What follows belongs to an exercise in optimizing a design on an open flow for small area; a production flow would make more cautious choices. Where RTL was checked, it was by simulation tests only, not by an equivalence proof against the original. Some runs may be left out. An edit can pass the tests and still lose a function that they never use. The RTL of runs 7 to 11 was laid out without a check of its function.

--- flow/design.v: outline only ---
// module CORDIC_COS_SIN: 1294 lines
module CORDIC_COS_SIN #(
    parameter DATA_WIDTH = 16,
    parameter PHASE_WIDTH = 32,
    parameter STAGE = 16
) (
    input clk,
    input rst,
    input en,
    input mode,
    input signed [DATA_WIDTH-1:0] x0,
    input signed [DATA_WIDTH-1:0] y0,
    input signed [PHASE_WIDTH-1:0] phase,
    output valid,
    output [DATA_WIDTH:0] cos,
    output [DATA_WIDTH:0] sin
);
  // ...
==> flow/run.sh <==
#!/bin/bash
# synth_recipe.tcl (not shown) runs the flow's synth.tcl, then flattens the netlist and writes it again
# the make line also repeats each setting of config.mk as NAME=value (left out here)
make -C /OpenROAD-flow-scripts/flow DESIGN_CONFIG=/design/flow/config.mk WORK_HOME=/design/flow/orfs CLKGATE_MAP_FILE= SYNTH_SCRIPT=/design/flow/synth_recipe.tcl finish
==> flow/config.mk <==
export PLATFORM = sky130hd
export DESIGN_NAME = CORDIC_COS_SIN
export DESIGN_NICKNAME = CORDIC_COS_SIN
export VERILOG_FILES = /design/flow/design.v
export SDC_FILE = /design/flow/constraint.sdc
export NUM_CORES = 4
export LEC_CHECK = 0
export ABC_AREA = 1
export CAP_MARGIN = 20
export CORE_MARGIN = 2
export CORE_UTILIZATION = 40
export CTS_BUF_LIST = sky130_fd_sc_hd__clkbuf_2 sky130_fd_sc_hd__clkbuf_4
export CTS_CLUSTER_SIZE = 20
export SLEW_MARGIN = 20
==> flow/constraint.sdc <==
create_clock -name core_clock -period 5.0 [get_ports {clk}]
set_input_delay 1.0000 -clock core_clock [delete_from_list [all_inputs] [get_ports {clk}]]
set_output_delay 1.0000 -clock core_clock [all_outputs]
set_load 0.01 [all_outputs]
**Run 1: placement by cell class**

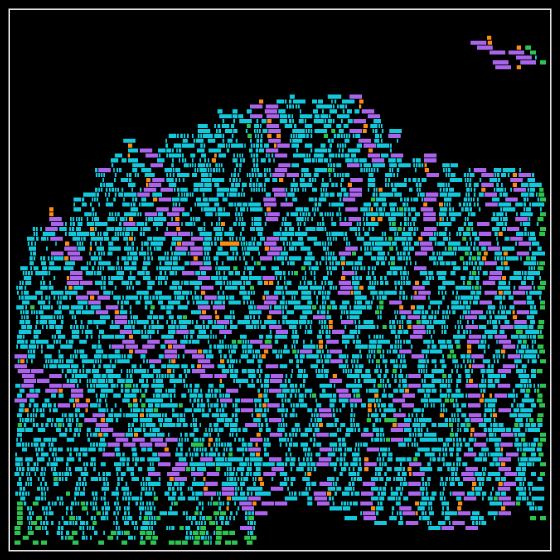
Key: combinational and other logic = cyan [cells 3922]; clock drivers and dummy loads = orange [cells 164]; remaining buffers and delay cells = green [cells 192]; sequential cells = purple [cells 358]

**Run 1: routed metal per tile**

Scale bar: 100 µm. The die is cut into 30 by 30 equal tiles; black is low, pale yellow is high, scaled to the fullest tile. Values are wire area over tile area, all layers added.
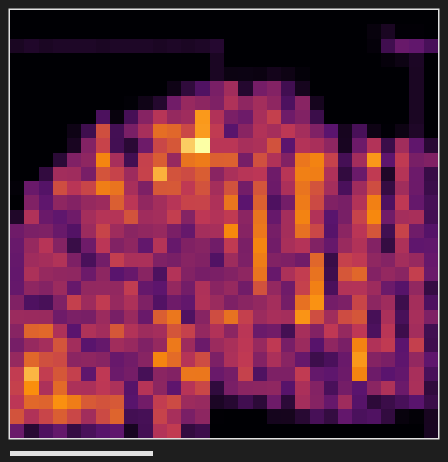
The fullest tile reaches 0.41. 17% of the tiles are over half the peak. 23% of the tiles are nearly empty. The emptiest ninth of the die: north-west. The mean over all tiles is 0.12.

**Run 1: routed clock nets over the placement**

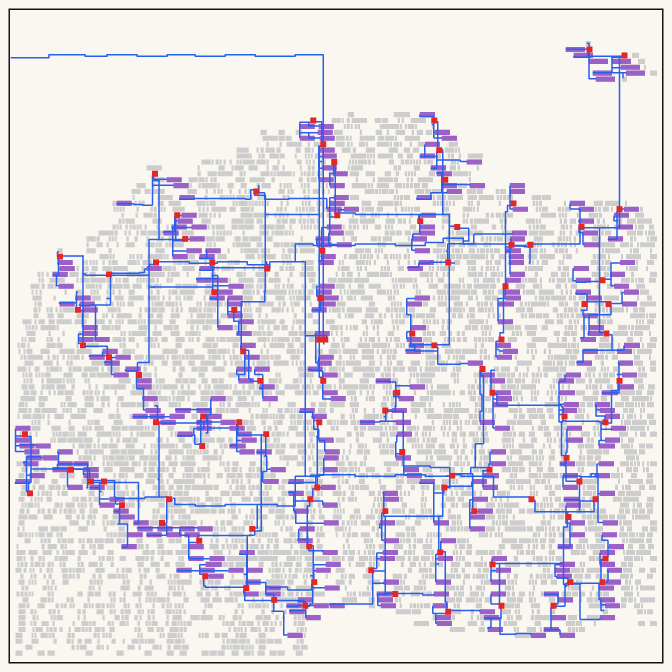
Key: clock wires = blue [length 5880 µm]; clock drivers = red [count 99]; flip-flops = purple [count 358]
There are 100 routed clock nets.
Setup Skew: 81.0 ps
clock latency on the worst-skew pair: 900 ps

==> run_results.csv, run 1 <==
group,metric,value,unit
drt,via_count,26800,
yosys,netlist_top_cells_area,"dfxtp_1, ha_1, fa_1, xor2_1, nand2_1",
drt,ant_nets,0,
global_route,grt_pass1_wl,117,mm
placed_design,port_buffers,95,
clock_tree,cts_buffers,99,
clock_tree,cts_sinks,358,
final_layout,multi_input_area,25100,µm²
floorplanning,die_area,89800,µm²
floorplanning,rows,108,
placed_design,dp.cells,5610,
clock_tree,hold_buffers,0,
timing,hold_viol_final,0,
timing,fin_crit_sh,94.2,%
final_layout,layout_common_cells,"nand2_1, inv_1, ha_1",
timing,fmax,212,MHz
yosys,synth.top_cell.area_share,20.0,%
worst_setup_path,start_kind,"flip-flop",
clock_tree,path_clk_slew,70,ps
drt,vias_per_cell,4.63,
clock_tree,htreeDepth,3,
drt,drt-initial-drc-count,636,
global_route,grt_pass1_vias,26800,
yosys,syn_nets,5082,
final_layout,fin_nets,5335,
worst_setup_path,reg2reg_depth,28,
timing,final-setup-viol-count,0,
drt,firstDrtPassIters,4,
timing,hold_ws,320,ps
clock_tree,clk_path_buf_depth,3,
drt,drc,0,
job,drv_cap,0,
timing,worst_slack,290,ps
global_route,grt_max_degree,45,
drt,top_layer,"met4",
yosys,syn_area,35000,µm²
timing,relSlewSlack,48.0,%
yosys,synth_cell_types,60,
timing,post-route-min-period,4710,ps
final_layout,syn_to_final_growth,13.0,%
worst_setup_path,crit_path_end_kind,"output pin",
timing,drv_slew,0,
worst_setup_path,cp_max_fo,3,
worst_setup_path,ff2ff_setup_slack,370,ps
final_layout,layout.cells.most_common,"nand2_1",
yosys,syn_area_per_cell,8.10,µm²
clock_tree,cts.repair.resized,21,
final_layout,final_cells,5795,
final_layout,fill_cells,8696,
clock_tree,cts_tree,"built",
final_layout,drive_above_1_share,9.36,%
global_route,antenna_found_initial,2,
worst_setup_path,cp.required,4000,ps
status,outcome,"complete, no violations",
floorplanning,start_util,40.3,%
timing,tightest_slew,780,ps
drt,route.met2.wl,37.5,mm
yosys,synth.largest_area_cell,"dfxtp_1",
drt,wl_per_cell,11.7,µm
final_layout,ff_latch_area,7210,µm²
yosys,synth_seq_cells,358,
clock_tree,cts_root_buffer,"clkbuf_4",
global_route,grt_overflow,0,
drt,routed_wl,67.9,mm
min_path,min_path_type,"flip-flop to flip-flop",
placed_design,dp_hpwl,57.6,mm
floorplanning,dieHeight,300,µm
worst_setup_path,worstPathArrival,3710,ps
floorplanning,boundaryPins,103,
min_path,hold_depth,0,
drt,drt-met1-wl,26.3,mm
worst_setup_path,path_class,"flip-flop to output pin",
placed_design,dp_slack,130,ps
drt,met3_length,1.70,mm
clock_tree,cts_setup_buffers,3,
yosys,synth.yosys.seq_area_share,20.6,%
global_route,grtUsageTotal,15.4,%
floorplanning,chipWidth,300,µm
floorplanning,design.core.area,86800,µm²
timing,rsz0062_at_grt,"yes",
placed_design,place.gp.congestion,0.839,
yosys,ys_warn_count,1,
yosys,synthCells,4320,
run 1: cells by family (layout without fill, tap and decap cells):
group	after synthesis	count (layout)	share of synthesized area, %
simple gates	1298	1298	16.0
flops	358	358	20.6
other cells	0	4	0
buf+inv	809	1125	9.04
fa+ha+maj	694	694	29.1
xor+xnor	648	648	17.2
compound gates	513	513	8.02
run 1: per-layer routing:
metal | vias up | track usage [%]
met5 | - | 0
met4 | 0 | 6.10
met3 | 162 | 2.49
met2 | 273 | 31.5
met1 | 12200 | 15.1
li1 | 14200 | -
run 1: final cells by class:
type | instances | share of cell area (%)
Inverter | 769 | 7.32
Timing Repair Buffer | 192 | 4.31
Clock buffer | 128 | 2.43
Tap cell | 1155 | 3.66
Antenna cell | 4 | 0.0253
Clock inverter | 36 | 0.462
Multi-Input combinational cell | 3153 | 63.5
Sequential cell | 358 | 18.2
run 1: stage by stage:
| stage | cell area, µm² | utilization [%] | TNS [ps] |
|---|---|---|---|
| after floorplan | 35000 | - | 0 |
| after global placement | 37700 | 43.5 | 0 |
| after detailed placement | 37700 | 43.5 | 0 |
| after CTS | 38900 | 44.9 | 0 |
| after global routing | 39500 | 45.6 | -176 |
| final | 39500 | 45.6 | 0 |
run 1: synth_stat cells, drive strengths merged:
library cell and number:
dfxtp 350, o221ai 1, o21ai 161, o21bai 13, or3 1, nor2 104
nor3b 1, o2111ai 1, o211a 1, or2 7, inv 766, nor4 6
clkbuf 17, o22ai 1, fa 200, a31oi 25, a21boi 6, o211ai 2
a21o 23, nor3 27, a41oi 1, ha 494, nand2 879, a221oi 2
buf 23, nand3 220, xnor2 252, a31o 7, nand4 37, a211oi 7
dfrtp 8, a21oi 257, nand3b 14, xor2 396, clkinv 3, o31ai 5
and2 2
run 1: worst max-delay path, stage by stage, from the launching register on:
cell,delay (ps)
dfxtp_2,330
ha_1,190
fa_2,360
nand3_2,90
nand3_4,90
a31oi_4,160
inv_1,60
a31o_2,210
a31o_2,210
nand3_1,60
nand2_1,80
nand3_1,90
nand2_2,80
fa_1,380
xor2_1,160
dlygate4sd2_1,280
--- run 2 (diff from run 1) ---
--- a/flow/config.mk
+++ b/flow/config.mk
@@ -8,7 +8,8 @@
 export ABC_AREA = 1
 export CAP_MARGIN = 20
 export CORE_MARGIN = 2
-export CORE_UTILIZATION = 40
-export CTS_BUF_LIST = sky130_fd_sc_hd__clkbuf_2 sky130_fd_sc_hd__clkbuf_4
-export CTS_CLUSTER_SIZE = 20
+export CORE_UTILIZATION = 55
+export CTS_BUF_LIST = sky130_fd_sc_hd__clkbuf_4 sky130_fd_sc_hd__clkbuf_8
+export CTS_CLUSTER_DIAMETER = 60
+export CTS_CLUSTER_SIZE = 30
 export SLEW_MARGIN = 20
**Run 2: placement by cell class**

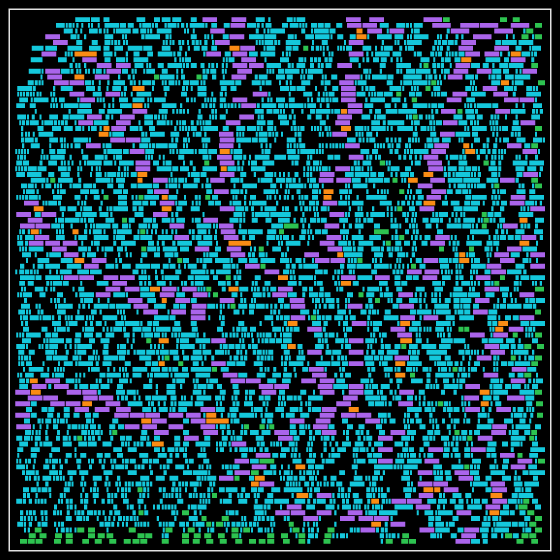
Key: combinational and other logic = cyan [cells 3922]; sequential cells = purple [cells 358]; remaining buffers and delay cells = green [cells 174]; clock drivers and dummy loads = orange [cells 72]
# rows: 92
fin util: 61.6%

**Run 2: routed clock nets over the placement**

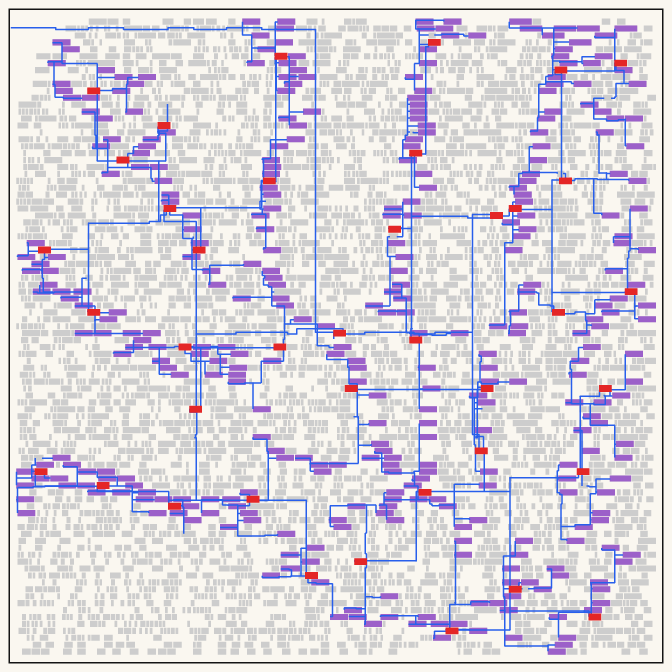
Key: clock wires = blue [length 4940 µm]; clock drivers = red [count 39]; flip-flops = purple [count 358]
There are 40 routed clock nets.
Setup Skew: 51.1 ps
clock latency on the worst-skew pair: 660 ps

==> run 2 against run 1 <==
  * Still clean on timing, DRC and antenna
  * Register-to-register slack about the same
  * First-iteration DRC count increased by 8.0%
  * Cell count decreased by 7.3%
  * Via count decreased by 2.2%
  * Synthesized area unchanged
  * Sequential cell count unchanged
  * Critical path type unchanged
  * Critical endpoint is now cos[14]
  * Largest cell class unchanged
  * Highest routed layer unchanged
==> run_results.csv, run 2 <==
group,metric,value,unit
clock_tree,hold_buffers,0,
global_route,grt_pass1_vias,26000,
drt,ant_nets,0,
final_layout,syn_to_final_growth,10.8,%
worst_setup_path,path_cells,"ha_1, fa_1, nand3_1, nand3_2, a31oi_4, inv_1, a31o_2, a31o_2, nand3_1, nand2_1, nand3_1, nand2_1, fa_1, xnor2_1, dlygate4sd2_1",
job,drv_cap,0,
worst_setup_path,crit_top_cell,"nand3_1",
yosys,synth-compound-area-share,8.02,%
yosys,syn_nets,5082,
global_route,grt_max_degree,45,
yosys,synth_top_family_by_area,"adder cells",
drt,drt-initial-drc-count,687,
timing,post-route-min-period,4720,ps
clock_tree,htreeDepth,2,
placed_design,dp_hpwl,59.0,mm
worst_setup_path,crit_path_end_kind,"output pin",
clock_tree,cts_buffers,39,
yosys,synth.area.mux_share,0,%
drt,via_count,26200,
timing,tightest_slew,836,ps
drt,vias_per_cell,4.88,
yosys,synth_seq_cells,358,
worst_setup_path,cp_max_fo,3,
worst_setup_path,ff2ff_setup_slack,370,ps
timing,final-setup-viol-count,0,
final_layout,fin_area,38800,µm²
timing,fmax,212,MHz
worst_setup_path,worstPathArrival,3720,ps
yosys,ys_warn_count,1,
worst_setup_path,start_kind,"flip-flop",
floorplanning,dieHeight,256,µm
worst_setup_path,cp.required,4000,ps
global_route,grt_overflow,0,
final_layout,fin_nets,5257,
yosys,syn_area_per_cell,8.10,µm²
clock_tree,cts_tree,"built",
placed_design,placement.cell_area,37300,µm²
yosys,synthSimpleGateAreaFrac,16.0,%
status,outcome,"complete, no violations",
yosys,async_reset_ff_share,2.23,%
yosys,synth.yosys.seq_area_share,20.6,%
worst_setup_path,cp.depth,15,
global_route,grtUsageTotal,21.3,%
clock_tree,cts_root_buffer,"clkbuf_8",
yosys,synth.largest_area_cell,"dfxtp_1",
global_route,antenna_found_initial,1,
clock_tree,cts_sinks,358,
timing,relSlewSlack,44.3,%
yosys,synthAdderAreaFrac,29.1,%
placed_design,place.gp.congestion,0.826,
yosys,synth_cell_types,60,
yosys,synth_xor_area_share,17.2,%
worst_setup_path,slowest_stage,"fa_1",
placed_design,port_buffers,95,
yosys,synth_common_cells,"nand2_1, inv_1, ha_1, xor2_1, dfxtp_1",
yosys,synth.top_cell.area_share,20.0,%
min_path,hold_depth,0,
final_layout,layout.cells.most_common,"nand2_1",
floorplanning,design.core.area,63000,µm²
yosys,synth_edf_count,0,
worst_setup_path,critPathMaxStageDelay,510,ps
worst_setup_path,cp.buffers_inverters,2,
drt,route.met2.wl,36.9,mm
timing,drv_slew,0,
clock_tree,clk_path_buf_depth,3,
drt,top_layer,"met4",
floorplanning,boundaryPins,103,
floorplanning,start_util,55.5,%
min_path,min_path_type,"flip-flop to flip-flop",
yosys,netlist_top_cells_area,"dfxtp_1, ha_1, fa_1, xor2_1, nand2_1",
worst_setup_path,crit_family,"adder cells",
drt,wl_per_cell,12.8,µm
floorplanning,die_area,65600,µm²
worst_setup_path,reg2reg_depth,25,
yosys,synthCells,4320,
clock_tree,path_clk_slew,100,ps
drt,routed_wl,68.7,mm
timing,hold_viol_final,0,
worst_setup_path,path_class,"flip-flop to output pin",
timing,fin_crit_sh,94.4,%
drt,drt-met1-wl,28.8,mm
yosys,yosysMostFrequentCell,"nand2_1",
floorplanning,chipWidth,256,µm
drt,firstDrtPassIters,5,
yosys,synth-main-ff-cell,"dfxtp_1",
final_layout,layout_common_cells,"nand2_1, inv_1, ha_1",
drt,met3_length,1.16,mm
global_route,grt_pass1_wl,118,mm
drt,drc,0,
yosys,syn_area,35000,µm²
final_layout,drive_above_1_share,7.47,%
**Run 2: cell placement**

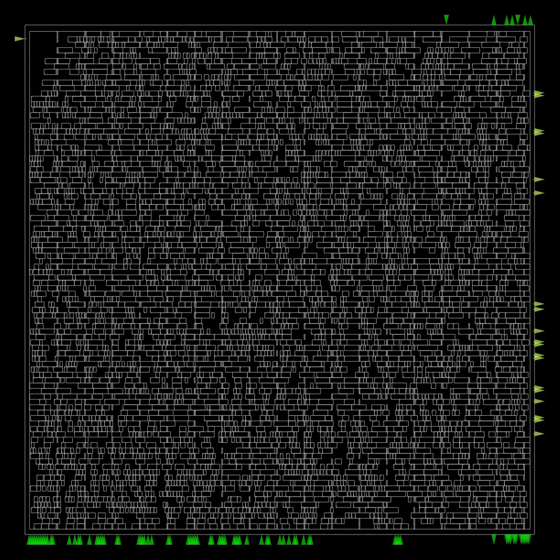
TAP cells: 846
filler cell count: 5841

-- run 2: cell counts after synthesis --
Identical to the previous run, type by type.
-- run 2: logic make-up (layout without fill, tap and decap cells) --
family	Yosys count	after routing
AOI/OAI and AO/OA	513	513
buffers and inverters	809	1015
xor gates and xnor gates	648	648
and+or+nand+nor	1298	1298
adders and majority gates	694	694
DFF	358	358
other	0	1
-- run 2: per-layer routing --
| metal | global-route usage [%] | vias to the layer above |
|---|---|---|
| met5 | 0 | - |
| met4 | 5.99 | 0 |
| met3 | 2.01 | 96 |
| met2 | 42.9 | 176 |
| met1 | 23.4 | 11900 |
| li1 | - | 14000 |
-- run 2: metrics by stage --
step                      instances  setup TNS (ps)  setup WS [ps]  util, %  hold slack, ps
after global placement         5295               0           75.3     59.3             329
final                          5373               0            279     61.6             357
after global routing           5373           -12.3          -11.4     61.6             365
after floorplan                4320               0            183        -             310
after detailed placement       5295               0           58.1     59.3             321
after CTS                      5367           -47.2          -47.2     60.8             360
-- run 2: what timing repair did --
action | 4_1_cts | 5_1_grt
gates cloned | 0 | 0
setup endpoints to repair | 9 | 47
buffers inserted | 0 | 5
resized for setup | 10 | 76
pin swaps | 2 | 12
-- run 2: final cells by class --
cell class	count	area, µm²	area share, %
diodes	1	2.50	0.00646
clock buffers	41	558	1.44
clock inverters	31	404	1.04
inverters	769	2900	7.47
multi-input cells	3153	25000	64.6
flip-flops and latches	358	7210	18.6
well taps	846	1060	2.73
repair buffers	174	1590	4.09
--- run 3: outline of the changes from run 2 ---
flow/design.v: 1294 -> 1546 lines; modules unchanged: 0
  CORDIC_COS_SIN: edited, 1294 -> 1546 lines
--- a/flow/config.mk
+++ b/flow/config.mk
@@ -7,5 +7,5 @@
 export LEC_CHECK = 0
 export ABC_AREA = 1
-export CAP_MARGIN = 20
+export CAP_MARGIN = 5
 export CORE_MARGIN = 2
 export CORE_UTILIZATION = 55
@@ -13,3 +13,3 @@
 export CTS_CLUSTER_DIAMETER = 60
 export CTS_CLUSTER_SIZE = 30
-export SLEW_MARGIN = 20
+export SLEW_MARGIN = 5
**Run 3: routed clock nets over the placement**

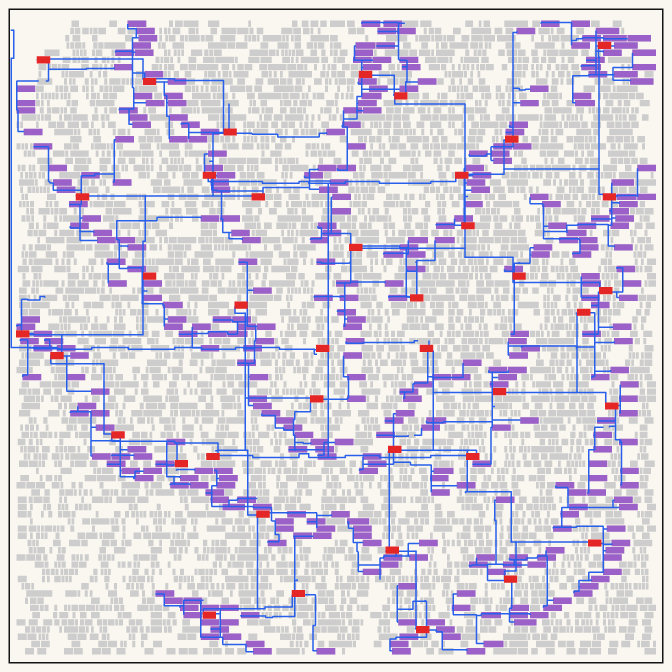
Key: clock wires = blue [length 5000 µm]; clock drivers = red [count 39]; flip-flops = purple [count 358]
There are 40 routed clock nets. Position of the flops: all over the die.
clock latency on the worst-skew pair: 650 ps
Setup Skew: 38.2 ps

**Run 3: routed metal per tile**

Scale bar: 50 µm. The die is cut into 25 by 25 equal tiles; black is low, pale yellow is high, scaled to the fullest tile. Values are wire area over tile area, all layers added.
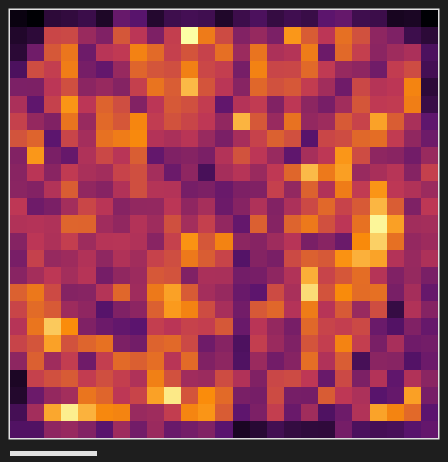
The densest ninth of the die: east. 41% of the tiles are over half the peak. The mean over all tiles is 0.18.
DRT Wirelength: 70.1 mm
Via Count: 26100

==> run 3 against run 2 <==
  * Still clean
  * Die area decreased by 7.8%
  * Sequential share of layout area increased by 0.11 points
  * Global-route usage increased by 1.8 points
  * Non-clock buffer count increased by 219
  * Sequential cell count unchanged
  * First-iteration DRC count increased by 6.3%
  * Worst hold slack got worse by 0.79 ps
  * Via count decreased by 0.50%
  * Synthesized cell count decreased by 5.2%
==> run_results.csv, run 3 <==
group,metric,value,unit
floorplanning,die_area,60500,µm²
floorplanning,design.core.area,57800,µm²
worst_setup_path,cp.required,5570,ps
yosys,synth.largest_area_cell,"dfxtp_1",
final_layout,final_cells,5290,
final_layout,layout.cells.most_common,"inv_1",
yosys,synth.top_cell.area_share,21.8,%
min_path,hold_depth,0,
timing,hold_viol_final,0,
yosys,syn_area_per_cell,7.86,µm²
placed_design,dp_hpwl,57.7,mm
global_route,grt_max_degree,40,
timing,fin_crit_sh,98.1,%
yosys,synthAdderAreaFrac,22.8,%
yosys,syn_nets,4658,
timing,relSlewSlack,55.2,%
yosys,synth_seq_cells,358,
worst_setup_path,cp.depth,35,
yosys,ys_warn_count,1,
floorplanning,chipWidth,246,µm
global_route,grt_overflow,0,
yosys,yosysMostFrequentCell,"inv_1",
yosys,synth_cell_types,61,
status,outcome,"complete, no violations",
final_layout,fin_nets,5055,
clock_tree,clk_path_buf_depth,3,
drt,vias_per_cell,4.93,
clock_tree,cts_sinks,358,
timing,final-setup-viol-count,0,
drt,ant_nets,0,
yosys,synth-main-ff-cell,"dfxtp_1",
yosys,synthCells,4095,
final_layout,syn_to_final_growth,20.3,%
yosys,synthSimpleGateAreaFrac,16.6,%
worst_setup_path,slowest_stage,"dfxtp_2",
timing,drv_slew,0,
yosys,async_reset_ff_share,2.23,%
worst_setup_path,critPathMaxStageDelay,340,ps
worst_setup_path,crit_family,"simple AND/OR/NAND/NOR gates",
placed_design,port_buffers,95,
final_layout,layout_common_cells,"inv_1, nand2_1, xor2_1",
min_path,min_path_type,"flip-flop to flip-flop",
final_layout,finish.utilization,67.0,%
timing,tightest_slew,671,ps
timing,worst_slack,97.4,ps
timing,fmax,204,MHz
job,drv_cap,0,
clock_tree,cts_buffers,39,
clock_tree,cts_root_buffer,"clkbuf_8",
drt,firstDrtPassIters,5,
timing,post-route-min-period,4900,ps
yosys,synth_common_cells,"inv_1, nand2_1, xor2_1, dfxtp_1, ha_1",
clock_tree,cts_tree,"built",
worst_setup_path,crit_top_cell,"nand2_2",
worst_setup_path,start_kind,"flip-flop",
floorplanning,dieHeight,246,µm
yosys,netlist_top_cells_area,"dfxtp_1, xor2_1, ha_1, fa_1, inv_1",
yosys,syn_area,32200,µm²
worst_setup_path,reg2reg_depth,35,
global_route,antenna_found_initial,1,
timing,hold_ws,357,ps
worst_setup_path,ff2ff_setup_slack,100,ps
clock_tree,hold_buffers,0,
placed_design,dp.cells,5164,
floorplanning,boundaryPins,103,
floorplanning,start_util,55.7,%
yosys,synth-compound-area-share,9.33,%
global_route,grt_pass1_wl,116,mm
worst_setup_path,worstPathArrival,5480,ps
yosys,synth_xor_area_share,20.0,%
clock_tree,path_clk_slew,110,ps
clock_tree,htreeDepth,2,
yosys,synth_edf_count,0,
yosys,synth.yosys.seq_area_share,22.4,%
drt,drt-initial-drc-count,730,
worst_setup_path,cp.buffers_inverters,3,
global_route,grt_pass1_vias,25500,
placed_design,dp_slack,-195,ps
drt,drc,0,
final_layout,fill_cells,5073,
drt,wl_per_cell,13.3,µm
floorplanning,rows,88,
global_route,grtUsageTotal,23.1,%
final_layout,ff_latch_area,7250,µm²
placed_design,place.gp.congestion,0.858,
worst_setup_path,crit_path_end_kind,"flip-flop",
**Run 3: placement by cell class**

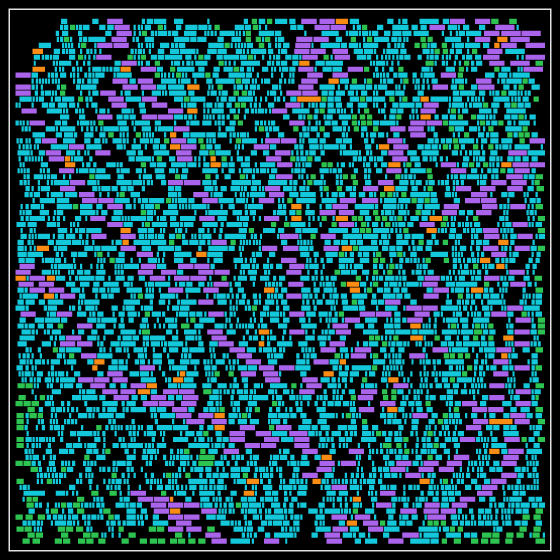
Key: clock drivers and dummy loads = orange [cells 72]; sequential cells = purple [cells 358]; remaining buffers and delay cells = green [cells 393]; combinational and other logic = cyan [cells 3700]

run 3: cell types whose count changed in the layout (fill, tap and decap cells not counted), moves of 60 or more:
cell     delta
fa_1       -63
a21oi_1    -92
nand2_1   -203
inv_1      -78
xor2_1    +137
xnor2_1    -60
buf_4     +215
nor2_1     +73
ha_1      -169
run 3: cell families after synthesis:
| kind of cell | count (synthesis) |
|---|---|
| simple gates | 1245 |
| xor+xnor | 712 |
| buf+inv | 753 |
| flops | 358 |
| compound gates | 532 |
| fa+ha+maj | 495 |
run 3: metrics by stage:
step	instance area (µm²)	setup TNS (ps)
global placement	35800	-633
detailed placement	35800	-1150
floorplan	32200	0
finish	38700	0
global route	38700	-2230
CTS	36900	-54.9
run 3: cell type report:
cell class	instances	area share, %
antenna	2	0.0129
clock buffer	43	1.51
clock inverter	29	1.00
inverter	715	6.96
multi-input combinational	2984	60.9
sequential	358	18.7
tap	765	2.47
timing repair buffer	393	8.36
timing repair inverter	1	0.0194
run 3: timing repair:
item                       4_1_cts  5_1_grt
pin swaps                        7      169
setup endpoints to repair       26      112
setup buffers                    3       50
cloned                           0        1
resized for setup               33      372
run 3: metal layers:
metal / vias to the layer above / part of all wire (%) / track usage (%)
li1: 13800 / - / -
met3: 123 / 2.6 / 2.94
met4: 0 / 2.7 / 6.17
met1: 11900 / 41 / 26.2
met5: - / 0 / 0
met2: 270 / 53 / 45.0
--- run 4 (diff from run 3) ---
--- a/flow/config.mk
+++ b/flow/config.mk
@@ -6,10 +6,10 @@
 export NUM_CORES = 4
 export LEC_CHECK = 0
 export ABC_AREA = 1
-export CAP_MARGIN = 5
+export CAP_MARGIN = 20
 export CORE_MARGIN = 2
 export CORE_UTILIZATION = 55
 export CTS_BUF_LIST = sky130_fd_sc_hd__clkbuf_4 sky130_fd_sc_hd__clkbuf_8
 export CTS_CLUSTER_DIAMETER = 60
 export CTS_CLUSTER_SIZE = 30
-export SLEW_MARGIN = 5
+export SLEW_MARGIN = 20
**Run 4: wires at chosen ports, followed through buffers**

Scale bar: 50 µm.
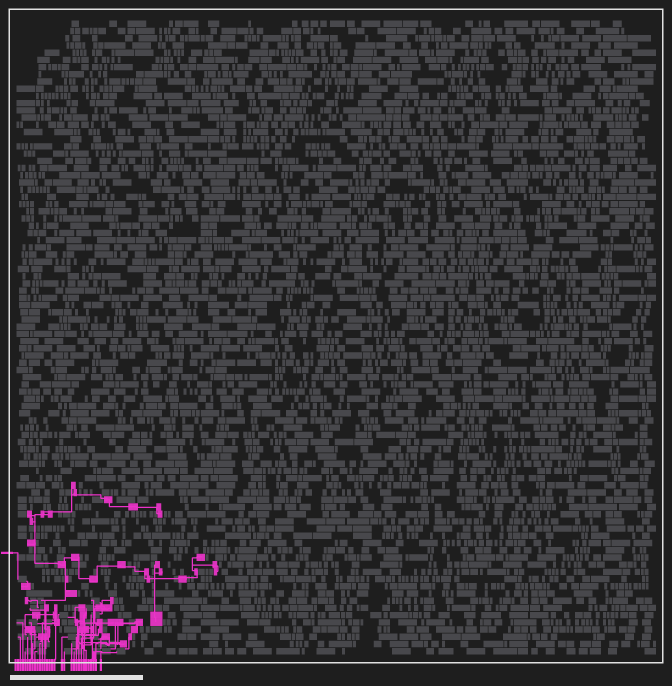
Key: phase = magenta [direction input, edge 31 south, 1 west, end cells 75, buffers 27, wire 868 µm]

==> run 4 against run 3 <==
  * Worst setup slack unchanged
  * Count of clock-buffer cells in the layout is the same
  * Sequential cell count is the same
  * Via count is the same
  * Critical path type unchanged
  * Final area is the same
  * Die area stayed put
  * Synthesized cell count stayed put
  * Core utilization unchanged
  * Global-route usage is the same
  * Critical endpoint unchanged
  * Sequential share of layout area did not move
  * Highest routed layer unchanged
==> run_results.csv, run 4 <==
group,metric,value,unit
status,outcome,"complete, no violations",
worst_setup_path,start_kind,"flip-flop",
drt,routed_wl,70.1,mm
placed_design,dp_hpwl,57.7,mm
placed_design,place.gp.congestion,0.858,
yosys,syn_area_per_cell,7.86,µm²
min_path,min_path_type,"flip-flop to flip-flop",
final_layout,syn_to_final_growth,20.3,%
timing,drv_slew,0,
clock_tree,htreeDepth,2,
worst_setup_path,cp.required,5570,ps
final_layout,layout.cells.most_common,"inv_1",
timing,tightest_slew,671,ps
timing,fmax,204,MHz
yosys,synth_common_cells,"inv_1, nand2_1, xor2_1, dfxtp_1, ha_1",
timing,final-setup-viol-count,0,
worst_setup_path,reg2reg_depth,35,
global_route,grtUsageTotal,23.1,%
drt,firstDrtPassIters,5,
final_layout,fin_nets,5055,
yosys,synth_edf_count,0,
min_path,hold_depth,0,
global_route,grt_max_degree,40,
worst_setup_path,cp.buffers_inverters,3,
yosys,ys_warn_count,1,
global_route,grt_overflow,0,
drt,met3_length,1.81,mm
drt,ant_nets,0,
worst_setup_path,cp.depth,35,
timing,fin_setup_tns,0,ps
global_route,grt_pass1_wl,116,mm
clock_tree,cts_buffers,39,
drt,drc,0,
global_route,grt_pass1_vias,25500,
clock_tree,cts_root_buffer,"clkbuf_8",
worst_setup_path,crit_top_cell,"nand2_2",
clock_tree,path_clk_slew,110,ps
yosys,synth-main-ff-cell,"dfxtp_1",
yosys,synth.yosys.seq_area_share,22.4,%
drt,drt-initial-drc-count,730,
timing,relSlewSlack,55.2,%
yosys,synthCells,4095,
worst_setup_path,crit_path_end_kind,"flip-flop",
floorplanning,dieHeight,246,µm
clock_tree,clk_path_buf_depth,3,
global_route,antenna_found_initial,1,
floorplanning,design.core.area,57800,µm²
clock_tree,cts_tree,"built",
worst_setup_path,worstPathArrival,5480,ps
timing,fin_crit_sh,98.1,%
clock_tree,hold_buffers,0,
yosys,synth_cell_types,61,
clock_tree,cts_sinks,358,
yosys,async_reset_ff_share,2.23,%
worst_setup_path,ff2ff_setup_slack,100,ps
placed_design,port_buffers,95,
clock_tree,clkLatencyLatePin,650,ps
yosys,synth_seq_cells,358,
yosys,syn_nets,4658,
worst_setup_path,crit_family,"simple AND/OR/NAND/NOR gates",
yosys,syn_area,32200,µm²
job,drv_cap,0,
drt,top_layer,"met4",
timing,post-route-min-period,4900,ps
floorplanning,start_util,55.7,%
timing,skew,38.2,ps
worst_setup_path,slowest_stage,"dfxtp_2",
**Run 4: cell placement**

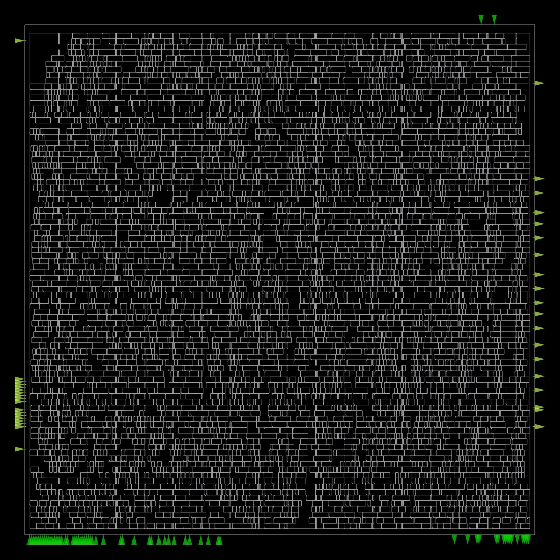
# rows: 88
filler cell count: 5073

==> run 4: cell counts after synthesis <==
Identical to the previous run, type by type.
==> run 4: worst reg2reg max path: cells and delay by family (launching register included) <==
kind | cells | cell delay (ps)
DFF | 1 | 340
buffers and inverters | 3 | 220
AOI/OAI and AO/OA | 6 | 1140
xor gates and xnor gates | 1 | 230
and+or+nand+nor | 22 | 2190
adders and majority gates | 3 | 740
==> run 4: layer usage <==
| metal | vias to the layer above | track usage [%] |
|---|---|---|
| li1 | 13800 | - |
| met1 | 11900 | 26.2 |
| met2 | 270 | 45.0 |
| met3 | 123 | 2.94 |
| met4 | 0 | 6.17 |
| met5 | - | 0 |
==> run 4: cell families (layout without fill, tap and decap cells) <==
group                    after synthesis  in the layout  synth area share [%]
other                                  0              2                     0
XOR/XNOR                             712            712                  20.0
flip-flops                           358            358                  22.4
AND/OR/NAND/NOR                     1245           1245                  16.6
buffers and inverters                753           1181                  8.96
adder cells (fa/ha/maj)              495            495                  22.8
AO/OA/AOI/OAI                        532            532                  9.33
==> run 4: through the flow <==
stage	std cells	worst slack [ps]	utilization [%]	hold slack (ps)	instance area, µm²
after floorplan	4095	56.5	-	310	32200
after global placement	5164	-129	61.9	334	35800
after detailed placement	5164	-195	61.9	337	35800
after CTS	5239	-52.0	63.8	359	36900
after global routing	5290	-252	67.0	370	38700
final	5290	97.4	67.0	357	38700
==> run 4: final cells by class <==
type / instances / area, µm²
diodes: 2 / 5.00
clock buffers: 43 / 586
clock inverters: 29 / 389
fillers: 5073 / 19100
inverters: 715 / 2700
multi-input cells: 2984 / 23600
flip-flops and latches: 358 / 7250
well taps: 765 / 957
repair buffers: 393 / 3240
repair inverters: 1 / 7.51
==> run 4: what timing repair did <==
item / 4_1_cts / 5_1_grt
resized for setup: 33 / 372
setup endpoints to repair: 26 / 112
cloned: 0 / 1
buffers inserted: 3 / 50
pin swaps: 7 / 169
--- run 5 (diff from run 4) ---
--- a/flow/config.mk
+++ b/flow/config.mk
@@ -12,4 +12,5 @@
 export CTS_BUF_LIST = sky130_fd_sc_hd__clkbuf_4 sky130_fd_sc_hd__clkbuf_8
 export CTS_CLUSTER_DIAMETER = 60
 export CTS_CLUSTER_SIZE = 30
+export GPL_TIMING_DRIVEN = 0
 export SLEW_MARGIN = 20
**Run 5: routed metal per tile**

Scale bar: 50 µm. The die is cut into 25 by 25 equal tiles; black is low, pale yellow is high, scaled to the fullest tile. Values are wire area over tile area, all layers added.
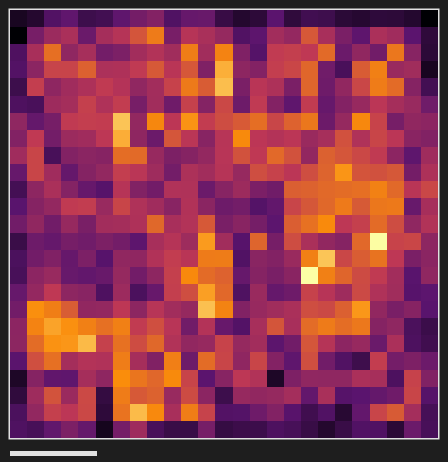
The fullest tile reaches 0.43. The mean over all tiles is 0.18. The densest ninth of the die: east. 32% of the tiles are over half the peak. 0.30% of the tiles are nearly empty.
Via Count: 25800
DRT Wirelength: 71.6 mm
Total GRT Usage: 23.4%
DR WL/cell: 13.8 µm

**Run 5: routed clock nets over the placement**

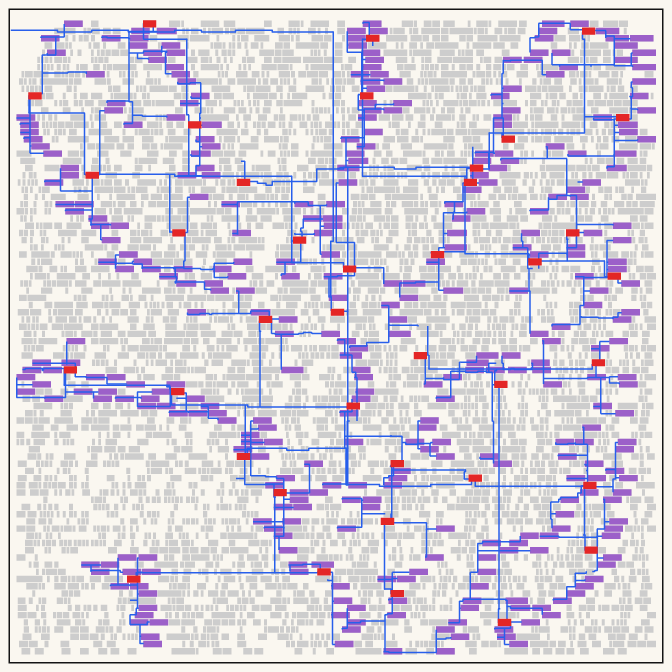
Key: clock wires = blue [length 5020 µm]; clock drivers = red [count 38]; flip-flops = purple [count 358]
There are 39 routed clock nets. Position of the flops: all over the die.

==> run 5 against run 4 <==
  * Worst setup slack got worse by 6.2 ps
  * Global-route usage rose by 0.29 points
  * Via count fell by 1.1%
  * Critical endpoint unchanged
  * Count of clock-buffer cells in the layout fell by 4
  * Final area fell by 1.5%
  * Cell count fell by 2.2%
  * First-iteration DRC count rose by 31%
  * Largest cell class unchanged
  * Worst hold slack got worse by 11 ps
  * Still clean on timing, DRC and antenna
  * Synthesized cell count did not move
==> run_results.csv, run 5 <==
group,metric,value,unit
yosys,ys_warn_count,1,
worst_setup_path,worstPathArrival,5470,ps
clock_tree,cts_tree,"built",
yosys,synth.yosys.seq_area_share,22.4,%
placed_design,dp_slack,-1670,ps
min_path,min_path_type,"flip-flop to flip-flop",
final_layout,fin_area,38100,µm²
timing,hold_viol_final,0,
timing,fmax,204,MHz
placed_design,dp_hpwl,57.8,mm
drt,firstDrtPassIters,5,
global_route,antenna_found_initial,0,
final_layout,fill_cells,5174,
floorplanning,chipWidth,246,µm
worst_setup_path,critPathMaxStageDelay,380,ps
final_layout,final_cells,5173,
yosys,synth_cell_types,61,
global_route,grt_max_degree,23,
placed_design,place.gp.congestion,0.900,
timing,relSlewSlack,39.9,%
clock_tree,path_clk_slew,110,ps
timing,worst_slack,91.2,ps
worst_setup_path,path_class,"flip-flop to flip-flop",
yosys,synth.top_cell.area_share,21.8,%
placed_design,dp.cells,4955,
yosys,synth_edf_count,0,
timing,drv_slew,0,
worst_setup_path,cp_max_fo,3,
floorplanning,boundaryPins,103,
yosys,synth_seq_cells,358,
timing,tightest_slew,898,ps
clock_tree,htreeDepth,2,
drt,drt-initial-drc-count,959,
final_layout,layout_common_cells,"inv_1, nand2_1, xor2_1",
worst_setup_path,crit_top_cell,"nand2_2",
yosys,syn_area,32200,µm²
floorplanning,rows,88,
drt,ant_nets,0,
floorplanning,start_util,55.7,%
placed_design,port_buffers,95,
timing,rsz0062_at_grt,"yes",
final_layout,layout.cells.most_common,"inv_1",
yosys,netlist_top_cells_area,"dfxtp_1, xor2_1, ha_1, fa_1, inv_1",
clock_tree,cts_buffers,38,
worst_setup_path,slowest_stage,"dfxtp_4",
yosys,synth-main-ff-cell,"dfxtp_1",
worst_setup_path,start_kind,"flip-flop",
final_layout,fin_nets,4942,
timing,skew,35.0,ps
timing,fin_setup_tns,0,ps
yosys,syn_area_per_cell,7.86,µm²
yosys,async_reset_ff_share,2.23,%
worst_setup_path,ff2ff_setup_slack,90,ps
floorplanning,dieHeight,246,µm
global_route,grt_overflow,0,
clock_tree,hold_buffers,0,
yosys,yosysMostFrequentCell,"inv_1",
yosys,synth_common_cells,"inv_1, nand2_1, xor2_1, dfxtp_1, ha_1",
final_layout,drive_above_1_share,15.0,%
floorplanning,design.core.area,57800,µm²
final_layout,syn_to_final_growth,18.5,%
drt,vias_per_cell,4.99,
global_route,grt_pass1_vias,24800,
clock_tree,cts_root_buffer,"clkbuf_8",
status,outcome,"complete, no violations",
global_route,grt_pass1_wl,117,mm
clock_tree,clk_path_buf_depth,3,
floorplanning,die_area,60500,µm²
drt,drc,0,
timing,final-setup-viol-count,0,
final_layout,antennaDiodeCount,0,
timing,post-route-min-period,4910,ps
job,drv_cap,0,
yosys,synth.largest_area_cell,"dfxtp_1",
clock_tree,cts_sinks,358,
worst_setup_path,crit_path_end_kind,"flip-flop",
worst_setup_path,cp.required,5560,ps
min_path,hold_depth,0,
yosys,synthCells,4095,
placed_design,placement.cell_area,34100,µm²
worst_setup_path,reg2reg_depth,37,
yosys,syn_nets,4658,
timing,fin_crit_sh,98.2,%
clock_tree,clkLatencyLatePin,650,ps
**Run 5: placement by cell class**

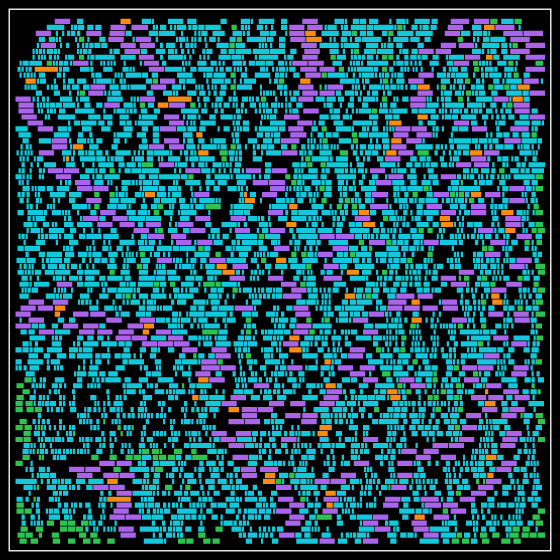
Key: remaining buffers and delay cells = green [cells 281]; combinational and other logic = cyan [cells 3700]; clock drivers and dummy loads = orange [cells 69]; sequential cells = purple [cells 358]

[run 5: cell counts after synthesis]
No cell type changed its count.
[run 5: per-stage QoR]
stage	utilization (%)	hold slack (ps)
after global placement	59.0	314
after floorplan	-	310
after detailed placement	59.0	318
final	66.0	346
after global routing	66.0	355
after CTS	62.6	345
[run 5: per-layer routing]
| layer | vias up | share of wire (%) | GRT usage [%] |
|---|---|---|---|
| li1 | 13600 | - | - |
| met1 | 11900 | 42 | 27.2 |
| met2 | 260 | 53 | 45.6 |
| met3 | 87 | 2.3 | 2.47 |
| met4 | 0 | 2.3 | 5.33 |
| met5 | - | 0 | 0 |
[run 5: repair_timing]
item                       CTS  global route
setup endpoints to repair  155           124
gates resized for setup    164           309
cloned                       1             0
buffers inserted            64            87
pin swaps                   53           147
[run 5: cells by family after synthesis]
logic type                 after synthesis  synth area share [%]
AOI/OAI and AO/OA                      532                  9.33
xor gates and xnor gates               712                  20.0
adders and majority gates              495                  22.8
buffers and inverters                  753                  8.96
DFF                                    358                  22.4
and+or+nand+nor                       1245                  16.6
[run 5: layout make-up]
type,instances,area [µm²],share of cell area [%]
Buffer,37,249,0.653
Timing Repair Buffer,244,2090,5.49
Inverter,715,2710,7.09
Clock inverter,30,423,1.11
Clock buffer,39,537,1.41
Timing Repair inverter,1,7.51,0.0197
Tap cell,765,957,2.51
Sequential cell,358,7270,19.1
Multi-Input combinational cell,2984,23900,62.7
[run 5: worst max-delay path: cells and delay by family (launching register included)]
family                     cells  cell delay [ps]
AOI/OAI and AO/OA              7             1210
adders and majority gates      4              990
buffers and inverters          9              640
DFF                            1              380
and+or+nand+nor               17             1580
--- run 6 (diff from run 5) ---
--- a/flow/config.mk
+++ b/flow/config.mk
@@ -8,7 +8,7 @@
 export ABC_AREA = 1
 export CAP_MARGIN = 20
 export CORE_MARGIN = 2
-export CORE_UTILIZATION = 55
+export CORE_UTILIZATION = 70
 export CTS_BUF_LIST = sky130_fd_sc_hd__clkbuf_4 sky130_fd_sc_hd__clkbuf_8
 export CTS_CLUSTER_DIAMETER = 60
 export CTS_CLUSTER_SIZE = 30
**Run 6: routed clock nets over the placement**

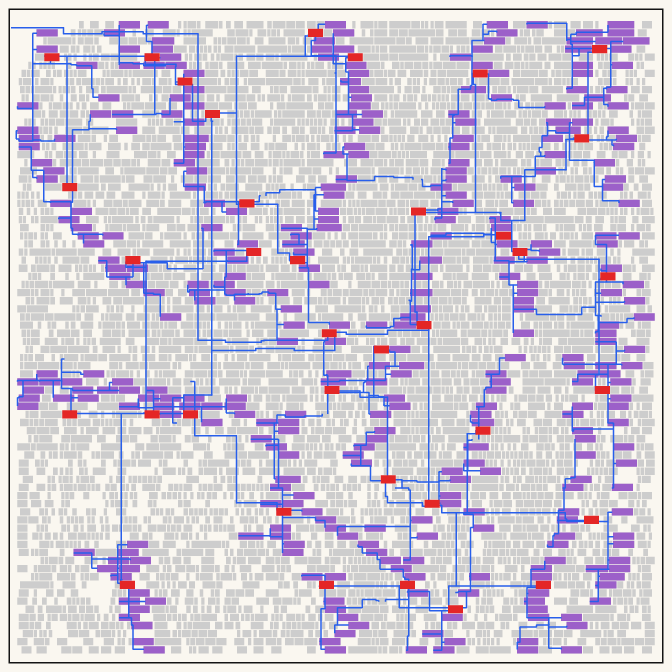
Key: flip-flops = purple [count 358]; clock wires = blue [length 4520 µm]; clock drivers = red [count 36]
There are 37 routed clock nets.

**Run 6: cell placement**

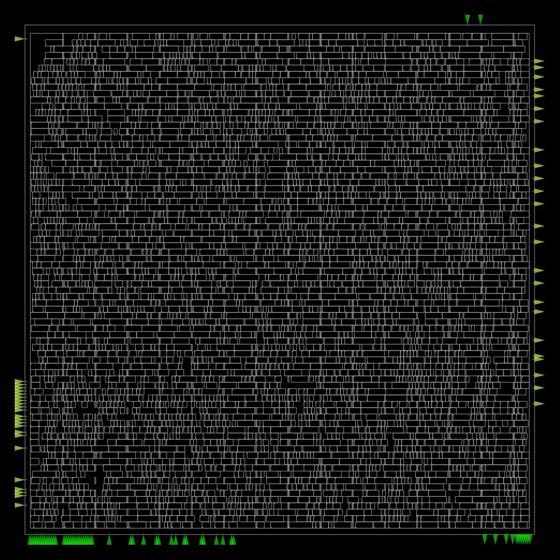
TAP cells: 600
# rows: 78

==> run 6 against run 5 <==
  * Now fails the layout checks on negative setup slack
  * Synthesized cell count unchanged
  * Final area down 1.2%
  * Clock skew up 8.4 ps
  * Critical endpoint is now xr5[14]
  * Non-clock buffer count up 1
  * Core utilization up 17 points
  * Register-to-register slack worse by 490 ps
==> run_results.csv, run 6 <==
group,metric,value,unit
status,so.violations,"negative setup slack",
drt,routed_wl,76.9,mm
drt,ant_nets,0,
floorplanning,die_area,47700,µm²
drt,wl_per_cell,15.4,µm
worst_setup_path,start_kind,"flip-flop",
job,drv_cap,0,
floorplanning,boundaryPins,103,
placed_design,place.gp.congestion,0.941,
yosys,synthCells,4095,
yosys,synth.yosys.seq_area_share,22.4,%
yosys,synth-main-ff-cell,"dfxtp_1",
drt,via_count,27300,
global_route,grt_max_degree,20,
final_layout,fin_area,37700,µm²
clock_tree,cts_sinks,358,
global_route,use_met3,2.44,%
worst_setup_path,cp_max_fo,10,
yosys,netlist_top_cells_area,"dfxtp_1, xor2_1, ha_1, fa_1, inv_1",
floorplanning,start_util,70.9,%
worst_setup_path,path_class,"flip-flop to flip-flop",
placed_design,dp_hpwl,55.3,mm
timing,fin_crit_sh,108,%
final_layout,drive_above_1_share,14.8,%
clock_tree,hold_buffers,0,
timing,worst_slack,-403,ps
final_layout,antennaDiodeCount,0,
global_route,busiest_layer,"met2",
drt,drc,0,
clock_tree,clk_path_buf_depth,3,
yosys,synth.top_cell.area_share,21.8,%
timing,hold_viol_final,0,
global_route,use_met2,58.8,%
timing,final-setup-viol-count,18,
yosys,syn_nets,4658,
timing,relSlewSlack,42.3,%
placed_design,port_buffers,95,
clock_tree,htreeDepth,2,
global_route,grt_overflow,0,
placed_design,placement.cell_area,33900,µm²
floorplanning,design.core.area,45400,µm²
yosys,synth_seq_cells,358,
global_route,antenna_found_initial,0,
yosys,syn_area_per_cell,7.86,µm²
clock_tree,cts_tree,"built",
yosys,synth_cell_types,61,
global_route,grt_pass1_vias,25400,
worst_setup_path,cp.required,5550,ps
worst_setup_path,crit_path_end_kind,"flip-flop",
worst_setup_path,ff2ff_setup_slack,-400,ps
worst_setup_path,worstPathArrival,5950,ps
floorplanning,dieHeight,218,µm
drt,drt-initial-drc-count,1427,
min_path,hold_depth,0,
yosys,synth_common_cells,"inv_1, nand2_1, xor2_1, dfxtp_1, ha_1",
timing,tightest_slew,862,ps
floorplanning,chipWidth,218,µm
clock_tree,path_clk_slew,100,ps
final_layout,syn_to_final_growth,17.1,%
timing,skew,43.4,ps
global_route,grt.met1_usage,30.4,%
clock_tree,cts_root_buffer,"clkbuf_8",
clock_tree,cts_buffers,36,
yosys,async_reset_ff_share,2.23,%
status,outcome,"failed layout checks",
global_route,grt_pass1_wl,114,mm
final_layout,fin_nets,4940,
yosys,yosysMostFrequentCell,"inv_1",
clock_tree,clkLatencyLatePin,650,ps
yosys,ys_warn_count,1,
final_layout,layout_common_cells,"inv_1, nand2_1, xor2_1",
global_route,grtUsageTotal,29.1,%
timing,post-route-min-period,5400,ps
drt,firstDrtPassIters,8,
yosys,syn_area,32200,µm²
min_path,min_path_type,"flip-flop to flip-flop",
drt,vias_per_cell,5.45,
worst_setup_path,reg2reg_depth,27,
timing,fmax,185,MHz
yosys,synth_edf_count,0,
yosys,synth.largest_area_cell,"dfxtp_1",
timing,rsz0062_at_grt,"yes",
final_layout,layout.cells.most_common,"inv_1",
timing,fin_setup_tns,-2890,ps
timing,drv_slew,0,
final_layout,finish.utilization,83.1,%
**Run 6: wires at chosen ports, followed through buffers**

Scale bar: 50 µm.
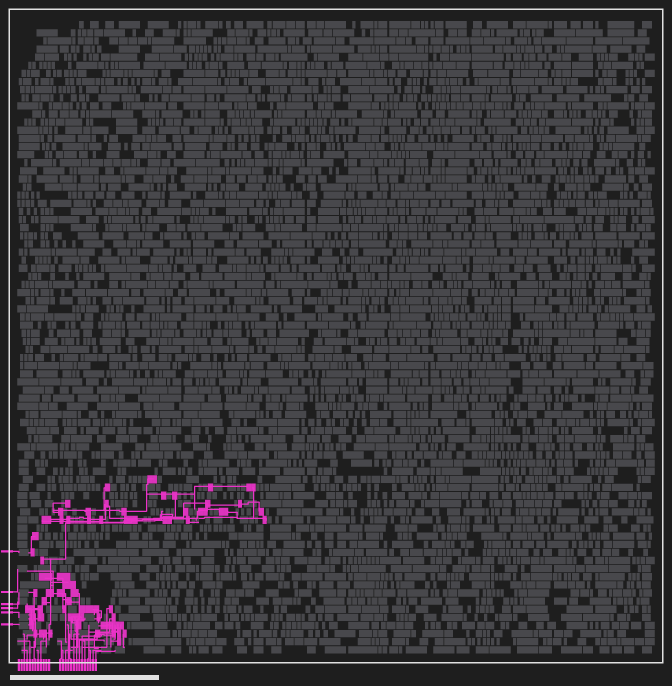
Key: phase = magenta [direction input, edge 26 south, 6 west, end cells 75, buffers 30, wire 934 µm]

run 6: changes by cell type in the layout (fill, tap and decap cells not counted), moves of 6 or more:
cell / previous run / this run
xor2_2: 37 / 31
nand2_1: 638 / 630
ha_4: 36 / 29
nor2_2: 40 / 30
nor2_4: 17 / 23
run 6: critical path, stage by stage (launching register included):
cell and delay [ps]:
dfxtp_4 430, clkinvlp_4 180, ha_1 370, nand2_1 100, nor3_1 220, nand2_1 150
nand2_1 90, nand2_1 80, nand2_4 150, nand2_1 220, nand2_4 180, buf_6 190
xnor2_1 110, ha_1 230, fa_2 360, a31oi_2 220, inv_1 190, a31oi_4 250
nor2_2 90, a211oi_2 290, buf_4 210, nand2_2 90, nor2_4 170, nand4_1 200
nor2_2 210, a21oi_1 110, xnor2_1 190, inv_1 50
run 6: logic make-up after synthesis:
kind of cell | after synthesis | synth area share (%)
flip-flops | 358 | 22.4
XOR/XNOR | 712 | 20.0
buffers and inverters | 753 | 8.96
AND/OR/NAND/NOR | 1245 | 16.6
AO/OA/AOI/OAI | 532 | 9.33
adder cells (fa/ha/maj) | 495 | 22.8
run 6: final cells by class:
| class | instances | area, µm² |
|---|---|---|
| multi-input combinational | 2984 | 23900 |
| fill | 2876 | 7670 |
| sequential | 358 | 7270 |
| inverter | 715 | 2710 |
| timing repair buffer | 246 | 2100 |
| tap | 600 | 751 |
| clock buffer | 41 | 558 |
| buffer | 36 | 226 |
| clock inverter | 23 | 225 |
run 6: metrics by stage:
step	instances	hold WS (ps)	setup slack, ps
after floorplan	4095	310	56.5
after global placement	4790	313	-1510
after detailed placement	4790	312	-1560
after CTS	4894	335	0.470
after global routing	5003	342	-656
final	5003	334	-403
run 6: per-layer routing:
layer / vias up / routed length, µm
li1: 13600 / -
met1: 12700 / 28600
met2: 725 / 41300
met3: 298 / 2820
met4: 0 / 4190
met5: - / 0
run 6: what timing repair did:
| item | in CTS | in global routing |
|---|---|---|
| setup buffers | 41 | 110 |
| pin swaps | 44 | 152 |
| gates resized for setup | 151 | 330 |
| endpoints found under the setup margin | 152 | 121 |
--- run 7 (diff from run 6) ---
--- a/flow/design.v
+++ b/flow/design.v
@@ -1423,124 +1423,122 @@
 wire [5:0] z14_f = {{1{zr7[4]}}, zr7} + (zr7[4] ? 6'd7 : -6'd7);
 wire [3:0] z14 = z14_f[3:0];
 wire [16:0] x14 = xa14 ^ {17{zr7[4] ^ z14[3]}};
-reg [16:0] xr8, yr8;
-reg [3:0] zr8;
-always @(posedge clk) begin
-    xr8 <= x14;
-    yr8 <= y14;
-    zr8 <= z14;
-end
-wire [16:0] xa15_b = {yr8[16], yr8[16], yr8[16], yr8[16], yr8[16], yr8[16], yr8[16], yr8[16], yr8[16], yr8[16], yr8[16], yr8[16], yr8[16], yr8[16], yr8[16], yr8[15], yr8[14]};
-wire [16:0] xa15_p = xr8 ^ xa15_b, xa15_g = xr8 & xa15_b;
+wire [16:0] xa15_b = {y14[16], y14[16], y14[16], y14[16], y14[16], y14[16], y14[16], y14[16], y14[16], y14[16], y14[16], y14[16], y14[16], y14[16], y14[16], y14[15], y14[14]};
+wire [16:0] xa15_p = x14 ^ xa15_b, xa15_g = x14 & xa15_b;
 wire [17:0] xa15_c;
 assign xa15_c[0] = 1'b0;
 assign xa15_c[1] = xa15_g[0] | (xa15_p[0] & xa15_c[0]);
 wire xa15_G0 = (xa15_g[1] | (xa15_p[1] & xa15_g[0]));
 wire xa15_P0 = xa15_p[1] & xa15_p[0];
 assign xa15_c[2] = xa15_G0 | (xa15_P0 & xa15_c[0]);
-wire xa15_sg = yr8[16];
+wire xa15_sg = y14[16];
 wire [16:2] xa15_or, xa15_and;
 assign xa15_or[2] = xa15_c[2];
 assign xa15_and[2] = xa15_c[2];
-assign xa15_or[3] = xa15_or[2] | xr8[2];
-assign xa15_and[3] = xa15_and[2] & xr8[2];
+assign xa15_or[3] = xa15_or[2] | x14[2];
+assign xa15_and[3] = xa15_and[2] & x14[2];
 assign xa15_c[3] = xa15_sg ? xa15_or[3] : xa15_and[3];
-assign xa15_or[4] = xa15_or[3] | xr8[3];
-assign xa15_and[4] = xa15_and[3] & xr8[3];
+assign xa15_or[4] = xa15_or[3] | x14[3];
+assign xa15_and[4] = xa15_and[3] & x14[3];
 assign xa15_c[4] = xa15_sg ? xa15_or[4] : xa15_and[4];
-assign xa15_or[5] = xa15_or[4] | xr8[4];
-assign xa15_and[5] = xa15_and[4] & xr8[4];
+assign xa15_or[5] = xa15_or[4] | x14[4];
+assign xa15_and[5] = xa15_and[4] & x14[4];
 assign xa15_c[5] = xa15_sg ? xa15_or[5] : xa15_and[5];
-assign xa15_or[6] = xa15_or[5] | xr8[5];
-assign xa15_and[6] = xa15_and[5] & xr8[5];
+assign xa15_or[6] = xa15_or[5] | x14[5];
+assign xa15_and[6] = xa15_and[5] & x14[5];
 assign xa15_c[6] = xa15_sg ? xa15_or[6] : xa15_and[6];
-assign xa15_or[7] = xa15_or[6] | xr8[6];
-assign xa15_and[7] = xa15_and[6] & xr8[6];
+assign xa15_or[7] = xa15_or[6] | x14[6];
+assign xa15_and[7] = xa15_and[6] & x14[6];
 assign xa15_c[7] = xa15_sg ? xa15_or[7] : xa15_and[7];
-assign xa15_or[8] = xa15_or[7] | xr8[7];
-assign xa15_and[8] = xa15_and[7] & xr8[7];
+assign xa15_or[8] = xa15_or[7] | x14[7];
+assign xa15_and[8] = xa15_and[7] & x14[7];
 assign xa15_c[8] = xa15_sg ? xa15_or[8] : xa15_and[8];
-assign xa15_or[9] = xa15_or[8] | xr8[8];
-assign xa15_and[9] = xa15_and[8] & xr8[8];
+assign xa15_or[9] = xa15_or[8] | x14[8];
+assign xa15_and[9] = xa15_and[8] & x14[8];
 assign xa15_c[9] = xa15_sg ? xa15_or[9] : xa15_and[9];
-assign xa15_or[10] = xa15_or[9] | xr8[9];
-assign xa15_and[10] = xa15_and[9] & xr8[9];
+assign xa15_or[10] = xa15_or[9] | x14[9];
+assign xa15_and[10] = xa15_and[9] & x14[9];
 assign xa15_c[10] = xa15_sg ? xa15_or[10] : xa15_and[10];
-assign xa15_or[11] = xa15_or[10] | xr8[10];
-assign xa15_and[11] = xa15_and[10] & xr8[10];
+assign xa15_or[11] = xa15_or[10] | x14[10];
+assign xa15_and[11] = xa15_and[10] & x14[10];
 assign xa15_c[11] = xa15_sg ? xa15_or[11] : xa15_and[11];
-assign xa15_or[12] = xa15_or[11] | xr8[11];
-assign xa15_and[12] = xa15_and[11] & xr8[11];
+assign xa15_or[12] = xa15_or[11] | x14[11];
+assign xa15_and[12] = xa15_and[11] & x14[11];
 assign xa15_c[12] = xa15_sg ? xa15_or[12] : xa15_and[12];
-assign xa15_or[13] = xa15_or[12] | xr8[12];
-assign xa15_and[13] = xa15_and[12] & xr8[12];
+assign xa15_or[13] = xa15_or[12] | x14[12];
+assign xa15_and[13] = xa15_and[12] & x14[12];
 assign xa15_c[13] = xa15_sg ? xa15_or[13] : xa15_and[13];
-assign xa15_or[14] = xa15_or[13] | xr8[13];
-assign xa15_and[14] = xa15_and[13] & xr8[13];
+assign xa15_or[14] = xa15_or[13] | x14[13];
+assign xa15_and[14] = xa15_and[13] & x14[13];
 assign xa15_c[14] = xa15_sg ? xa15_or[14] : xa15_and[14];
-assign xa15_or[15] = xa15_or[14] | xr8[14];
-assign xa15_and[15] = xa15_and[14] & xr8[14];
+assign xa15_or[15] = xa15_or[14] | x14[14];
+assign xa15_and[15] = xa15_and[14] & x14[14];
 assign xa15_c[15] = xa15_sg ? xa15_or[15] : xa15_and[15];
-assign xa15_or[16] = xa15_or[15] | xr8[15];
-assign xa15_and[16] = xa15_and[15] & xr8[15];
+assign xa15_or[16] = xa15_or[15] | x14[15];
+assign xa15_and[16] = xa15_and[15] & x14[15];
 assign xa15_c[16] = xa15_sg ? xa15_or[16] : xa15_and[16];
 wire [16:0] xa15 = xa15_p[16:0] ^ xa15_c[16:0];
-wire [16:0] y15_b = {~xr8[16], ~xr8[16], ~xr8[16], ~xr8[16], ~xr8[16], ~xr8[16], ~xr8[16], ~xr8[16], ~xr8[16], ~xr8[16], ~xr8[16], ~xr8[16], ~xr8[16], ~xr8[16], ~xr8[16], ~xr8[15], ~xr8[14]};
-wire [16:0] y15_p = yr8 ^ y15_b, y15_g = yr8 & y15_b;
+wire [16:0] y15_b = {~x14[16], ~x14[16], ~x14[16], ~x14[16], ~x14[16], ~x14[16], ~x14[16], ~x14[16], ~x14[16], ~x14[16], ~x14[16], ~x14[16], ~x14[16], ~x14[16], ~x14[16], ~x14[15], ~x14[14]};
+wire [16:0] y15_p = y14 ^ y15_b, y15_g = y14 & y15_b;
 wire [17:0] y15_c;
-assign y15_c[0] = zr8[3];
+assign y15_c[0] = z14[3];
 assign y15_c[1] = y15_g[0] | (y15_p[0] & y15_c[0]);
 wire y15_G0 = (y15_g[1] | (y15_p[1] & y15_g[0]));
 wire y15_P0 = y15_p[1] & y15_p[0];
 assign y15_c[2] = y15_G0 | (y15_P0 & y15_c[0]);
-wire y15_sg = ~xr8[16];
+wire y15_sg = ~x14[16];
 wire [16:2] y15_or, y15_and;
 assign y15_or[2] = y15_c[2];
 assign y15_and[2] = y15_c[2];
-assign y15_or[3] = y15_or[2] | yr8[2];
-assign y15_and[3] = y15_and[2] & yr8[2];
+assign y15_or[3] = y15_or[2] | y14[2];
+assign y15_and[3] = y15_and[2] & y14[2];
 assign y15_c[3] = y15_sg ? y15_or[3] : y15_and[3];
-assign y15_or[4] = y15_or[3] | yr8[3];
-assign y15_and[4] = y15_and[3] & yr8[3];
+assign y15_or[4] = y15_or[3] | y14[3];
+assign y15_and[4] = y15_and[3] & y14[3];
 assign y15_c[4] = y15_sg ? y15_or[4] : y15_and[4];
-assign y15_or[5] = y15_or[4] | yr8[4];
-assign y15_and[5] = y15_and[4] & yr8[4];
+assign y15_or[5] = y15_or[4] | y14[4];
+assign y15_and[5] = y15_and[4] & y14[4];
 assign y15_c[5] = y15_sg ? y15_or[5] : y15_and[5];
-assign y15_or[6] = y15_or[5] | yr8[5];
-assign y15_and[6] = y15_and[5] & yr8[5];
+assign y15_or[6] = y15_or[5] | y14[5];
+assign y15_and[6] = y15_and[5] & y14[5];
 assign y15_c[6] = y15_sg ? y15_or[6] : y15_and[6];
-assign y15_or[7] = y15_or[6] | yr8[6];
-assign y15_and[7] = y15_and[6] & yr8[6];
+assign y15_or[7] = y15_or[6] | y14[6];
+assign y15_and[7] = y15_and[6] & y14[6];
 assign y15_c[7] = y15_sg ? y15_or[7] : y15_and[7];
-assign y15_or[8] = y15_or[7] | yr8[7];
-assign y15_and[8] = y15_and[7] & yr8[7];
+assign y15_or[8] = y15_or[7] | y14[7];
+assign y15_and[8] = y15_and[7] & y14[7];
 assign y15_c[8] = y15_sg ? y15_or[8] : y15_and[8];
-assign y15_or[9] = y15_or[8] | yr8[8];
-assign y15_and[9] = y15_and[8] & yr8[8];
+assign y15_or[9] = y15_or[8] | y14[8];
+assign y15_and[9] = y15_and[8] & y14[8];
 assign y15_c[9] = y15_sg ? y15_or[9] : y15_and[9];
-assign y15_or[10] = y15_or[9] | yr8[9];
-assign y15_and[10] = y15_and[9] & yr8[9];
+assign y15_or[10] = y15_or[9] | y14[9];
+assign y15_and[10] = y15_and[9] & y14[9];
 assign y15_c[10] = y15_sg ? y15_or[10] : y15_and[10];
-assign y15_or[11] = y15_or[10] | yr8[10];
-assign y15_and[11] = y15_and[10] & yr8[10];
+assign y15_or[11] = y15_or[10] | y14[10];
+assign y15_and[11] = y15_and[10] & y14[10];
 assign y15_c[11] = y15_sg ? y15_or[11] : y15_and[11];
-assign y15_or[12] = y15_or[11] | yr8[11];
-assign y15_and[12] = y15_and[11] & yr8[11];
+assign y15_or[12] = y15_or[11] | y14[11];
+assign y15_and[12] = y15_and[11] & y14[11];
 assign y15_c[12] = y15_sg ? y15_or[12] : y15_and[12];
-assign y15_or[13] = y15_or[12] | yr8[12];
-assign y15_and[13] = y15_and[12] & yr8[12];
+assign y15_or[13] = y15_or[12] | y14[12];
+assign y15_and[13] = y15_and[12] & y14[12];
 assign y15_c[13] = y15_sg ? y15_or[13] : y15_and[13];
-assign y15_or[14] = y15_or[13] | yr8[13];
-assign y15_and[14] = y15_and[13] & yr8[13];
+assign y15_or[14] = y15_or[13] | y14[13];
+assign y15_and[14] = y15_and[13] & y14[13];
 assign y15_c[14] = y15_sg ? y15_or[14] : y15_and[14];
-assign y15_or[15] = y15_or[14] | yr8[14];
-assign y15_and[15] = y15_and[14] & yr8[14];
+assign y15_or[15] = y15_or[14] | y14[14];
+assign y15_and[15] = y15_and[14] & y14[14];
 assign y15_c[15] = y15_sg ? y15_or[15] : y15_and[15];
-assign y15_or[16] = y15_or[15] | yr8[15];
-assign y15_and[16] = y15_and[15] & yr8[15];
+assign y15_or[16] = y15_or[15] | y14[15];
+assign y15_and[16] = y15_and[15] & y14[15];
 assign y15_c[16] = y15_sg ? y15_or[16] : y15_and[16];
 wire [16:0] y15 = y15_p[16:0] ^ y15_c[16:0];
-wire [16:0] x15 = xa15 ^ {17{~zr8[3]}};
-assign cos = x15;
-assign sin = y15;
+wire [16:0] x15 = xa15 ^ {17{~z14[3]}};
+reg [16:0] xr8, yr8;
+always @(posedge clk) begin
+    xr8 <= x15;
+    yr8 <= y15;
+end
+assign cos = xr8;
+assign sin = yr8;
 endmodule
--- a/flow/config.mk
+++ b/flow/config.mk
@@ -8,7 +8,7 @@
 export ABC_AREA = 1
 export CAP_MARGIN = 20
 export CORE_MARGIN = 2
-export CORE_UTILIZATION = 70
+export CORE_UTILIZATION = 55
 export CTS_BUF_LIST = sky130_fd_sc_hd__clkbuf_4 sky130_fd_sc_hd__clkbuf_8
 export CTS_CLUSTER_DIAMETER = 60
 export CTS_CLUSTER_SIZE = 30
**Run 7: routed metal per tile**

Scale bar: 50 µm. The die is cut into 25 by 25 equal tiles; black is low, pale yellow is high, scaled to the fullest tile. Values are wire area over tile area, all layers added.
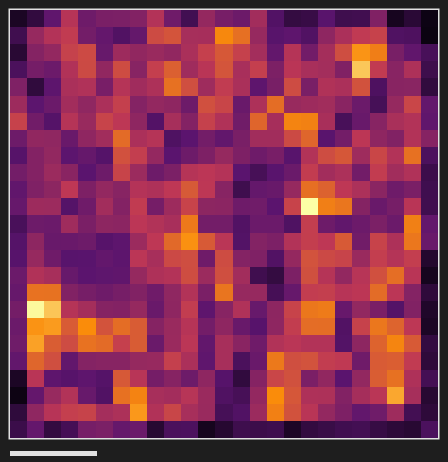
The mean over all tiles is 0.19. 24% of the tiles are over half the peak. The fullest tile reaches 0.48.
Total GRT Usage: 24.0%
Via Count: 26900
DR WL/cell: 14.1 µm
DRT Wirelength: 75.5 mm

**Run 7: routed clock nets over the placement**

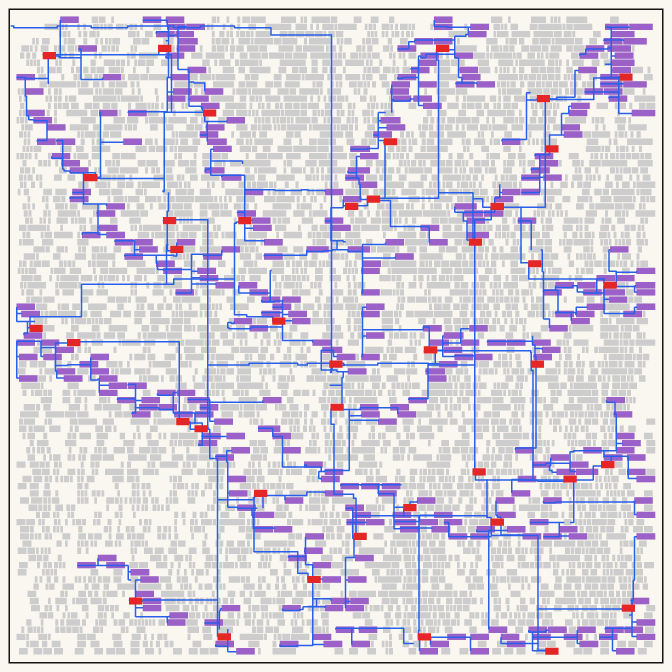
Key: flip-flops = purple [count 357]; clock drivers = red [count 40]; clock wires = blue [length 5120 µm]
Position of the flops: all over the die. There are 41 routed clock nets.
clock latency on the worst-skew pair: 680 ps

==> run 7 against run 6 <==
  * Global-route usage shrank 5.1 points
  * Cell count up 6.9%
  * Sequential share of layout area is 0.89 points lower
  * Die area up 28%
  * Critical path type unchanged
  * Worst setup slack better by 530 ps
  * The run now finishes clean
  * Sequential cell count shrank 1
  * Synthesized cell count is 2.4% higher
  * Maximum frequency rose by 11%
  * Core utilization shrank 16 points
==> run_results.csv, run 7 <==
group,metric,value,unit
status,outcome,"complete, no violations",
clock_tree,clk_path_buf_depth,3,
timing,hold_viol_final,0,
drt,firstDrtPassIters,7,
yosys,netlist_top_cells_area,"dfxtp_1, ha_1, xor2_1, fa_1, nand2_1",
floorplanning,die_area,61100,µm²
floorplanning,chipWidth,247,µm
worst_setup_path,path_class,"flip-flop to flip-flop",
yosys,synthCells,4192,
final_layout,layout_common_cells,"nand2_1, inv_1, xor2_1",
floorplanning,dieHeight,247,µm
timing,final-setup-viol-count,0,
drt,ant_nets,0,
min_path,min_path_type,"flip-flop to flip-flop",
worst_setup_path,slowest_stage,"fa_2",
timing,post-route-min-period,4880,ps
clock_tree,htreeDepth,2,
yosys,syn_area_per_cell,7.76,µm²
timing,fmax,205,MHz
drt,drt-initial-drc-count,1007,
worst_setup_path,cp_max_fo,4,
timing,fin_crit_sh,97.5,%
clock_tree,cts_root_buffer,"clkbuf_8",
floorplanning,start_util,55.4,%
timing,rsz0062_at_grt,"yes",
final_layout,fill_cells,5081,
global_route,antenna_found_initial,1,
placed_design,dp.cells,5060,
worst_setup_path,start_kind,"flip-flop",
job,drv_cap,0,
drt,drc,0,
yosys,synth-main-ff-cell,"dfxtp_1",
final_layout,drive_above_1_share,17.5,%
yosys,synth.largest_area_cell,"dfxtp_1",
global_route,grt_overflow,0,
timing,relSlewSlack,37.5,%
worst_setup_path,cp.required,5560,ps
worst_setup_path,critPathMaxStageDelay,400,ps
timing,skew,59.9,ps
floorplanning,rows,89,
worst_setup_path,worstPathArrival,5440,ps
placed_design,dp_hpwl,58.2,mm
yosys,synth_cell_types,57,
timing,drv_slew,0,
yosys,synth.top_cell.area_share,21.5,%
yosys,syn_nets,4756,
yosys,synth_edf_count,0,
min_path,hold_depth,0,
placed_design,place.gp.congestion,0.895,
yosys,synth.yosys.seq_area_share,22.1,%
global_route,grt_pass1_wl,121,mm
drt,vias_per_cell,5.03,
floorplanning,design.core.area,58700,µm²
worst_setup_path,crit_top_cell,"nand2_1",
final_layout,fin_area,39400,µm²
yosys,syn_area,32500,µm²
yosys,yosysMostFrequentCell,"nand2_1",
clock_tree,path_clk_slew,90,ps
timing,tightest_slew,931,ps
yosys,ys_warn_count,1,
worst_setup_path,reg2reg_depth,33,
placed_design,placement.cell_area,34400,µm²
final_layout,final_cells,5349,
clock_tree,cts_tree,"built",
final_layout,fin_nets,5109,
timing,hold_ws,334,ps
worst_setup_path,crit_path_end_kind,"flip-flop",
timing,fin_setup_tns,0,ps
final_layout,syn_to_final_growth,21.2,%
clock_tree,cts_sinks,357,
yosys,synth_common_cells,"nand2_1, inv_1, xor2_1, dfxtp_1, ha_1",
yosys,async_reset_ff_share,2.24,%
final_layout,layout.cells.most_common,"nand2_1",
global_route,grt_max_degree,20,
global_route,grt_pass1_vias,25600,
yosys,synth_seq_cells,357,
worst_setup_path,ff2ff_setup_slack,120,ps
clock_tree,cts_buffers,40,
**Run 7: wires at chosen ports, followed through buffers**

Scale bar: 50 µm.
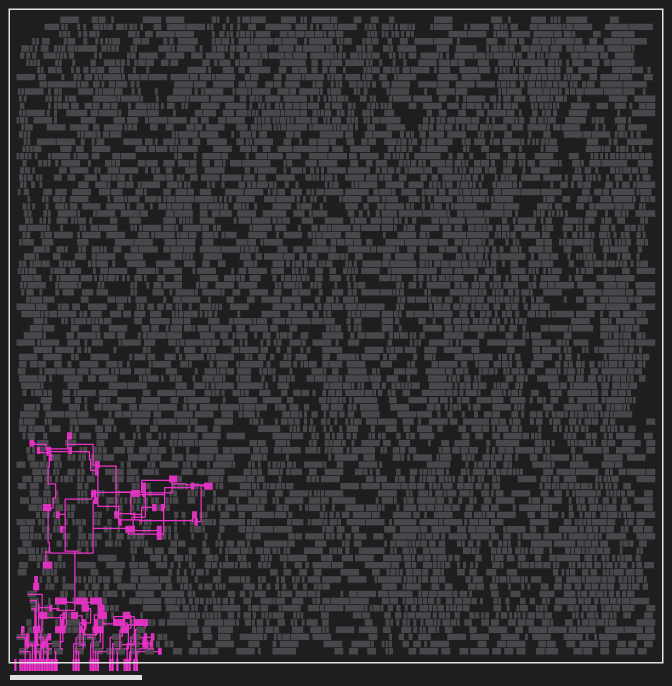
Key: phase = magenta [direction input, edge south, end cells 77, buffers 31, wire 1130 µm]
Port-buffer cells: 95
# IOs: 103

## run 7: cell types whose count changed in the layout (fill, tap and decap cells not counted), sizes merged, moves of 9 or more
cell           change
nand2            +131
buf               +65
xor2              -35
inv               -26
nand3             +26
xnor2             +26
nand4             +16
nor2              -15
o22ai             -13
a21oi             -12
nor3              -10
clkdlybuf4s50      +9
nand3b             +9
## run 7: area by class of cell
cell class | count | area (µm²) | area share (%)
Sequential cell | 357 | 7250 | 18.4
Clock inverter | 26 | 314 | 0.797
Tap cell | 773 | 967 | 2.45
Antenna cell | 1 | 2.50 | 0.00635
Timing Repair Buffer | 312 | 2590 | 6.57
Timing Repair inverter | 1 | 7.51 | 0.0190
Buffer | 40 | 253 | 0.641
Clock buffer | 46 | 621 | 1.57
Inverter | 681 | 2590 | 6.57
Multi-Input combinational cell | 3112 | 24800 | 63.0
## run 7: logic make-up after synthesis
family	count (synthesis)	share of synthesized area (%)
adder cells (fa/ha/maj)	496	22.6
multiplexers	1	0.0308
AO/OA/AOI/OAI	497	8.51
buffers and inverters	723	8.54
flip-flops	357	22.1
XOR/XNOR	702	19.4
AND/OR/NAND/NOR	1416	18.8
## run 7: through the flow
| step | setup WS (ps) | util (%) |
|---|---|---|
| floorplan | 84.5 | - |
| finish | 123 | 67.2 |
| CTS | -73.0 | 62.8 |
| global placement | -1300 | 58.7 |
| detailed placement | -1420 | 58.7 |
| global route | -140 | 67.2 |
## run 7: what timing repair did
| item | 4_1_cts | 5_1_grt |
|---|---|---|
| pin swaps | 63 | 197 |
| hold buffers | 0 | 0 |
| resized for setup | 177 | 389 |
| cloned | 1 | 0 |
| endpoints found under the setup margin | 160 | 118 |
| setup buffers | 95 | 122 |
## run 7: worst max-delay path, delay by kind of cell (launching register included)
kind                       cells  cell delay (ps)
buffers and inverters          4              300
DFF                            1              370
xor gates and xnor gates       1              240
adders and majority gates      4             1040
and+or+nand+nor               21             2120
AOI/OAI and AO/OA              3              670
## run 7: per-layer routing
layer / wire length, µm / share of wire [%] / track usage, %
met1: 32800 / 43 / 29.3
met2: 38900 / 52 / 44.8
met3: 1990 / 2.6 / 2.31
met4: 1760 / 2.3 / 6.17
met5: 0 / 0 / 0
==> run 8: too many edits to list; what changed since run 7 <==
flow/design.v: 1544 -> 1620 lines; modules unchanged: 0
  CORDIC_COS_SIN: edited, 1544 -> 1620 lines
**Run 8: routed metal per tile**

Scale bar: 50 µm. The die is cut into 25 by 25 equal tiles; black is low, pale yellow is high, scaled to the fullest tile. Values are wire area over tile area, all layers added.
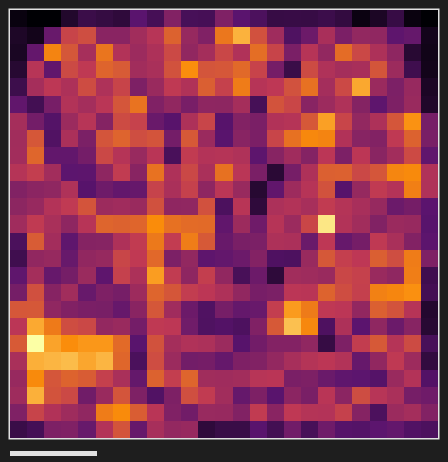
The mean over all tiles is 0.18. 0.50% of the tiles are nearly empty. The fullest tile reaches 0.42. The densest ninth of the die: south-west.
DR WL/cell: 13.5 µm
Via Count: 26000
Total GRT Usage: 22.8%
DRT Wirelength: 70.3 mm

**Run 8: routed clock nets over the placement**

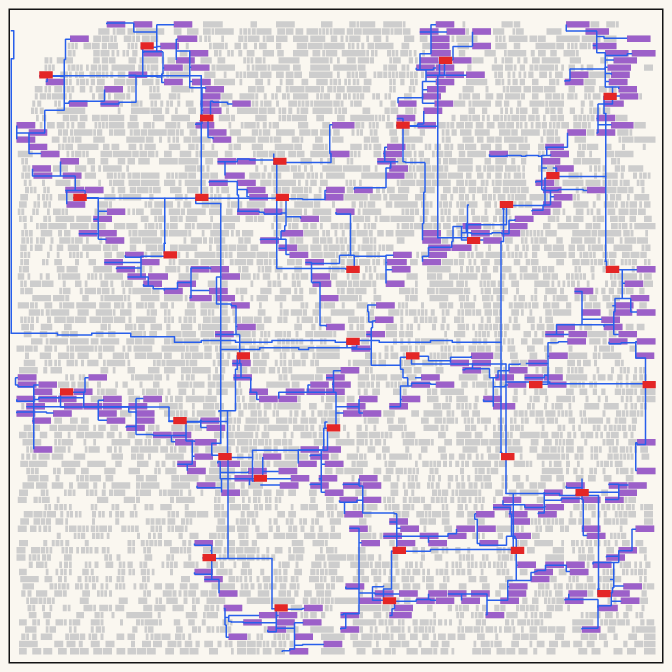
Key: clock wires = blue [length 4620 µm]; flip-flops = purple [count 358]; clock drivers = red [count 34]
Position of the flops: all over the die. There are 35 routed clock nets.
clock latency on the worst-skew pair: 630 ps

==> run 8 against run 7 <==
  * Final area down 3.3%
  * First-iteration DRC count down 9.6%
  * Synthesized cell count down 1.5%
  * Critical path type unchanged
  * Largest cell class unchanged
==> run_results.csv, run 8 <==
group,metric,value,unit
status,outcome,"complete, no violations",
yosys,synth.area.mux_share,0.0621,%
yosys,synth.top_cell.area_share,21.7,%
worst_setup_path,crit_top_cell,"inv_1",
worst_setup_path,slowest_stage,"dfxtp_4",
drt,drc,0,
job,drv_cap,0,
floorplanning,die_area,60600,µm²
worst_setup_path,path_class,"flip-flop to flip-flop",
yosys,synth_seq_cells,358,
yosys,synth_common_cells,"inv_1, nand2_1, xor2_1, dfxtp_1, ha_1",
worst_setup_path,cp.required,5510,ps
drt,drt-initial-drc-count,910,
yosys,synth.yosys.seq_area_share,22.3,%
drt,ant_nets,0,
timing,relSlewSlack,40.7,%
worst_setup_path,critPathMaxStageDelay,380,ps
clock_tree,clk_path_buf_depth,3,
global_route,grt_max_degree,23,
min_path,hold_depth,0,
clock_tree,path_clk_slew,110,ps
worst_setup_path,ff2ff_setup_slack,140,ps
final_layout,layout_common_cells,"inv_1, nand2_1, xor2_1",
clock_tree,cts_tree,"built",
clock_tree,cts_root_buffer,"clkbuf_8",
yosys,yosysMostFrequentCell,"inv_1",
yosys,synth_cell_types,64,
yosys,synth.largest_area_cell,"dfxtp_1",
yosys,synth-compound-area-share,9.27,%
timing,skew,29.2,ps
timing,hold_ws,341,ps
timing,rsz0062_at_grt,"yes",
final_layout,fill_cells,5170,
final_layout,syn_to_final_growth,18.2,%
yosys,synth_xor_area_share,19.6,%
floorplanning,dieHeight,246,µm
drt,vias_per_cell,4.99,
clock_tree,cts_sinks,358,
timing,fin_setup_tns,0,ps
worst_setup_path,crit_path_end_kind,"flip-flop",
worst_setup_path,cp_max_fo,5,
yosys,synth-main-ff-cell,"dfxtp_1",
timing,tightest_slew,886,ps
clock_tree,htreeDepth,2,
global_route,grt_pass1_vias,24700,
yosys,synth_top_family_by_area,"adder cells",
yosys,async_reset_ff_share,2.23,%
timing,final-setup-viol-count,0,
yosys,netlist_top_cells_area,"dfxtp_1, xor2_1, ha_1, fa_1, inv_1",
drt,firstDrtPassIters,5,
yosys,ys_warn_count,1,
timing,fmax,206,MHz
worst_setup_path,worstPathArrival,5370,ps
yosys,synth_edf_count,0,
placed_design,place.gp.congestion,0.869,
global_route,antenna_found_initial,1,
worst_setup_path,start_kind,"flip-flop",
final_layout,drive_above_1_share,14.6,%
yosys,syn_area_per_cell,7.81,µm²
placed_design,port_buffers,94,
min_path,min_path_type,"flip-flop to flip-flop",
yosys,syn_area,32200,µm²
timing,post-route-min-period,4860,ps
timing,hold_viol_final,0,
timing,fin_crit_sh,97.2,%
yosys,synthAdderAreaFrac,22.7,%
worst_setup_path,reg2reg_depth,36,
placed_design,dp_hpwl,56.1,mm
global_route,grt_pass1_wl,115,mm
global_route,grt_overflow,0,
clock_tree,cts_buffers,34,
floorplanning,start_util,55.8,%
floorplanning,boundaryPins,103,
timing,drv_slew,0,
floorplanning,chipWidth,246,µm
yosys,synthSimpleGateAreaFrac,17.0,%
final_layout,fin_nets,4980,
yosys,syn_nets,4691,
final_layout,layout.cells.most_common,"inv_1",
yosys,synthCells,4129,
**Run 8: cell placement**

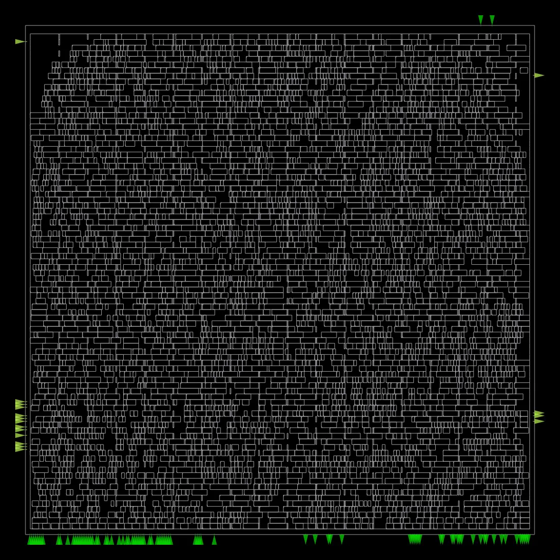
non-filler instance count after layout: 5207
# rows: 88
fin util: 65.9%
FF+latch count: 358
core area: 57800 µm²

==> run 8: changes by cell type in the layout (fill, tap and decap cells not counted), moves of 17 or more <==
cell     previous run  this run
nor2_1            124       183
nand3_1           192       175
nand4_1            76        58
inv_1             630       668
buf_4             219       154
nand2_2            62        37
nand2_1           750       663
o21ai_0           176       155
==> run 8: cell type report <==
cell class	count	area [µm²]	share of cell area [%]
Tap cell	765	957	2.51
Clock buffer	38	517	1.36
Clock inverter	21	270	0.709
Sequential cell	358	7260	19.1
Buffer	39	259	0.680
Multi-Input combinational cell	3008	23900	62.7
Timing Repair Buffer	254	2200	5.77
Antenna cell	1	2.50	0.00657
Inverter	723	2750	7.21
==> run 8: routing by layer <==
| layer | up-vias | part of all wire, % | global-route usage [%] |
|---|---|---|---|
| met5 | - | 0 | 0 |
| met4 | 0 | 2.3 | 6.27 |
| met3 | 95 | 2.1 | 2.18 |
| met2 | 238 | 51 | 41.7 |
| met1 | 12000 | 45 | 28.3 |
| li1 | 13700 | - | - |
==> run 8: through the flow <==
stage / setup slack, ps / cells / utilization (%) / area, µm²
after global placement: -1320 / 4988 / 59.1 / 34100
after global routing: -204 / 5207 / 65.9 / 38100
after CTS: -51.9 / 5089 / 62.0 / 35800
after detailed placement: -1310 / 4988 / 59.1 / 34100
final: 138 / 5207 / 65.9 / 38100
after floorplan: 34.9 / 4129 / - / 32200
==> run 8: timing repair <==
item	4_1_cts	5_1_grt
endpoints found under the setup margin	137	145
hold buffers	0	0
setup buffers	42	120
gates resized for setup	132	325
pin swaps	27	168
endpoints found under the hold margin	0	0
==> run 8: worst max-delay path: cells and delay by family, from the launching register on <==
kind,cells,cell delay (ps)
fa+ha+maj,3,900
flops,1,380
simple gates,17,1650
compound gates,5,800
xor+xnor,2,380
buf+inv,9,690
==> run 8: logic make-up (layout without fill, tap and decap cells) <==
kind of cell,after synthesis,count (layout)
simple gates,1277,1277
flops,358,358
buf+inv,763,1075
compound gates,530,530
xor+xnor,705,705
fa+ha+maj,494,494
mux,2,2
other cells,0,1
--- run 9 (diff from run 8) ---
--- a/flow/config.mk
+++ b/flow/config.mk
@@ -13,4 +13,5 @@
 export CTS_CLUSTER_DIAMETER = 60
 export CTS_CLUSTER_SIZE = 30
 export GPL_TIMING_DRIVEN = 0
+export PLACE_DENSITY = 0.75
 export SLEW_MARGIN = 20
**Run 9: routed clock nets over the placement**

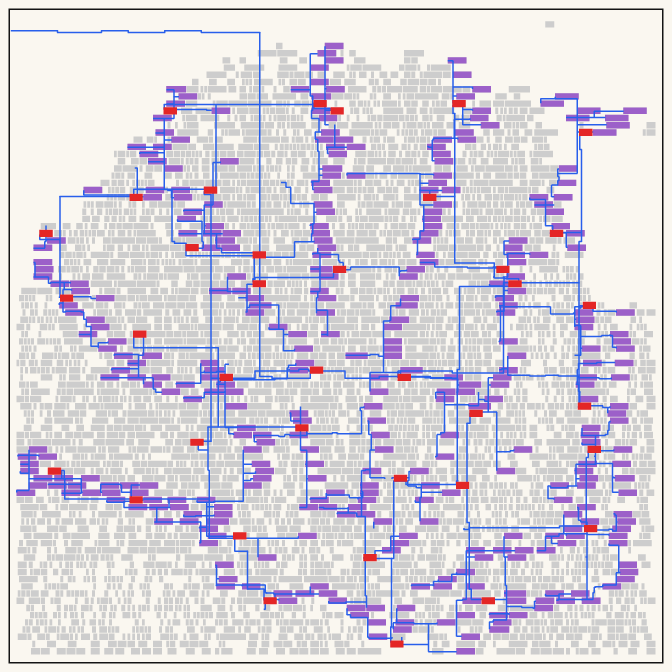
Key: clock drivers = red [count 37]; clock wires = blue [length 4710 µm]; flip-flops = purple [count 358]
Position of the flops: all over the die.

**Run 9: routed metal per tile**

Scale bar: 50 µm. The die is cut into 25 by 25 equal tiles; black is low, pale yellow is high, scaled to the fullest tile. Values are wire area over tile area, all layers added.
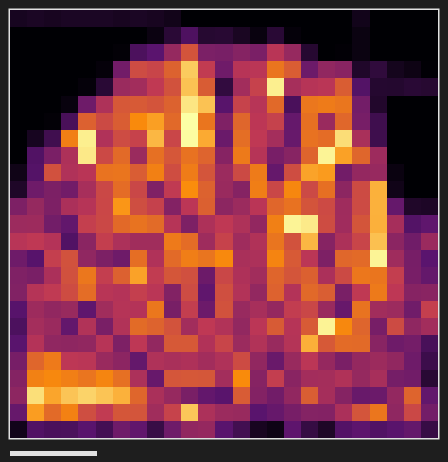
35% of the tiles are over half the peak. 13% of the tiles are nearly empty. The mean over all tiles is 0.18. The fullest tile reaches 0.46.
DRT Wirelength: 70.7 mm
Total GRT Usage: 22.2%
Via Count: 26800
DR WL/cell: 13.5 µm

==> run 9 against run 8 <==
  * Critical endpoint is now xr6[15]
  * Critical path type unchanged
  * Critical path depth up 2
  * Sequential share of layout area down 0.16 points
  * Cell count up 0.38%
  * Final area up 0.85%
==> run_results.csv, run 9 <==
group,metric,value,unit
yosys,synth.area.mux_share,0.0621,%
clock_tree,htreeDepth,2,
worst_setup_path,crit_path_end_kind,"flip-flop",
timing,final-setup-viol-count,0,
worst_setup_path,cp_max_fo,5,
yosys,synth.largest_area_cell,"dfxtp_1",
timing,relSlewSlack,38.5,%
timing,post-route-min-period,4860,ps
timing,fin_crit_sh,97.1,%
floorplanning,start_util,55.8,%
yosys,syn_area,32200,µm²
drt,firstDrtPassIters,5,
timing,tightest_slew,920,ps
worst_setup_path,crit_top_cell,"inv_2",
yosys,async_reset_ff_share,2.23,%
final_layout,final_cells,5227,
floorplanning,boundaryPins,103,
drt,vias_per_cell,5.13,
final_layout,fin_area,38400,µm²
floorplanning,die_area,60600,µm²
drt,drt-initial-drc-count,1063,
job,drv_cap,0,
yosys,ys_warn_count,1,
yosys,synth_common_cells,"inv_1, nand2_1, xor2_1, dfxtp_1, ha_1",
global_route,antenna_found_initial,1,
placed_design,placement.cell_area,34100,µm²
yosys,syn_nets,4691,
yosys,synthCells,4129,
clock_tree,cts_tree,"built",
final_layout,drive_above_1_share,15.6,%
final_layout,fin_nets,4997,
drt,drc,0,
status,outcome,"complete, no violations",
yosys,synth_top_family_by_area,"adder cells",
worst_setup_path,worstPathArrival,5390,ps
placed_design,place.gp.congestion,0.896,
timing,fmax,206,MHz
floorplanning,design.core.area,57800,µm²
final_layout,fill_cells,4531,
floorplanning,chipWidth,246,µm
timing,rsz0062_at_grt,"yes",
yosys,synth_edf_count,0,
timing,hold_viol_final,0,
global_route,grt_max_degree,23,
yosys,synth-main-ff-cell,"dfxtp_1",
worst_setup_path,cp.required,5530,ps
final_layout,layout.cells.most_common,"inv_1",
yosys,synthSimpleGateAreaFrac,17.0,%
clock_tree,cts_sinks,358,
yosys,syn_area_per_cell,7.81,µm²
global_route,grt_overflow,0,
drt,ant_nets,0,
timing,hold_ws,340,ps
clock_tree,cts_buffers,37,
final_layout,syn_to_final_growth,19.2,%
global_route,grt_pass1_wl,113,mm
clock_tree,cts_root_buffer,"clkbuf_8",
yosys,synth_xor_area_share,19.6,%
worst_setup_path,ff2ff_setup_slack,140,ps
worst_setup_path,critPathMaxStageDelay,390,ps
floorplanning,rows,88,
worst_setup_path,slowest_stage,"fa_2",
clock_tree,path_clk_slew,110,ps
global_route,grt_pass1_vias,25900,
yosys,synth.yosys.seq_area_share,22.3,%
timing,fin_setup_tns,0,ps
worst_setup_path,cp.depth,38,
yosys,synthAdderAreaFrac,22.7,%
timing,skew,31.3,ps
yosys,synth_seq_cells,358,
yosys,synth.top_cell.area_share,21.7,%
placed_design,dp_hpwl,53.5,mm
yosys,synth_cell_types,64,
worst_setup_path,crit_family,"simple AND/OR/NAND/NOR gates",
worst_setup_path,reg2reg_depth,38,
clock_tree,clkLatencyLatePin,640,ps
yosys,yosysMostFrequentCell,"inv_1",
clock_tree,clk_path_buf_depth,3,
yosys,netlist_top_cells_area,"dfxtp_1, xor2_1, ha_1, fa_1, inv_1",
worst_setup_path,cp.buffers_inverters,9,
floorplanning,dieHeight,246,µm
min_path,min_path_type,"flip-flop to flip-flop",
timing,drv_slew,0,
worst_setup_path,path_class,"flip-flop to flip-flop",
placed_design,dp.cells,4988,
min_path,hold_depth,0,
final_layout,layout_common_cells,"inv_1, nand2_1, xor2_1",
worst_setup_path,start_kind,"flip-flop",
yosys,synth-compound-area-share,9.27,%
placed_design,port_buffers,94,
**Run 9: placement by cell class**

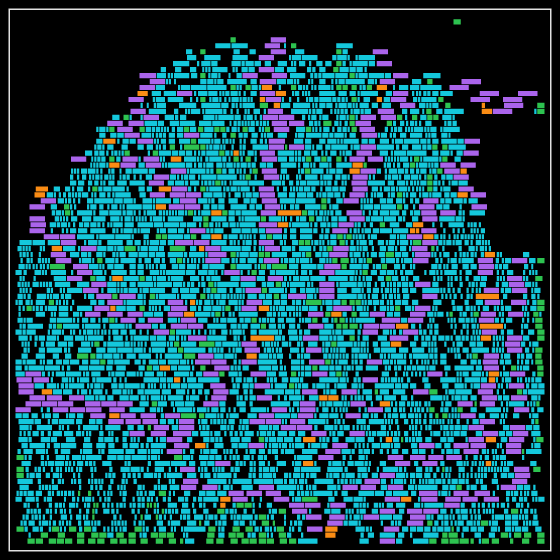
Key: sequential cells = purple [cells 358]; combinational and other logic = cyan [cells 3731]; remaining buffers and delay cells = green [cells 307]; clock drivers and dummy loads = orange [cells 65]

==> run 9: per-layer routing <==
layer / vias to the layer above / wire (µm) / GRT usage [%] / share of wire (%)
met5: - / 0 / 0 / 0
met4: 0 / 2390 / 8.48 / 3.4
met3: 151 / 1740 / 2.46 / 2.5
met2: 414 / 38900 / 44.9 / 55
met1: 12500 / 27700 / 23.0 / 39
li1: 13700 / - / - / -
==> run 9: kinds of logic (layout without fill, tap and decap cells) <==
| kind of cell | Yosys count | after routing |
|---|---|---|
| AND/OR/NAND/NOR | 1277 | 1277 |
| buffers and inverters | 763 | 1095 |
| XOR/XNOR | 705 | 705 |
| AO/OA/AOI/OAI | 530 | 530 |
| adder cells (fa/ha/maj) | 494 | 494 |
| flip-flops | 358 | 358 |
| multiplexers | 2 | 2 |
| other | 0 | 1 |
==> run 9: area by class of cell <==
| class | instances | area [µm²] | share of cell area (%) |
|---|---|---|---|
| clock inverter | 22 | 313 | 0.814 |
| inverter | 723 | 2750 | 7.15 |
| timing repair buffer | 268 | 2320 | 6.03 |
| clock buffer | 43 | 561 | 1.46 |
| sequential | 358 | 7260 | 18.9 |
| buffer | 39 | 267 | 0.693 |
| tap | 765 | 957 | 2.49 |
| multi-input combinational | 3008 | 24000 | 62.5 |
| antenna | 1 | 2.50 | 0.00651 |
==> run 9: stage by stage <==
step / util, % / worst slack [ps]
after floorplan: - / 34.9
after global placement: 59.1 / -1340
after detailed placement: 59.1 / -1510
after CTS: 62.4 / -40.4
after global routing: 66.5 / -212
final: 66.5 / 145
==> run 9: what timing repair did <==
action / in CTS / in global routing
hold buffers: 0 / 0
endpoints found under the setup margin: 124 / 145
pin swaps: 35 / 191
resized for setup: 138 / 358
buffers inserted: 52 / 123
--- run 10 (diff from run 9) ---
--- a/flow/config.mk
+++ b/flow/config.mk
@@ -8,10 +8,9 @@
 export ABC_AREA = 1
 export CAP_MARGIN = 20
 export CORE_MARGIN = 2
-export CORE_UTILIZATION = 55
+export CORE_UTILIZATION = 62
 export CTS_BUF_LIST = sky130_fd_sc_hd__clkbuf_4 sky130_fd_sc_hd__clkbuf_8
 export CTS_CLUSTER_DIAMETER = 60
 export CTS_CLUSTER_SIZE = 30
 export GPL_TIMING_DRIVEN = 0
-export PLACE_DENSITY = 0.75
 export SLEW_MARGIN = 20
**Run 10: cell placement**

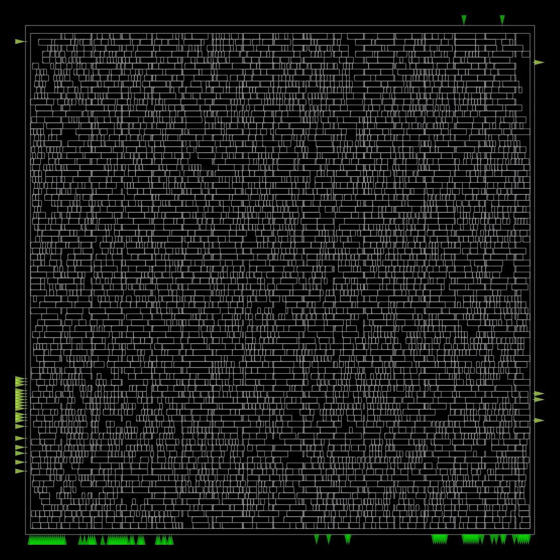
filler cell count: 4058
non-filler instance count after layout: 5129
TAP cells: 680
fin util: 74.3%
core area: 51400 µm²

**Run 10: wires at chosen ports, followed through buffers**

Scale bar: 50 µm.
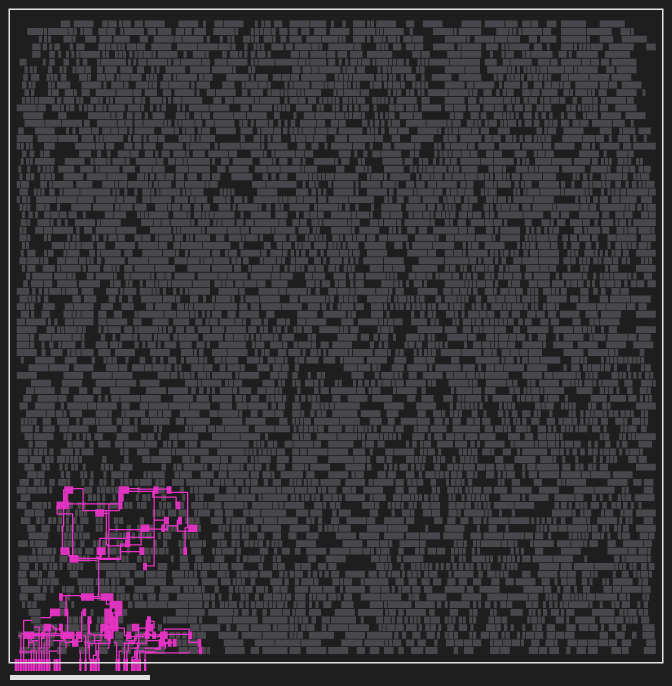
Key: phase = magenta [direction input, edge south, end cells 75, buffers 30, wire 1020 µm]

==> run 10 against run 9 <==
  * Still clean on timing, DRC and antenna
  * Via count decreased by 1.5%
  * First-iteration DRC count about the same
  * Core utilization rose by 7.8 points
  * Final area is 0.61% lower
  * Worst hold slack barely moved
  * Sequential share of layout area rose by 0.11 points
  * Critical endpoint is now xr6[16]
  * Highest routed layer unchanged
==> run_results.csv, run 10 <==
group,metric,value,unit
drt,ant_nets,0,
drt,drt-initial-drc-count,1062,
timing,fmax,205,MHz
clock_tree,cts_tree,"built",
yosys,synthCells,4129,
timing,fin_setup_tns,0,ps
worst_setup_path,reg2reg_depth,37,
yosys,synth_cell_types,64,
yosys,synth_seq_cells,358,
yosys,synth.yosys.seq_area_share,22.3,%
worst_setup_path,slowest_stage,"dfxtp_2",
yosys,netlist_top_cells_area,"dfxtp_1, xor2_1, ha_1, fa_1, inv_1",
floorplanning,chipWidth,232,µm
global_route,grtUsageTotal,25.6,%
worst_setup_path,crit_path_end_kind,"flip-flop",
min_path,min_path_type,"flip-flop to flip-flop",
yosys,synth.area.mux_share,0.0621,%
min_path,hold_depth,0,
timing,fin_crit_sh,97.4,%
timing,relSlewSlack,43.4,%
drt,firstDrtPassIters,5,
yosys,synth_top_family_by_area,"adder cells",
timing,tightest_slew,846,ps
clock_tree,cts_root_buffer,"clkbuf_8",
final_layout,fin_nets,4984,
yosys,syn_area_per_cell,7.81,µm²
worst_setup_path,cp_max_fo,5,
placed_design,dp_slack,-1420,ps
drt,via_count,26400,
clock_tree,cts_buffers,35,
drt,vias_per_cell,5.15,
job,drv_cap,0,
worst_setup_path,worstPathArrival,5410,ps
floorplanning,dieHeight,232,µm
yosys,synthSimpleGateAreaFrac,17.0,%
timing,drv_slew,0,
final_layout,layout_common_cells,"inv_1, nand2_1, xor2_1",
final_layout,multi_input_area,24000,µm²
global_route,antenna_found_initial,1,
global_route,grt_overflow,0,
placed_design,dp_hpwl,55.7,mm
global_route,grt_max_degree,23,
yosys,synth-compound-area-share,9.27,%
final_layout,layout.cells.most_common,"inv_1",
timing,post-route-min-period,4870,ps
timing,worst_slack,130,ps
worst_setup_path,cp.depth,37,
clock_tree,htreeDepth,2,
timing,final-setup-viol-count,0,
worst_setup_path,cp.required,5540,ps
floorplanning,start_util,62.7,%
timing,skew,39.8,ps
placed_design,port_buffers,94,
floorplanning,rows,83,
clock_tree,path_clk_slew,100,ps
worst_setup_path,crit_top_cell,"nand2_2",
worst_setup_path,cp.buffers_inverters,8,
yosys,synth_xor_area_share,19.6,%
drt,drc,0,
worst_setup_path,start_kind,"flip-flop",
global_route,grt_pass1_vias,25000,
drt,routed_wl,71.3,mm
status,outcome,"complete, no violations",
floorplanning,die_area,53900,µm²
final_layout,ff_latch_area,7260,µm²
clock_tree,hold_buffers,0,
yosys,syn_area,32200,µm²
worst_setup_path,ff2ff_setup_slack,130,ps
placed_design,place.gp.congestion,0.881,
final_layout,drive_above_1_share,15.3,%
yosys,async_reset_ff_share,2.23,%
floorplanning,boundaryPins,103,
drt,wl_per_cell,13.9,µm
yosys,synth-main-ff-cell,"dfxtp_1",
global_route,grt_pass1_wl,114,mm
yosys,ys_warn_count,1,
clock_tree,clk_path_buf_depth,3,
**Run 10: routed clock nets over the placement**

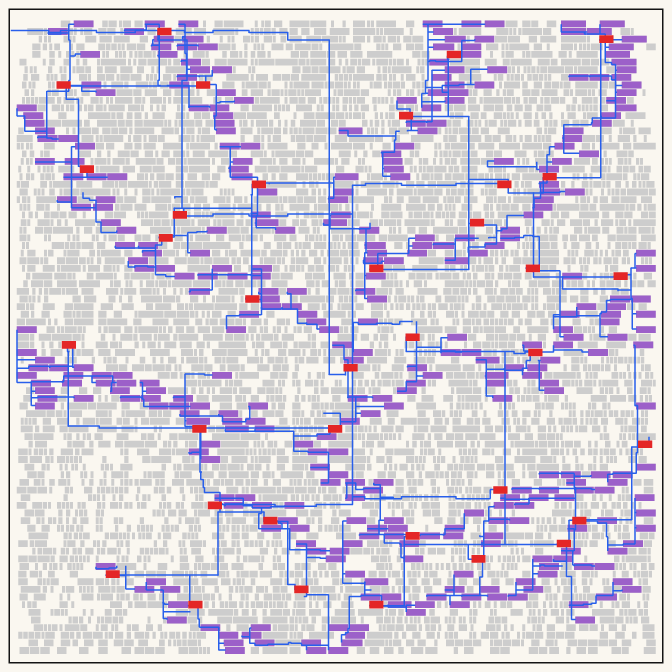
Key: clock wires = blue [length 4650 µm]; clock drivers = red [count 35]; flip-flops = purple [count 358]
Position of the flops: all over the die. There are 36 routed clock nets.

==> run 10: cell types whose count changed in the layout (fill, tap and decap cells not counted), sizes merged, moves of 3 or more <==
cell,delta
inv,+11
clkinv,-3
clkbuf,-4
dlygate4sd2,-3
buf,-11
clkinvlp,-4
==> run 10: area by class of cell <==
cell class,instances,share of cell area (%)
Tap cell,680,2.23
Multi-Input combinational cell,3008,62.8
Inverter,723,7.19
Buffer,38,0.639
Timing Repair Buffer,258,5.81
Sequential cell,358,19.0
Antenna cell,1,0.00655
Clock inverter,25,0.930
Clock buffer,38,1.35
==> run 10: what timing repair did <==
item / in CTS / in global routing
pin swaps: 26 / 164
resized for setup: 129 / 361
endpoints found under the setup margin: 135 / 134
cloned: 0 / 0
buffers inserted: 38 / 126
==> run 10: cell families after synthesis <==
group | Yosys count
DFF | 358
xor gates and xnor gates | 705
muxes | 2
buffers and inverters | 763
AOI/OAI and AO/OA | 530
and+or+nand+nor | 1277
adders and majority gates | 494
==> run 10: per-layer routing <==
layer  global-route usage [%]  part of all wire, %  up-vias
met2                     46.4                   50      359
li1                         -                    -    13700
met5                        0                    0        -
met4                     8.31                  3.1        0
met1                     31.4                   44    12300
met3                     3.18                  2.9      123
==> run 10: per-stage QoR <==
stage	std cells	hold slack, ps	instance area (µm²)	util (%)
final	5129	340	38200	74.3
after global routing	5129	352	38200	74.3
after CTS	5004	334	35800	69.6
after detailed placement	4903	321	34000	66.2
after global placement	4903	312	34000	66.2
after floorplan	4129	310	32200	-
--- run 11 (diff from run 10) ---
--- a/flow/config.mk
+++ b/flow/config.mk
@@ -5,10 +5,10 @@
 export SDC_FILE = /design/flow/constraint.sdc
 export NUM_CORES = 4
 export LEC_CHECK = 0
-export ABC_AREA = 1
+export ABC_AREA = 0
 export CAP_MARGIN = 20
 export CORE_MARGIN = 2
-export CORE_UTILIZATION = 62
+export CORE_UTILIZATION = 55
 export CTS_BUF_LIST = sky130_fd_sc_hd__clkbuf_4 sky130_fd_sc_hd__clkbuf_8
 export CTS_CLUSTER_DIAMETER = 60
 export CTS_CLUSTER_SIZE = 30
**Run 11: cell placement**

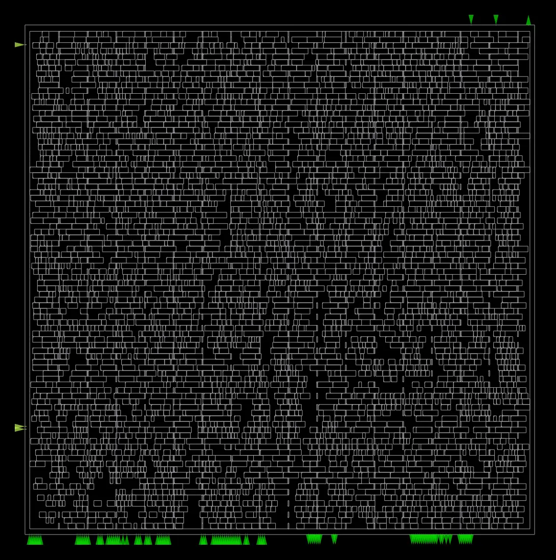
TAP cells: 765
filler cell count: 4598
fin util: 68.3%
non-filler instance count after layout: 4709
Seq/total area: 18.4%

**Run 11: wires at chosen ports, followed through buffers**

Scale bar: 50 µm.
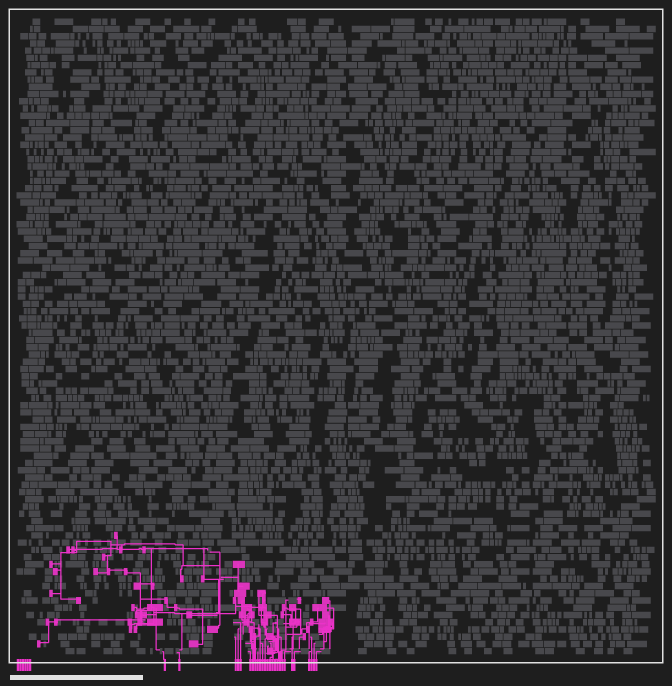
Key: phase = magenta [direction input, edge south, end cells 72, buffers 30, wire 1170 µm]
Port-buffer cells: 90

==> run 11 against run 10 <==
  * Now fails the layout checks on negative setup slack
  * Register-to-register slack worse by 580 ps
  * Clock skew shrank 11 ps
  * Routed wire length increased by 6.3%
  * Global-route usage shrank 1.2 points
  * Synthesized area fell by 0.83%
  * Sequential share of layout area down 0.56 points
  * Cell count decreased by 8.2%
  * Critical path depth down 12
  * Worst hold slack got worse by 5.5 ps
==> run_results.csv, run 11 <==
group,metric,value,unit
clock_tree,cts_root_buffer,"clkbuf_8",
final_layout,layout_common_cells,"xnor2_1, inv_1, dfxtp_1",
status,so.violations,"negative setup slack",
floorplanning,die_area,60100,µm²
drt,wl_per_cell,16.1,µm
timing,relSlewSlack,43.5,%
drt,drt-initial-drc-count,1074,
timing,rsz0062_at_grt,"yes",
timing,post-route-min-period,5450,ps
floorplanning,design.core.area,57600,µm²
clock_tree,cts_buffers,38,
global_route,grt_max_degree,21,
final_layout,ff_latch_area,7260,µm²
placed_design,dp_slack,-1730,ps
global_route,grt_pass1_wl,122,mm
final_layout,antennaDiodeCount,0,
placed_design,dp_hpwl,58.4,mm
timing,fmax,184,MHz
yosys,syn_area,32000,µm²
worst_setup_path,ff2ff_setup_slack,-450,ps
yosys,synth_top_family_by_area,"adder cells",
drt,vias_per_cell,5.39,
yosys,async_reset_ff_share,2.23,%
yosys,synth_seq_cells,358,
floorplanning,rows,88,
worst_setup_path,worstPathArrival,5950,ps
worst_setup_path,crit_family,"simple AND/OR/NAND/NOR gates",
global_route,grt.met1_usage,30.1,%
yosys,synthCells,3580,
final_layout,layout.cells.most_common,"xnor2_1",
global_route,grt_pass1_vias,25500,
global_route,grtUsageTotal,24.4,%
yosys,yosysMostFrequentCell,"xnor2_1",
placed_design,placement.cell_area,34100,µm²
worst_setup_path,reg2reg_depth,25,
drt,drc,0,
timing,drv_slew,0,
timing,hold_viol_final,0,
worst_setup_path,cp.buffers_inverters,2,
global_route,use_met3,2.51,%
placed_design,dp.cells,4435,
global_route,antenna_found_initial,0,
status,outcome,"failed layout checks",
final_layout,multi_input_area,26000,µm²
yosys,netlist_top_cells_area,"dfxtp_1, xnor2_1, ha_1, fa_1, xor2_1",
clock_tree,htreeDepth,2,
timing,fin_crit_sh,109,%
worst_setup_path,path_class,"flip-flop to flip-flop",
drt,firstDrtPassIters,5,
yosys,synth_common_cells,"xnor2_1, dfxtp_1, inv_1, ha_1, xor2_1",
min_path,min_path_type,"flip-flop to flip-flop",
yosys,syn_area_per_cell,8.93,µm²
global_route,use_met2,45.2,%
clock_tree,cts_sinks,358,
yosys,synth.top_cell.area_share,21.9,%
drt,routed_wl,75.9,mm
yosys,synthSimpleGateAreaFrac,13.7,%
worst_setup_path,start_kind,"flip-flop",
placed_design,place.gp.congestion,0.854,
clock_tree,cts_tree,"built",
global_route,grt_overflow,0,
yosys,synthAdderAreaFrac,22.8,%
yosys,synth.largest_area_cell,"dfxtp_1",
clock_tree,path_clk_slew,100,ps
drt,ant_nets,0,
min_path,hold_depth,0,
clock_tree,clk_path_buf_depth,3,
worst_setup_path,slowest_stage,"or4_4",
timing,tightest_slew,842,ps
final_layout,fin_area,39300,µm²
timing,final-setup-viol-count,23,
yosys,ys_warn_count,1,
floorplanning,start_util,55.5,%
final_layout,fin_nets,4477,
drt,via_count,25400,
yosys,synth-main-ff-cell,"dfxtp_1",
final_layout,drive_above_1_share,19.5,%
yosys,synth.area.mux_share,1.33,%
yosys,syn_nets,4142,
timing,fin_setup_tns,-3140,ps
final_layout,syn_to_final_growth,23.0,%
clock_tree,clkLatencyLatePin,630,ps
worst_setup_path,crit_path_end_kind,"flip-flop",
floorplanning,chipWidth,245,µm
worst_setup_path,cp.depth,25,
global_route,busiest_layer,"met2",
job,drv_cap,0,
yosys,synth_cell_types,91,
yosys,synth_xor_area_share,22.1,%
clock_tree,hold_buffers,0,
timing,worst_slack,-449,ps
worst_setup_path,cp_max_fo,4,
yosys,synth_edf_count,0,
yosys,synth.yosys.seq_area_share,22.5,%
worst_setup_path,cp.required,5500,ps
worst_setup_path,critPathMaxStageDelay,480,ps
floorplanning,dieHeight,245,µm
timing,hold_ws,335,ps
yosys,synth-compound-area-share,12.6,%
floorplanning,boundaryPins,103,
**Run 11: routed clock nets over the placement**

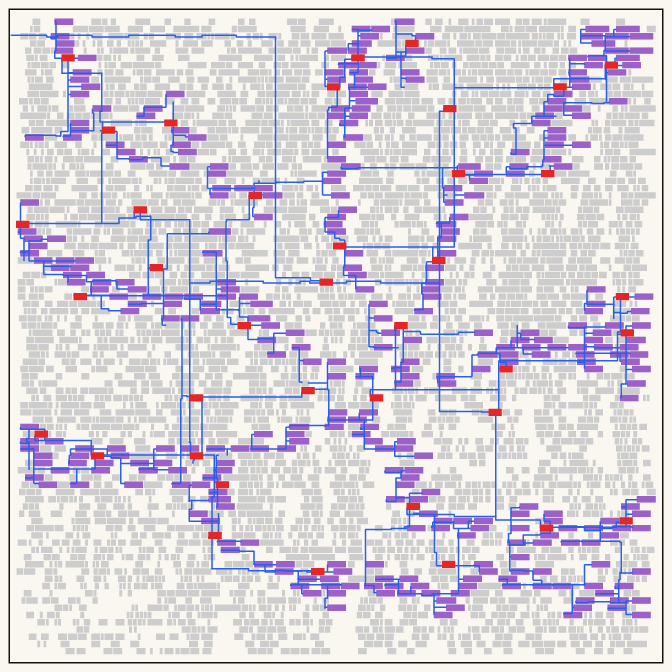
Key: flip-flops = purple [count 358]; clock drivers = red [count 38]; clock wires = blue [length 4460 µm]
Position of the flops: all over the die. There are 39 routed clock nets.
Setup Skew: 29.2 ps

## run 11: cell count changes after synthesis, moves of 36 or more
cell	previous run	this run
nand2_1	693	184
xor2_1	502	224
nand4_1	58	22
nand3_1	188	55
xnor2_1	186	551
nor3_1	37	89
inv_1	700	348
a21o_1	26	111
nand2b_1	0	43
o21ai_0	184	93
or3_1	0	39
nor2b_1	0	38
## run 11: cell families (layout without fill, tap and decap cells)
group | after synthesis | count (layout)
compound gates | 617 | 617
xor+xnor | 789 | 789
fa+ha+maj | 494 | 494
buf+inv | 416 | 780
flops | 358 | 358
mux | 42 | 42
simple gates | 864 | 864
## run 11: timing repair
item	in CTS	in global routing
resized for setup	249	316
pin swaps	129	200
setup endpoints to repair	196	168
buffers inserted	114	95
## run 11: worst register-to-register path: stages (launching register included)
cell      delay, ps
dfxtp_2         350
ha_4            150
inv_2            50
fa_2            210
inv_2            30
a21o_1          160
a21oi_2         150
o21bai_1         90
a21oi_2         160
o21bai_1         80
a21o_1          170
fa_2            360
or3b_4          390
or4_4           480
nand2_2         110
xnor2_2          80
xnor2_2         240
ha_4            250
a21o_1          170
a21oi_2         150
nor2b_1          60
a311o_2         350
or4_4           440
or3_4           400
mux2i_1         180
xnor2_1          80
## run 11: final cells by class
| class | instances | area share [%] |
|---|---|---|
| Sequential cell | 358 | 18.4 |
| Multi-Input combinational cell | 2806 | 66.0 |
| Inverter | 349 | 3.39 |
| Tap cell | 765 | 2.43 |
| Buffer | 64 | 0.992 |
| Clock buffer | 42 | 1.44 |
| Clock inverter | 27 | 0.795 |
| Timing Repair Buffer | 298 | 6.52 |
## run 11: metal layers
| metal | wire (µm) | share of wire, % |
|---|---|---|
| met4 | 1550 | 2.0 |
| met1 | 33100 | 44 |
| met2 | 39400 | 52 |
| met3 | 1820 | 2.4 |
| met5 | 0 | 0 |

==> gallery <==
Routed metal per tile.
image #1
Scale bar: 50 µm. The die is cut into 25 by 25 equal tiles; black is low, pale yellow is high, scaled to the fullest tile. Values are wire area over tile area, all layers added.
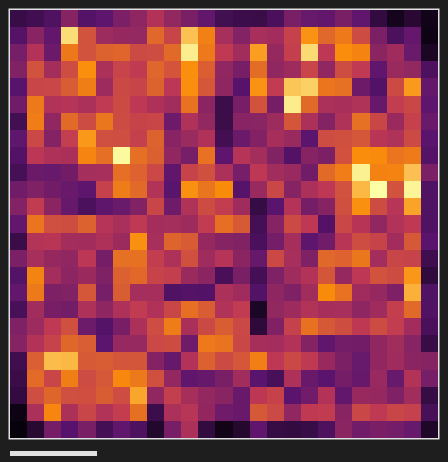
image #2
Scale bar: 50 µm. The die is cut into 22 by 22 equal tiles; black is low, pale yellow is high, scaled to the fullest tile. Values are wire area over tile area, all layers added.
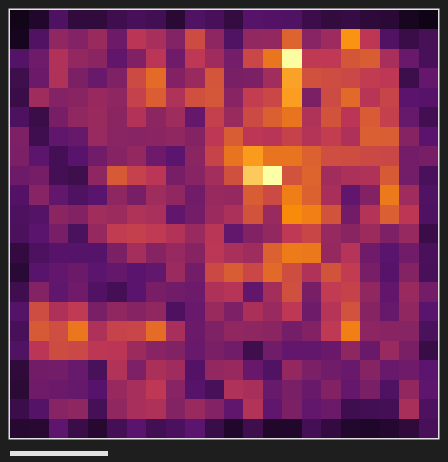
image #3
Scale bar: 50 µm. The die is cut into 23 by 23 equal tiles; black is low, pale yellow is high, scaled to the fullest tile. Values are wire area over tile area, all layers added.
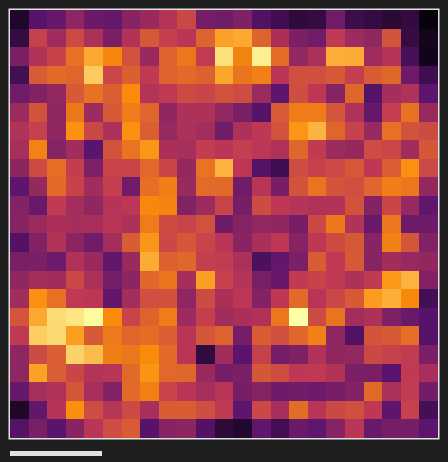
image #4
Scale bar: 100 µm. The die is cut into 26 by 26 equal tiles; black is low, pale yellow is high, scaled to the fullest tile. Values are wire area over tile area, all layers added.
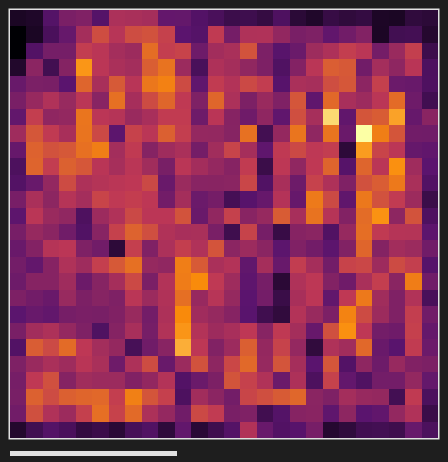
run 6: image #2
run 2: image #4
run 11: image #1
run 10: image #3

Key to image #2:
21% of the tiles are over half the peak. The fullest tile reaches 0.70. The mean over all tiles is 0.26.


==> screenshots <==
Placement by cell class.
(a)
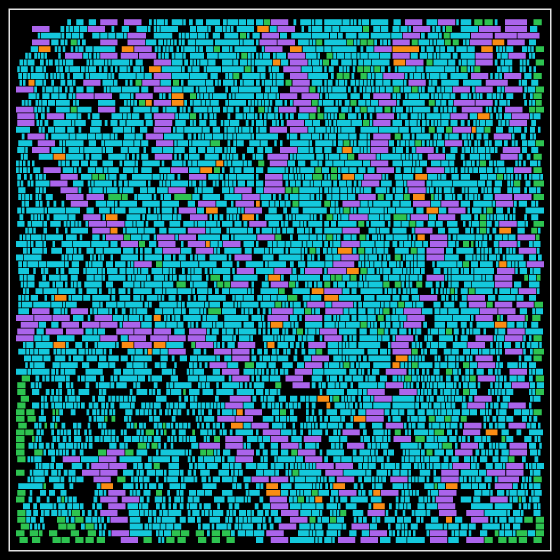
(b)
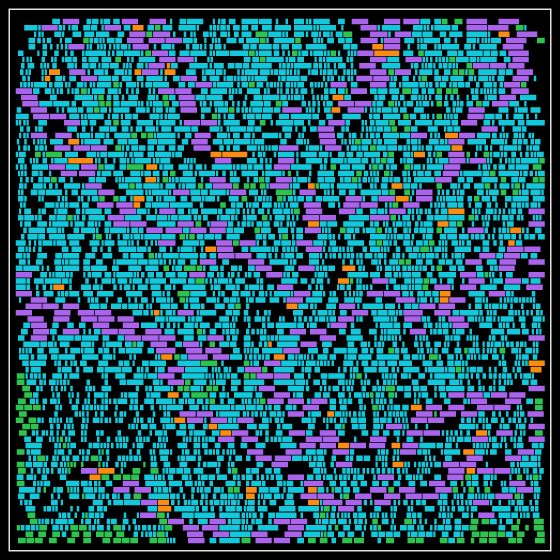
(c)
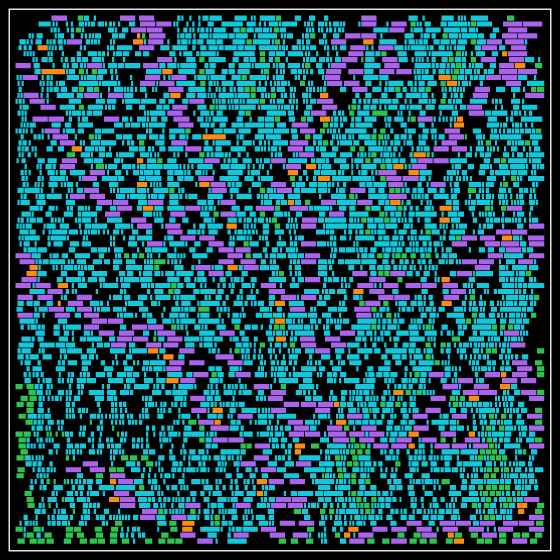
(d)
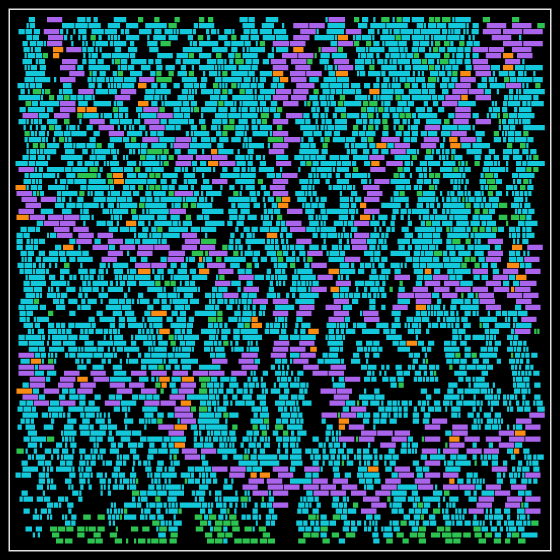
Run 11 is (d).
Run 6 is (a).
Run 7 is (c).
Run 10 is (b).

[afterwards: timing with drivers on the ports]
How much do the figures lean on ideal ports? The routed layouts below were timed once more, with nothing changed but the port constraints. Step 1 (the two cells are an assumption about what drives the block):
set clk [get_ports {clk}]
set_driving_cell -lib_cell sky130_fd_sc_hd__clkbuf_16 $clk
set_driving_cell -lib_cell sky130_fd_sc_hd__buf_2 [delete_from_list [all_inputs] $clk]
Step 2 moves the port delays by t, midway between the first and last clock arrival at a register: inputs arrive t later, outputs are due t later. That takes back most of the time a late clock gives input paths. a / b / c = no drivers / after step 1 / after step 2; a / b = the first two.
run | t, ns | setup WS [ns] | worst hold slack (ns) | latest minus earliest clock arrival (ns) | slew at the worst register clock pin (ns)
run 1 | 0.920 | 0.290 / 0.232 / 0.201 | 0.320 / 0.320 / 0.320 | 0.083 / 0.084 | 0.08 / 0.08
run 2 | 0.686 | 0.279 / 0.216 / 0.134 | 0.357 / 0.357 / 0.357 | 0.065 / 0.065 | 0.11 / 0.11
run 3 | 0.685 | 0.097 / 0.097 / -0.030 | 0.357 / 0.357 / 0.357 | 0.052 / 0.053 | 0.11 / 0.11
run 4 | 0.685 | 0.097 / 0.097 / -0.030 | 0.357 / 0.357 / 0.357 | 0.052 / 0.053 | 0.11 / 0.11
run 5 | 0.689 | 0.091 / 0.091 / -0.277 | 0.346 / 0.346 / 0.346 | 0.035 / 0.036 | 0.11 / 0.11
run 6 | 0.684 | -0.403 / -0.403 / -0.403 | 0.334 / 0.334 / 0.334 | 0.048 / 0.049 | 0.11 / 0.11
run 7 | 0.712 | 0.123 / 0.123 / -0.237 | 0.334 / 0.334 / 0.334 | 0.075 / 0.075 | 0.11 / 0.11
run 8 | 0.666 | 0.138 / 0.138 / -0.342 | 0.341 / 0.341 / 0.341 | 0.032 / 0.032 | 0.12 / 0.12
run 9 | 0.688 | 0.145 / 0.144 / -0.311 | 0.340 / 0.340 / 0.340 | 0.034 / 0.034 | 0.12 / 0.12
run 10 | 0.688 | 0.130 / 0.130 / -0.355 | 0.340 / 0.340 / 0.340 | 0.044 / 0.043 | 0.12 / 0.12
run 11 | 0.682 | -0.449 / -0.449 / -0.449 | 0.335 / 0.335 / 0.335 | 0.046 / 0.046 | 0.12 / 0.12
Met with ideal ports but missed after step 2: setup timing in 7 of these runs. The setup slack of run 10, which loses most, moves by 0.000 ns with the drivers and by -0.485 ns with both steps.
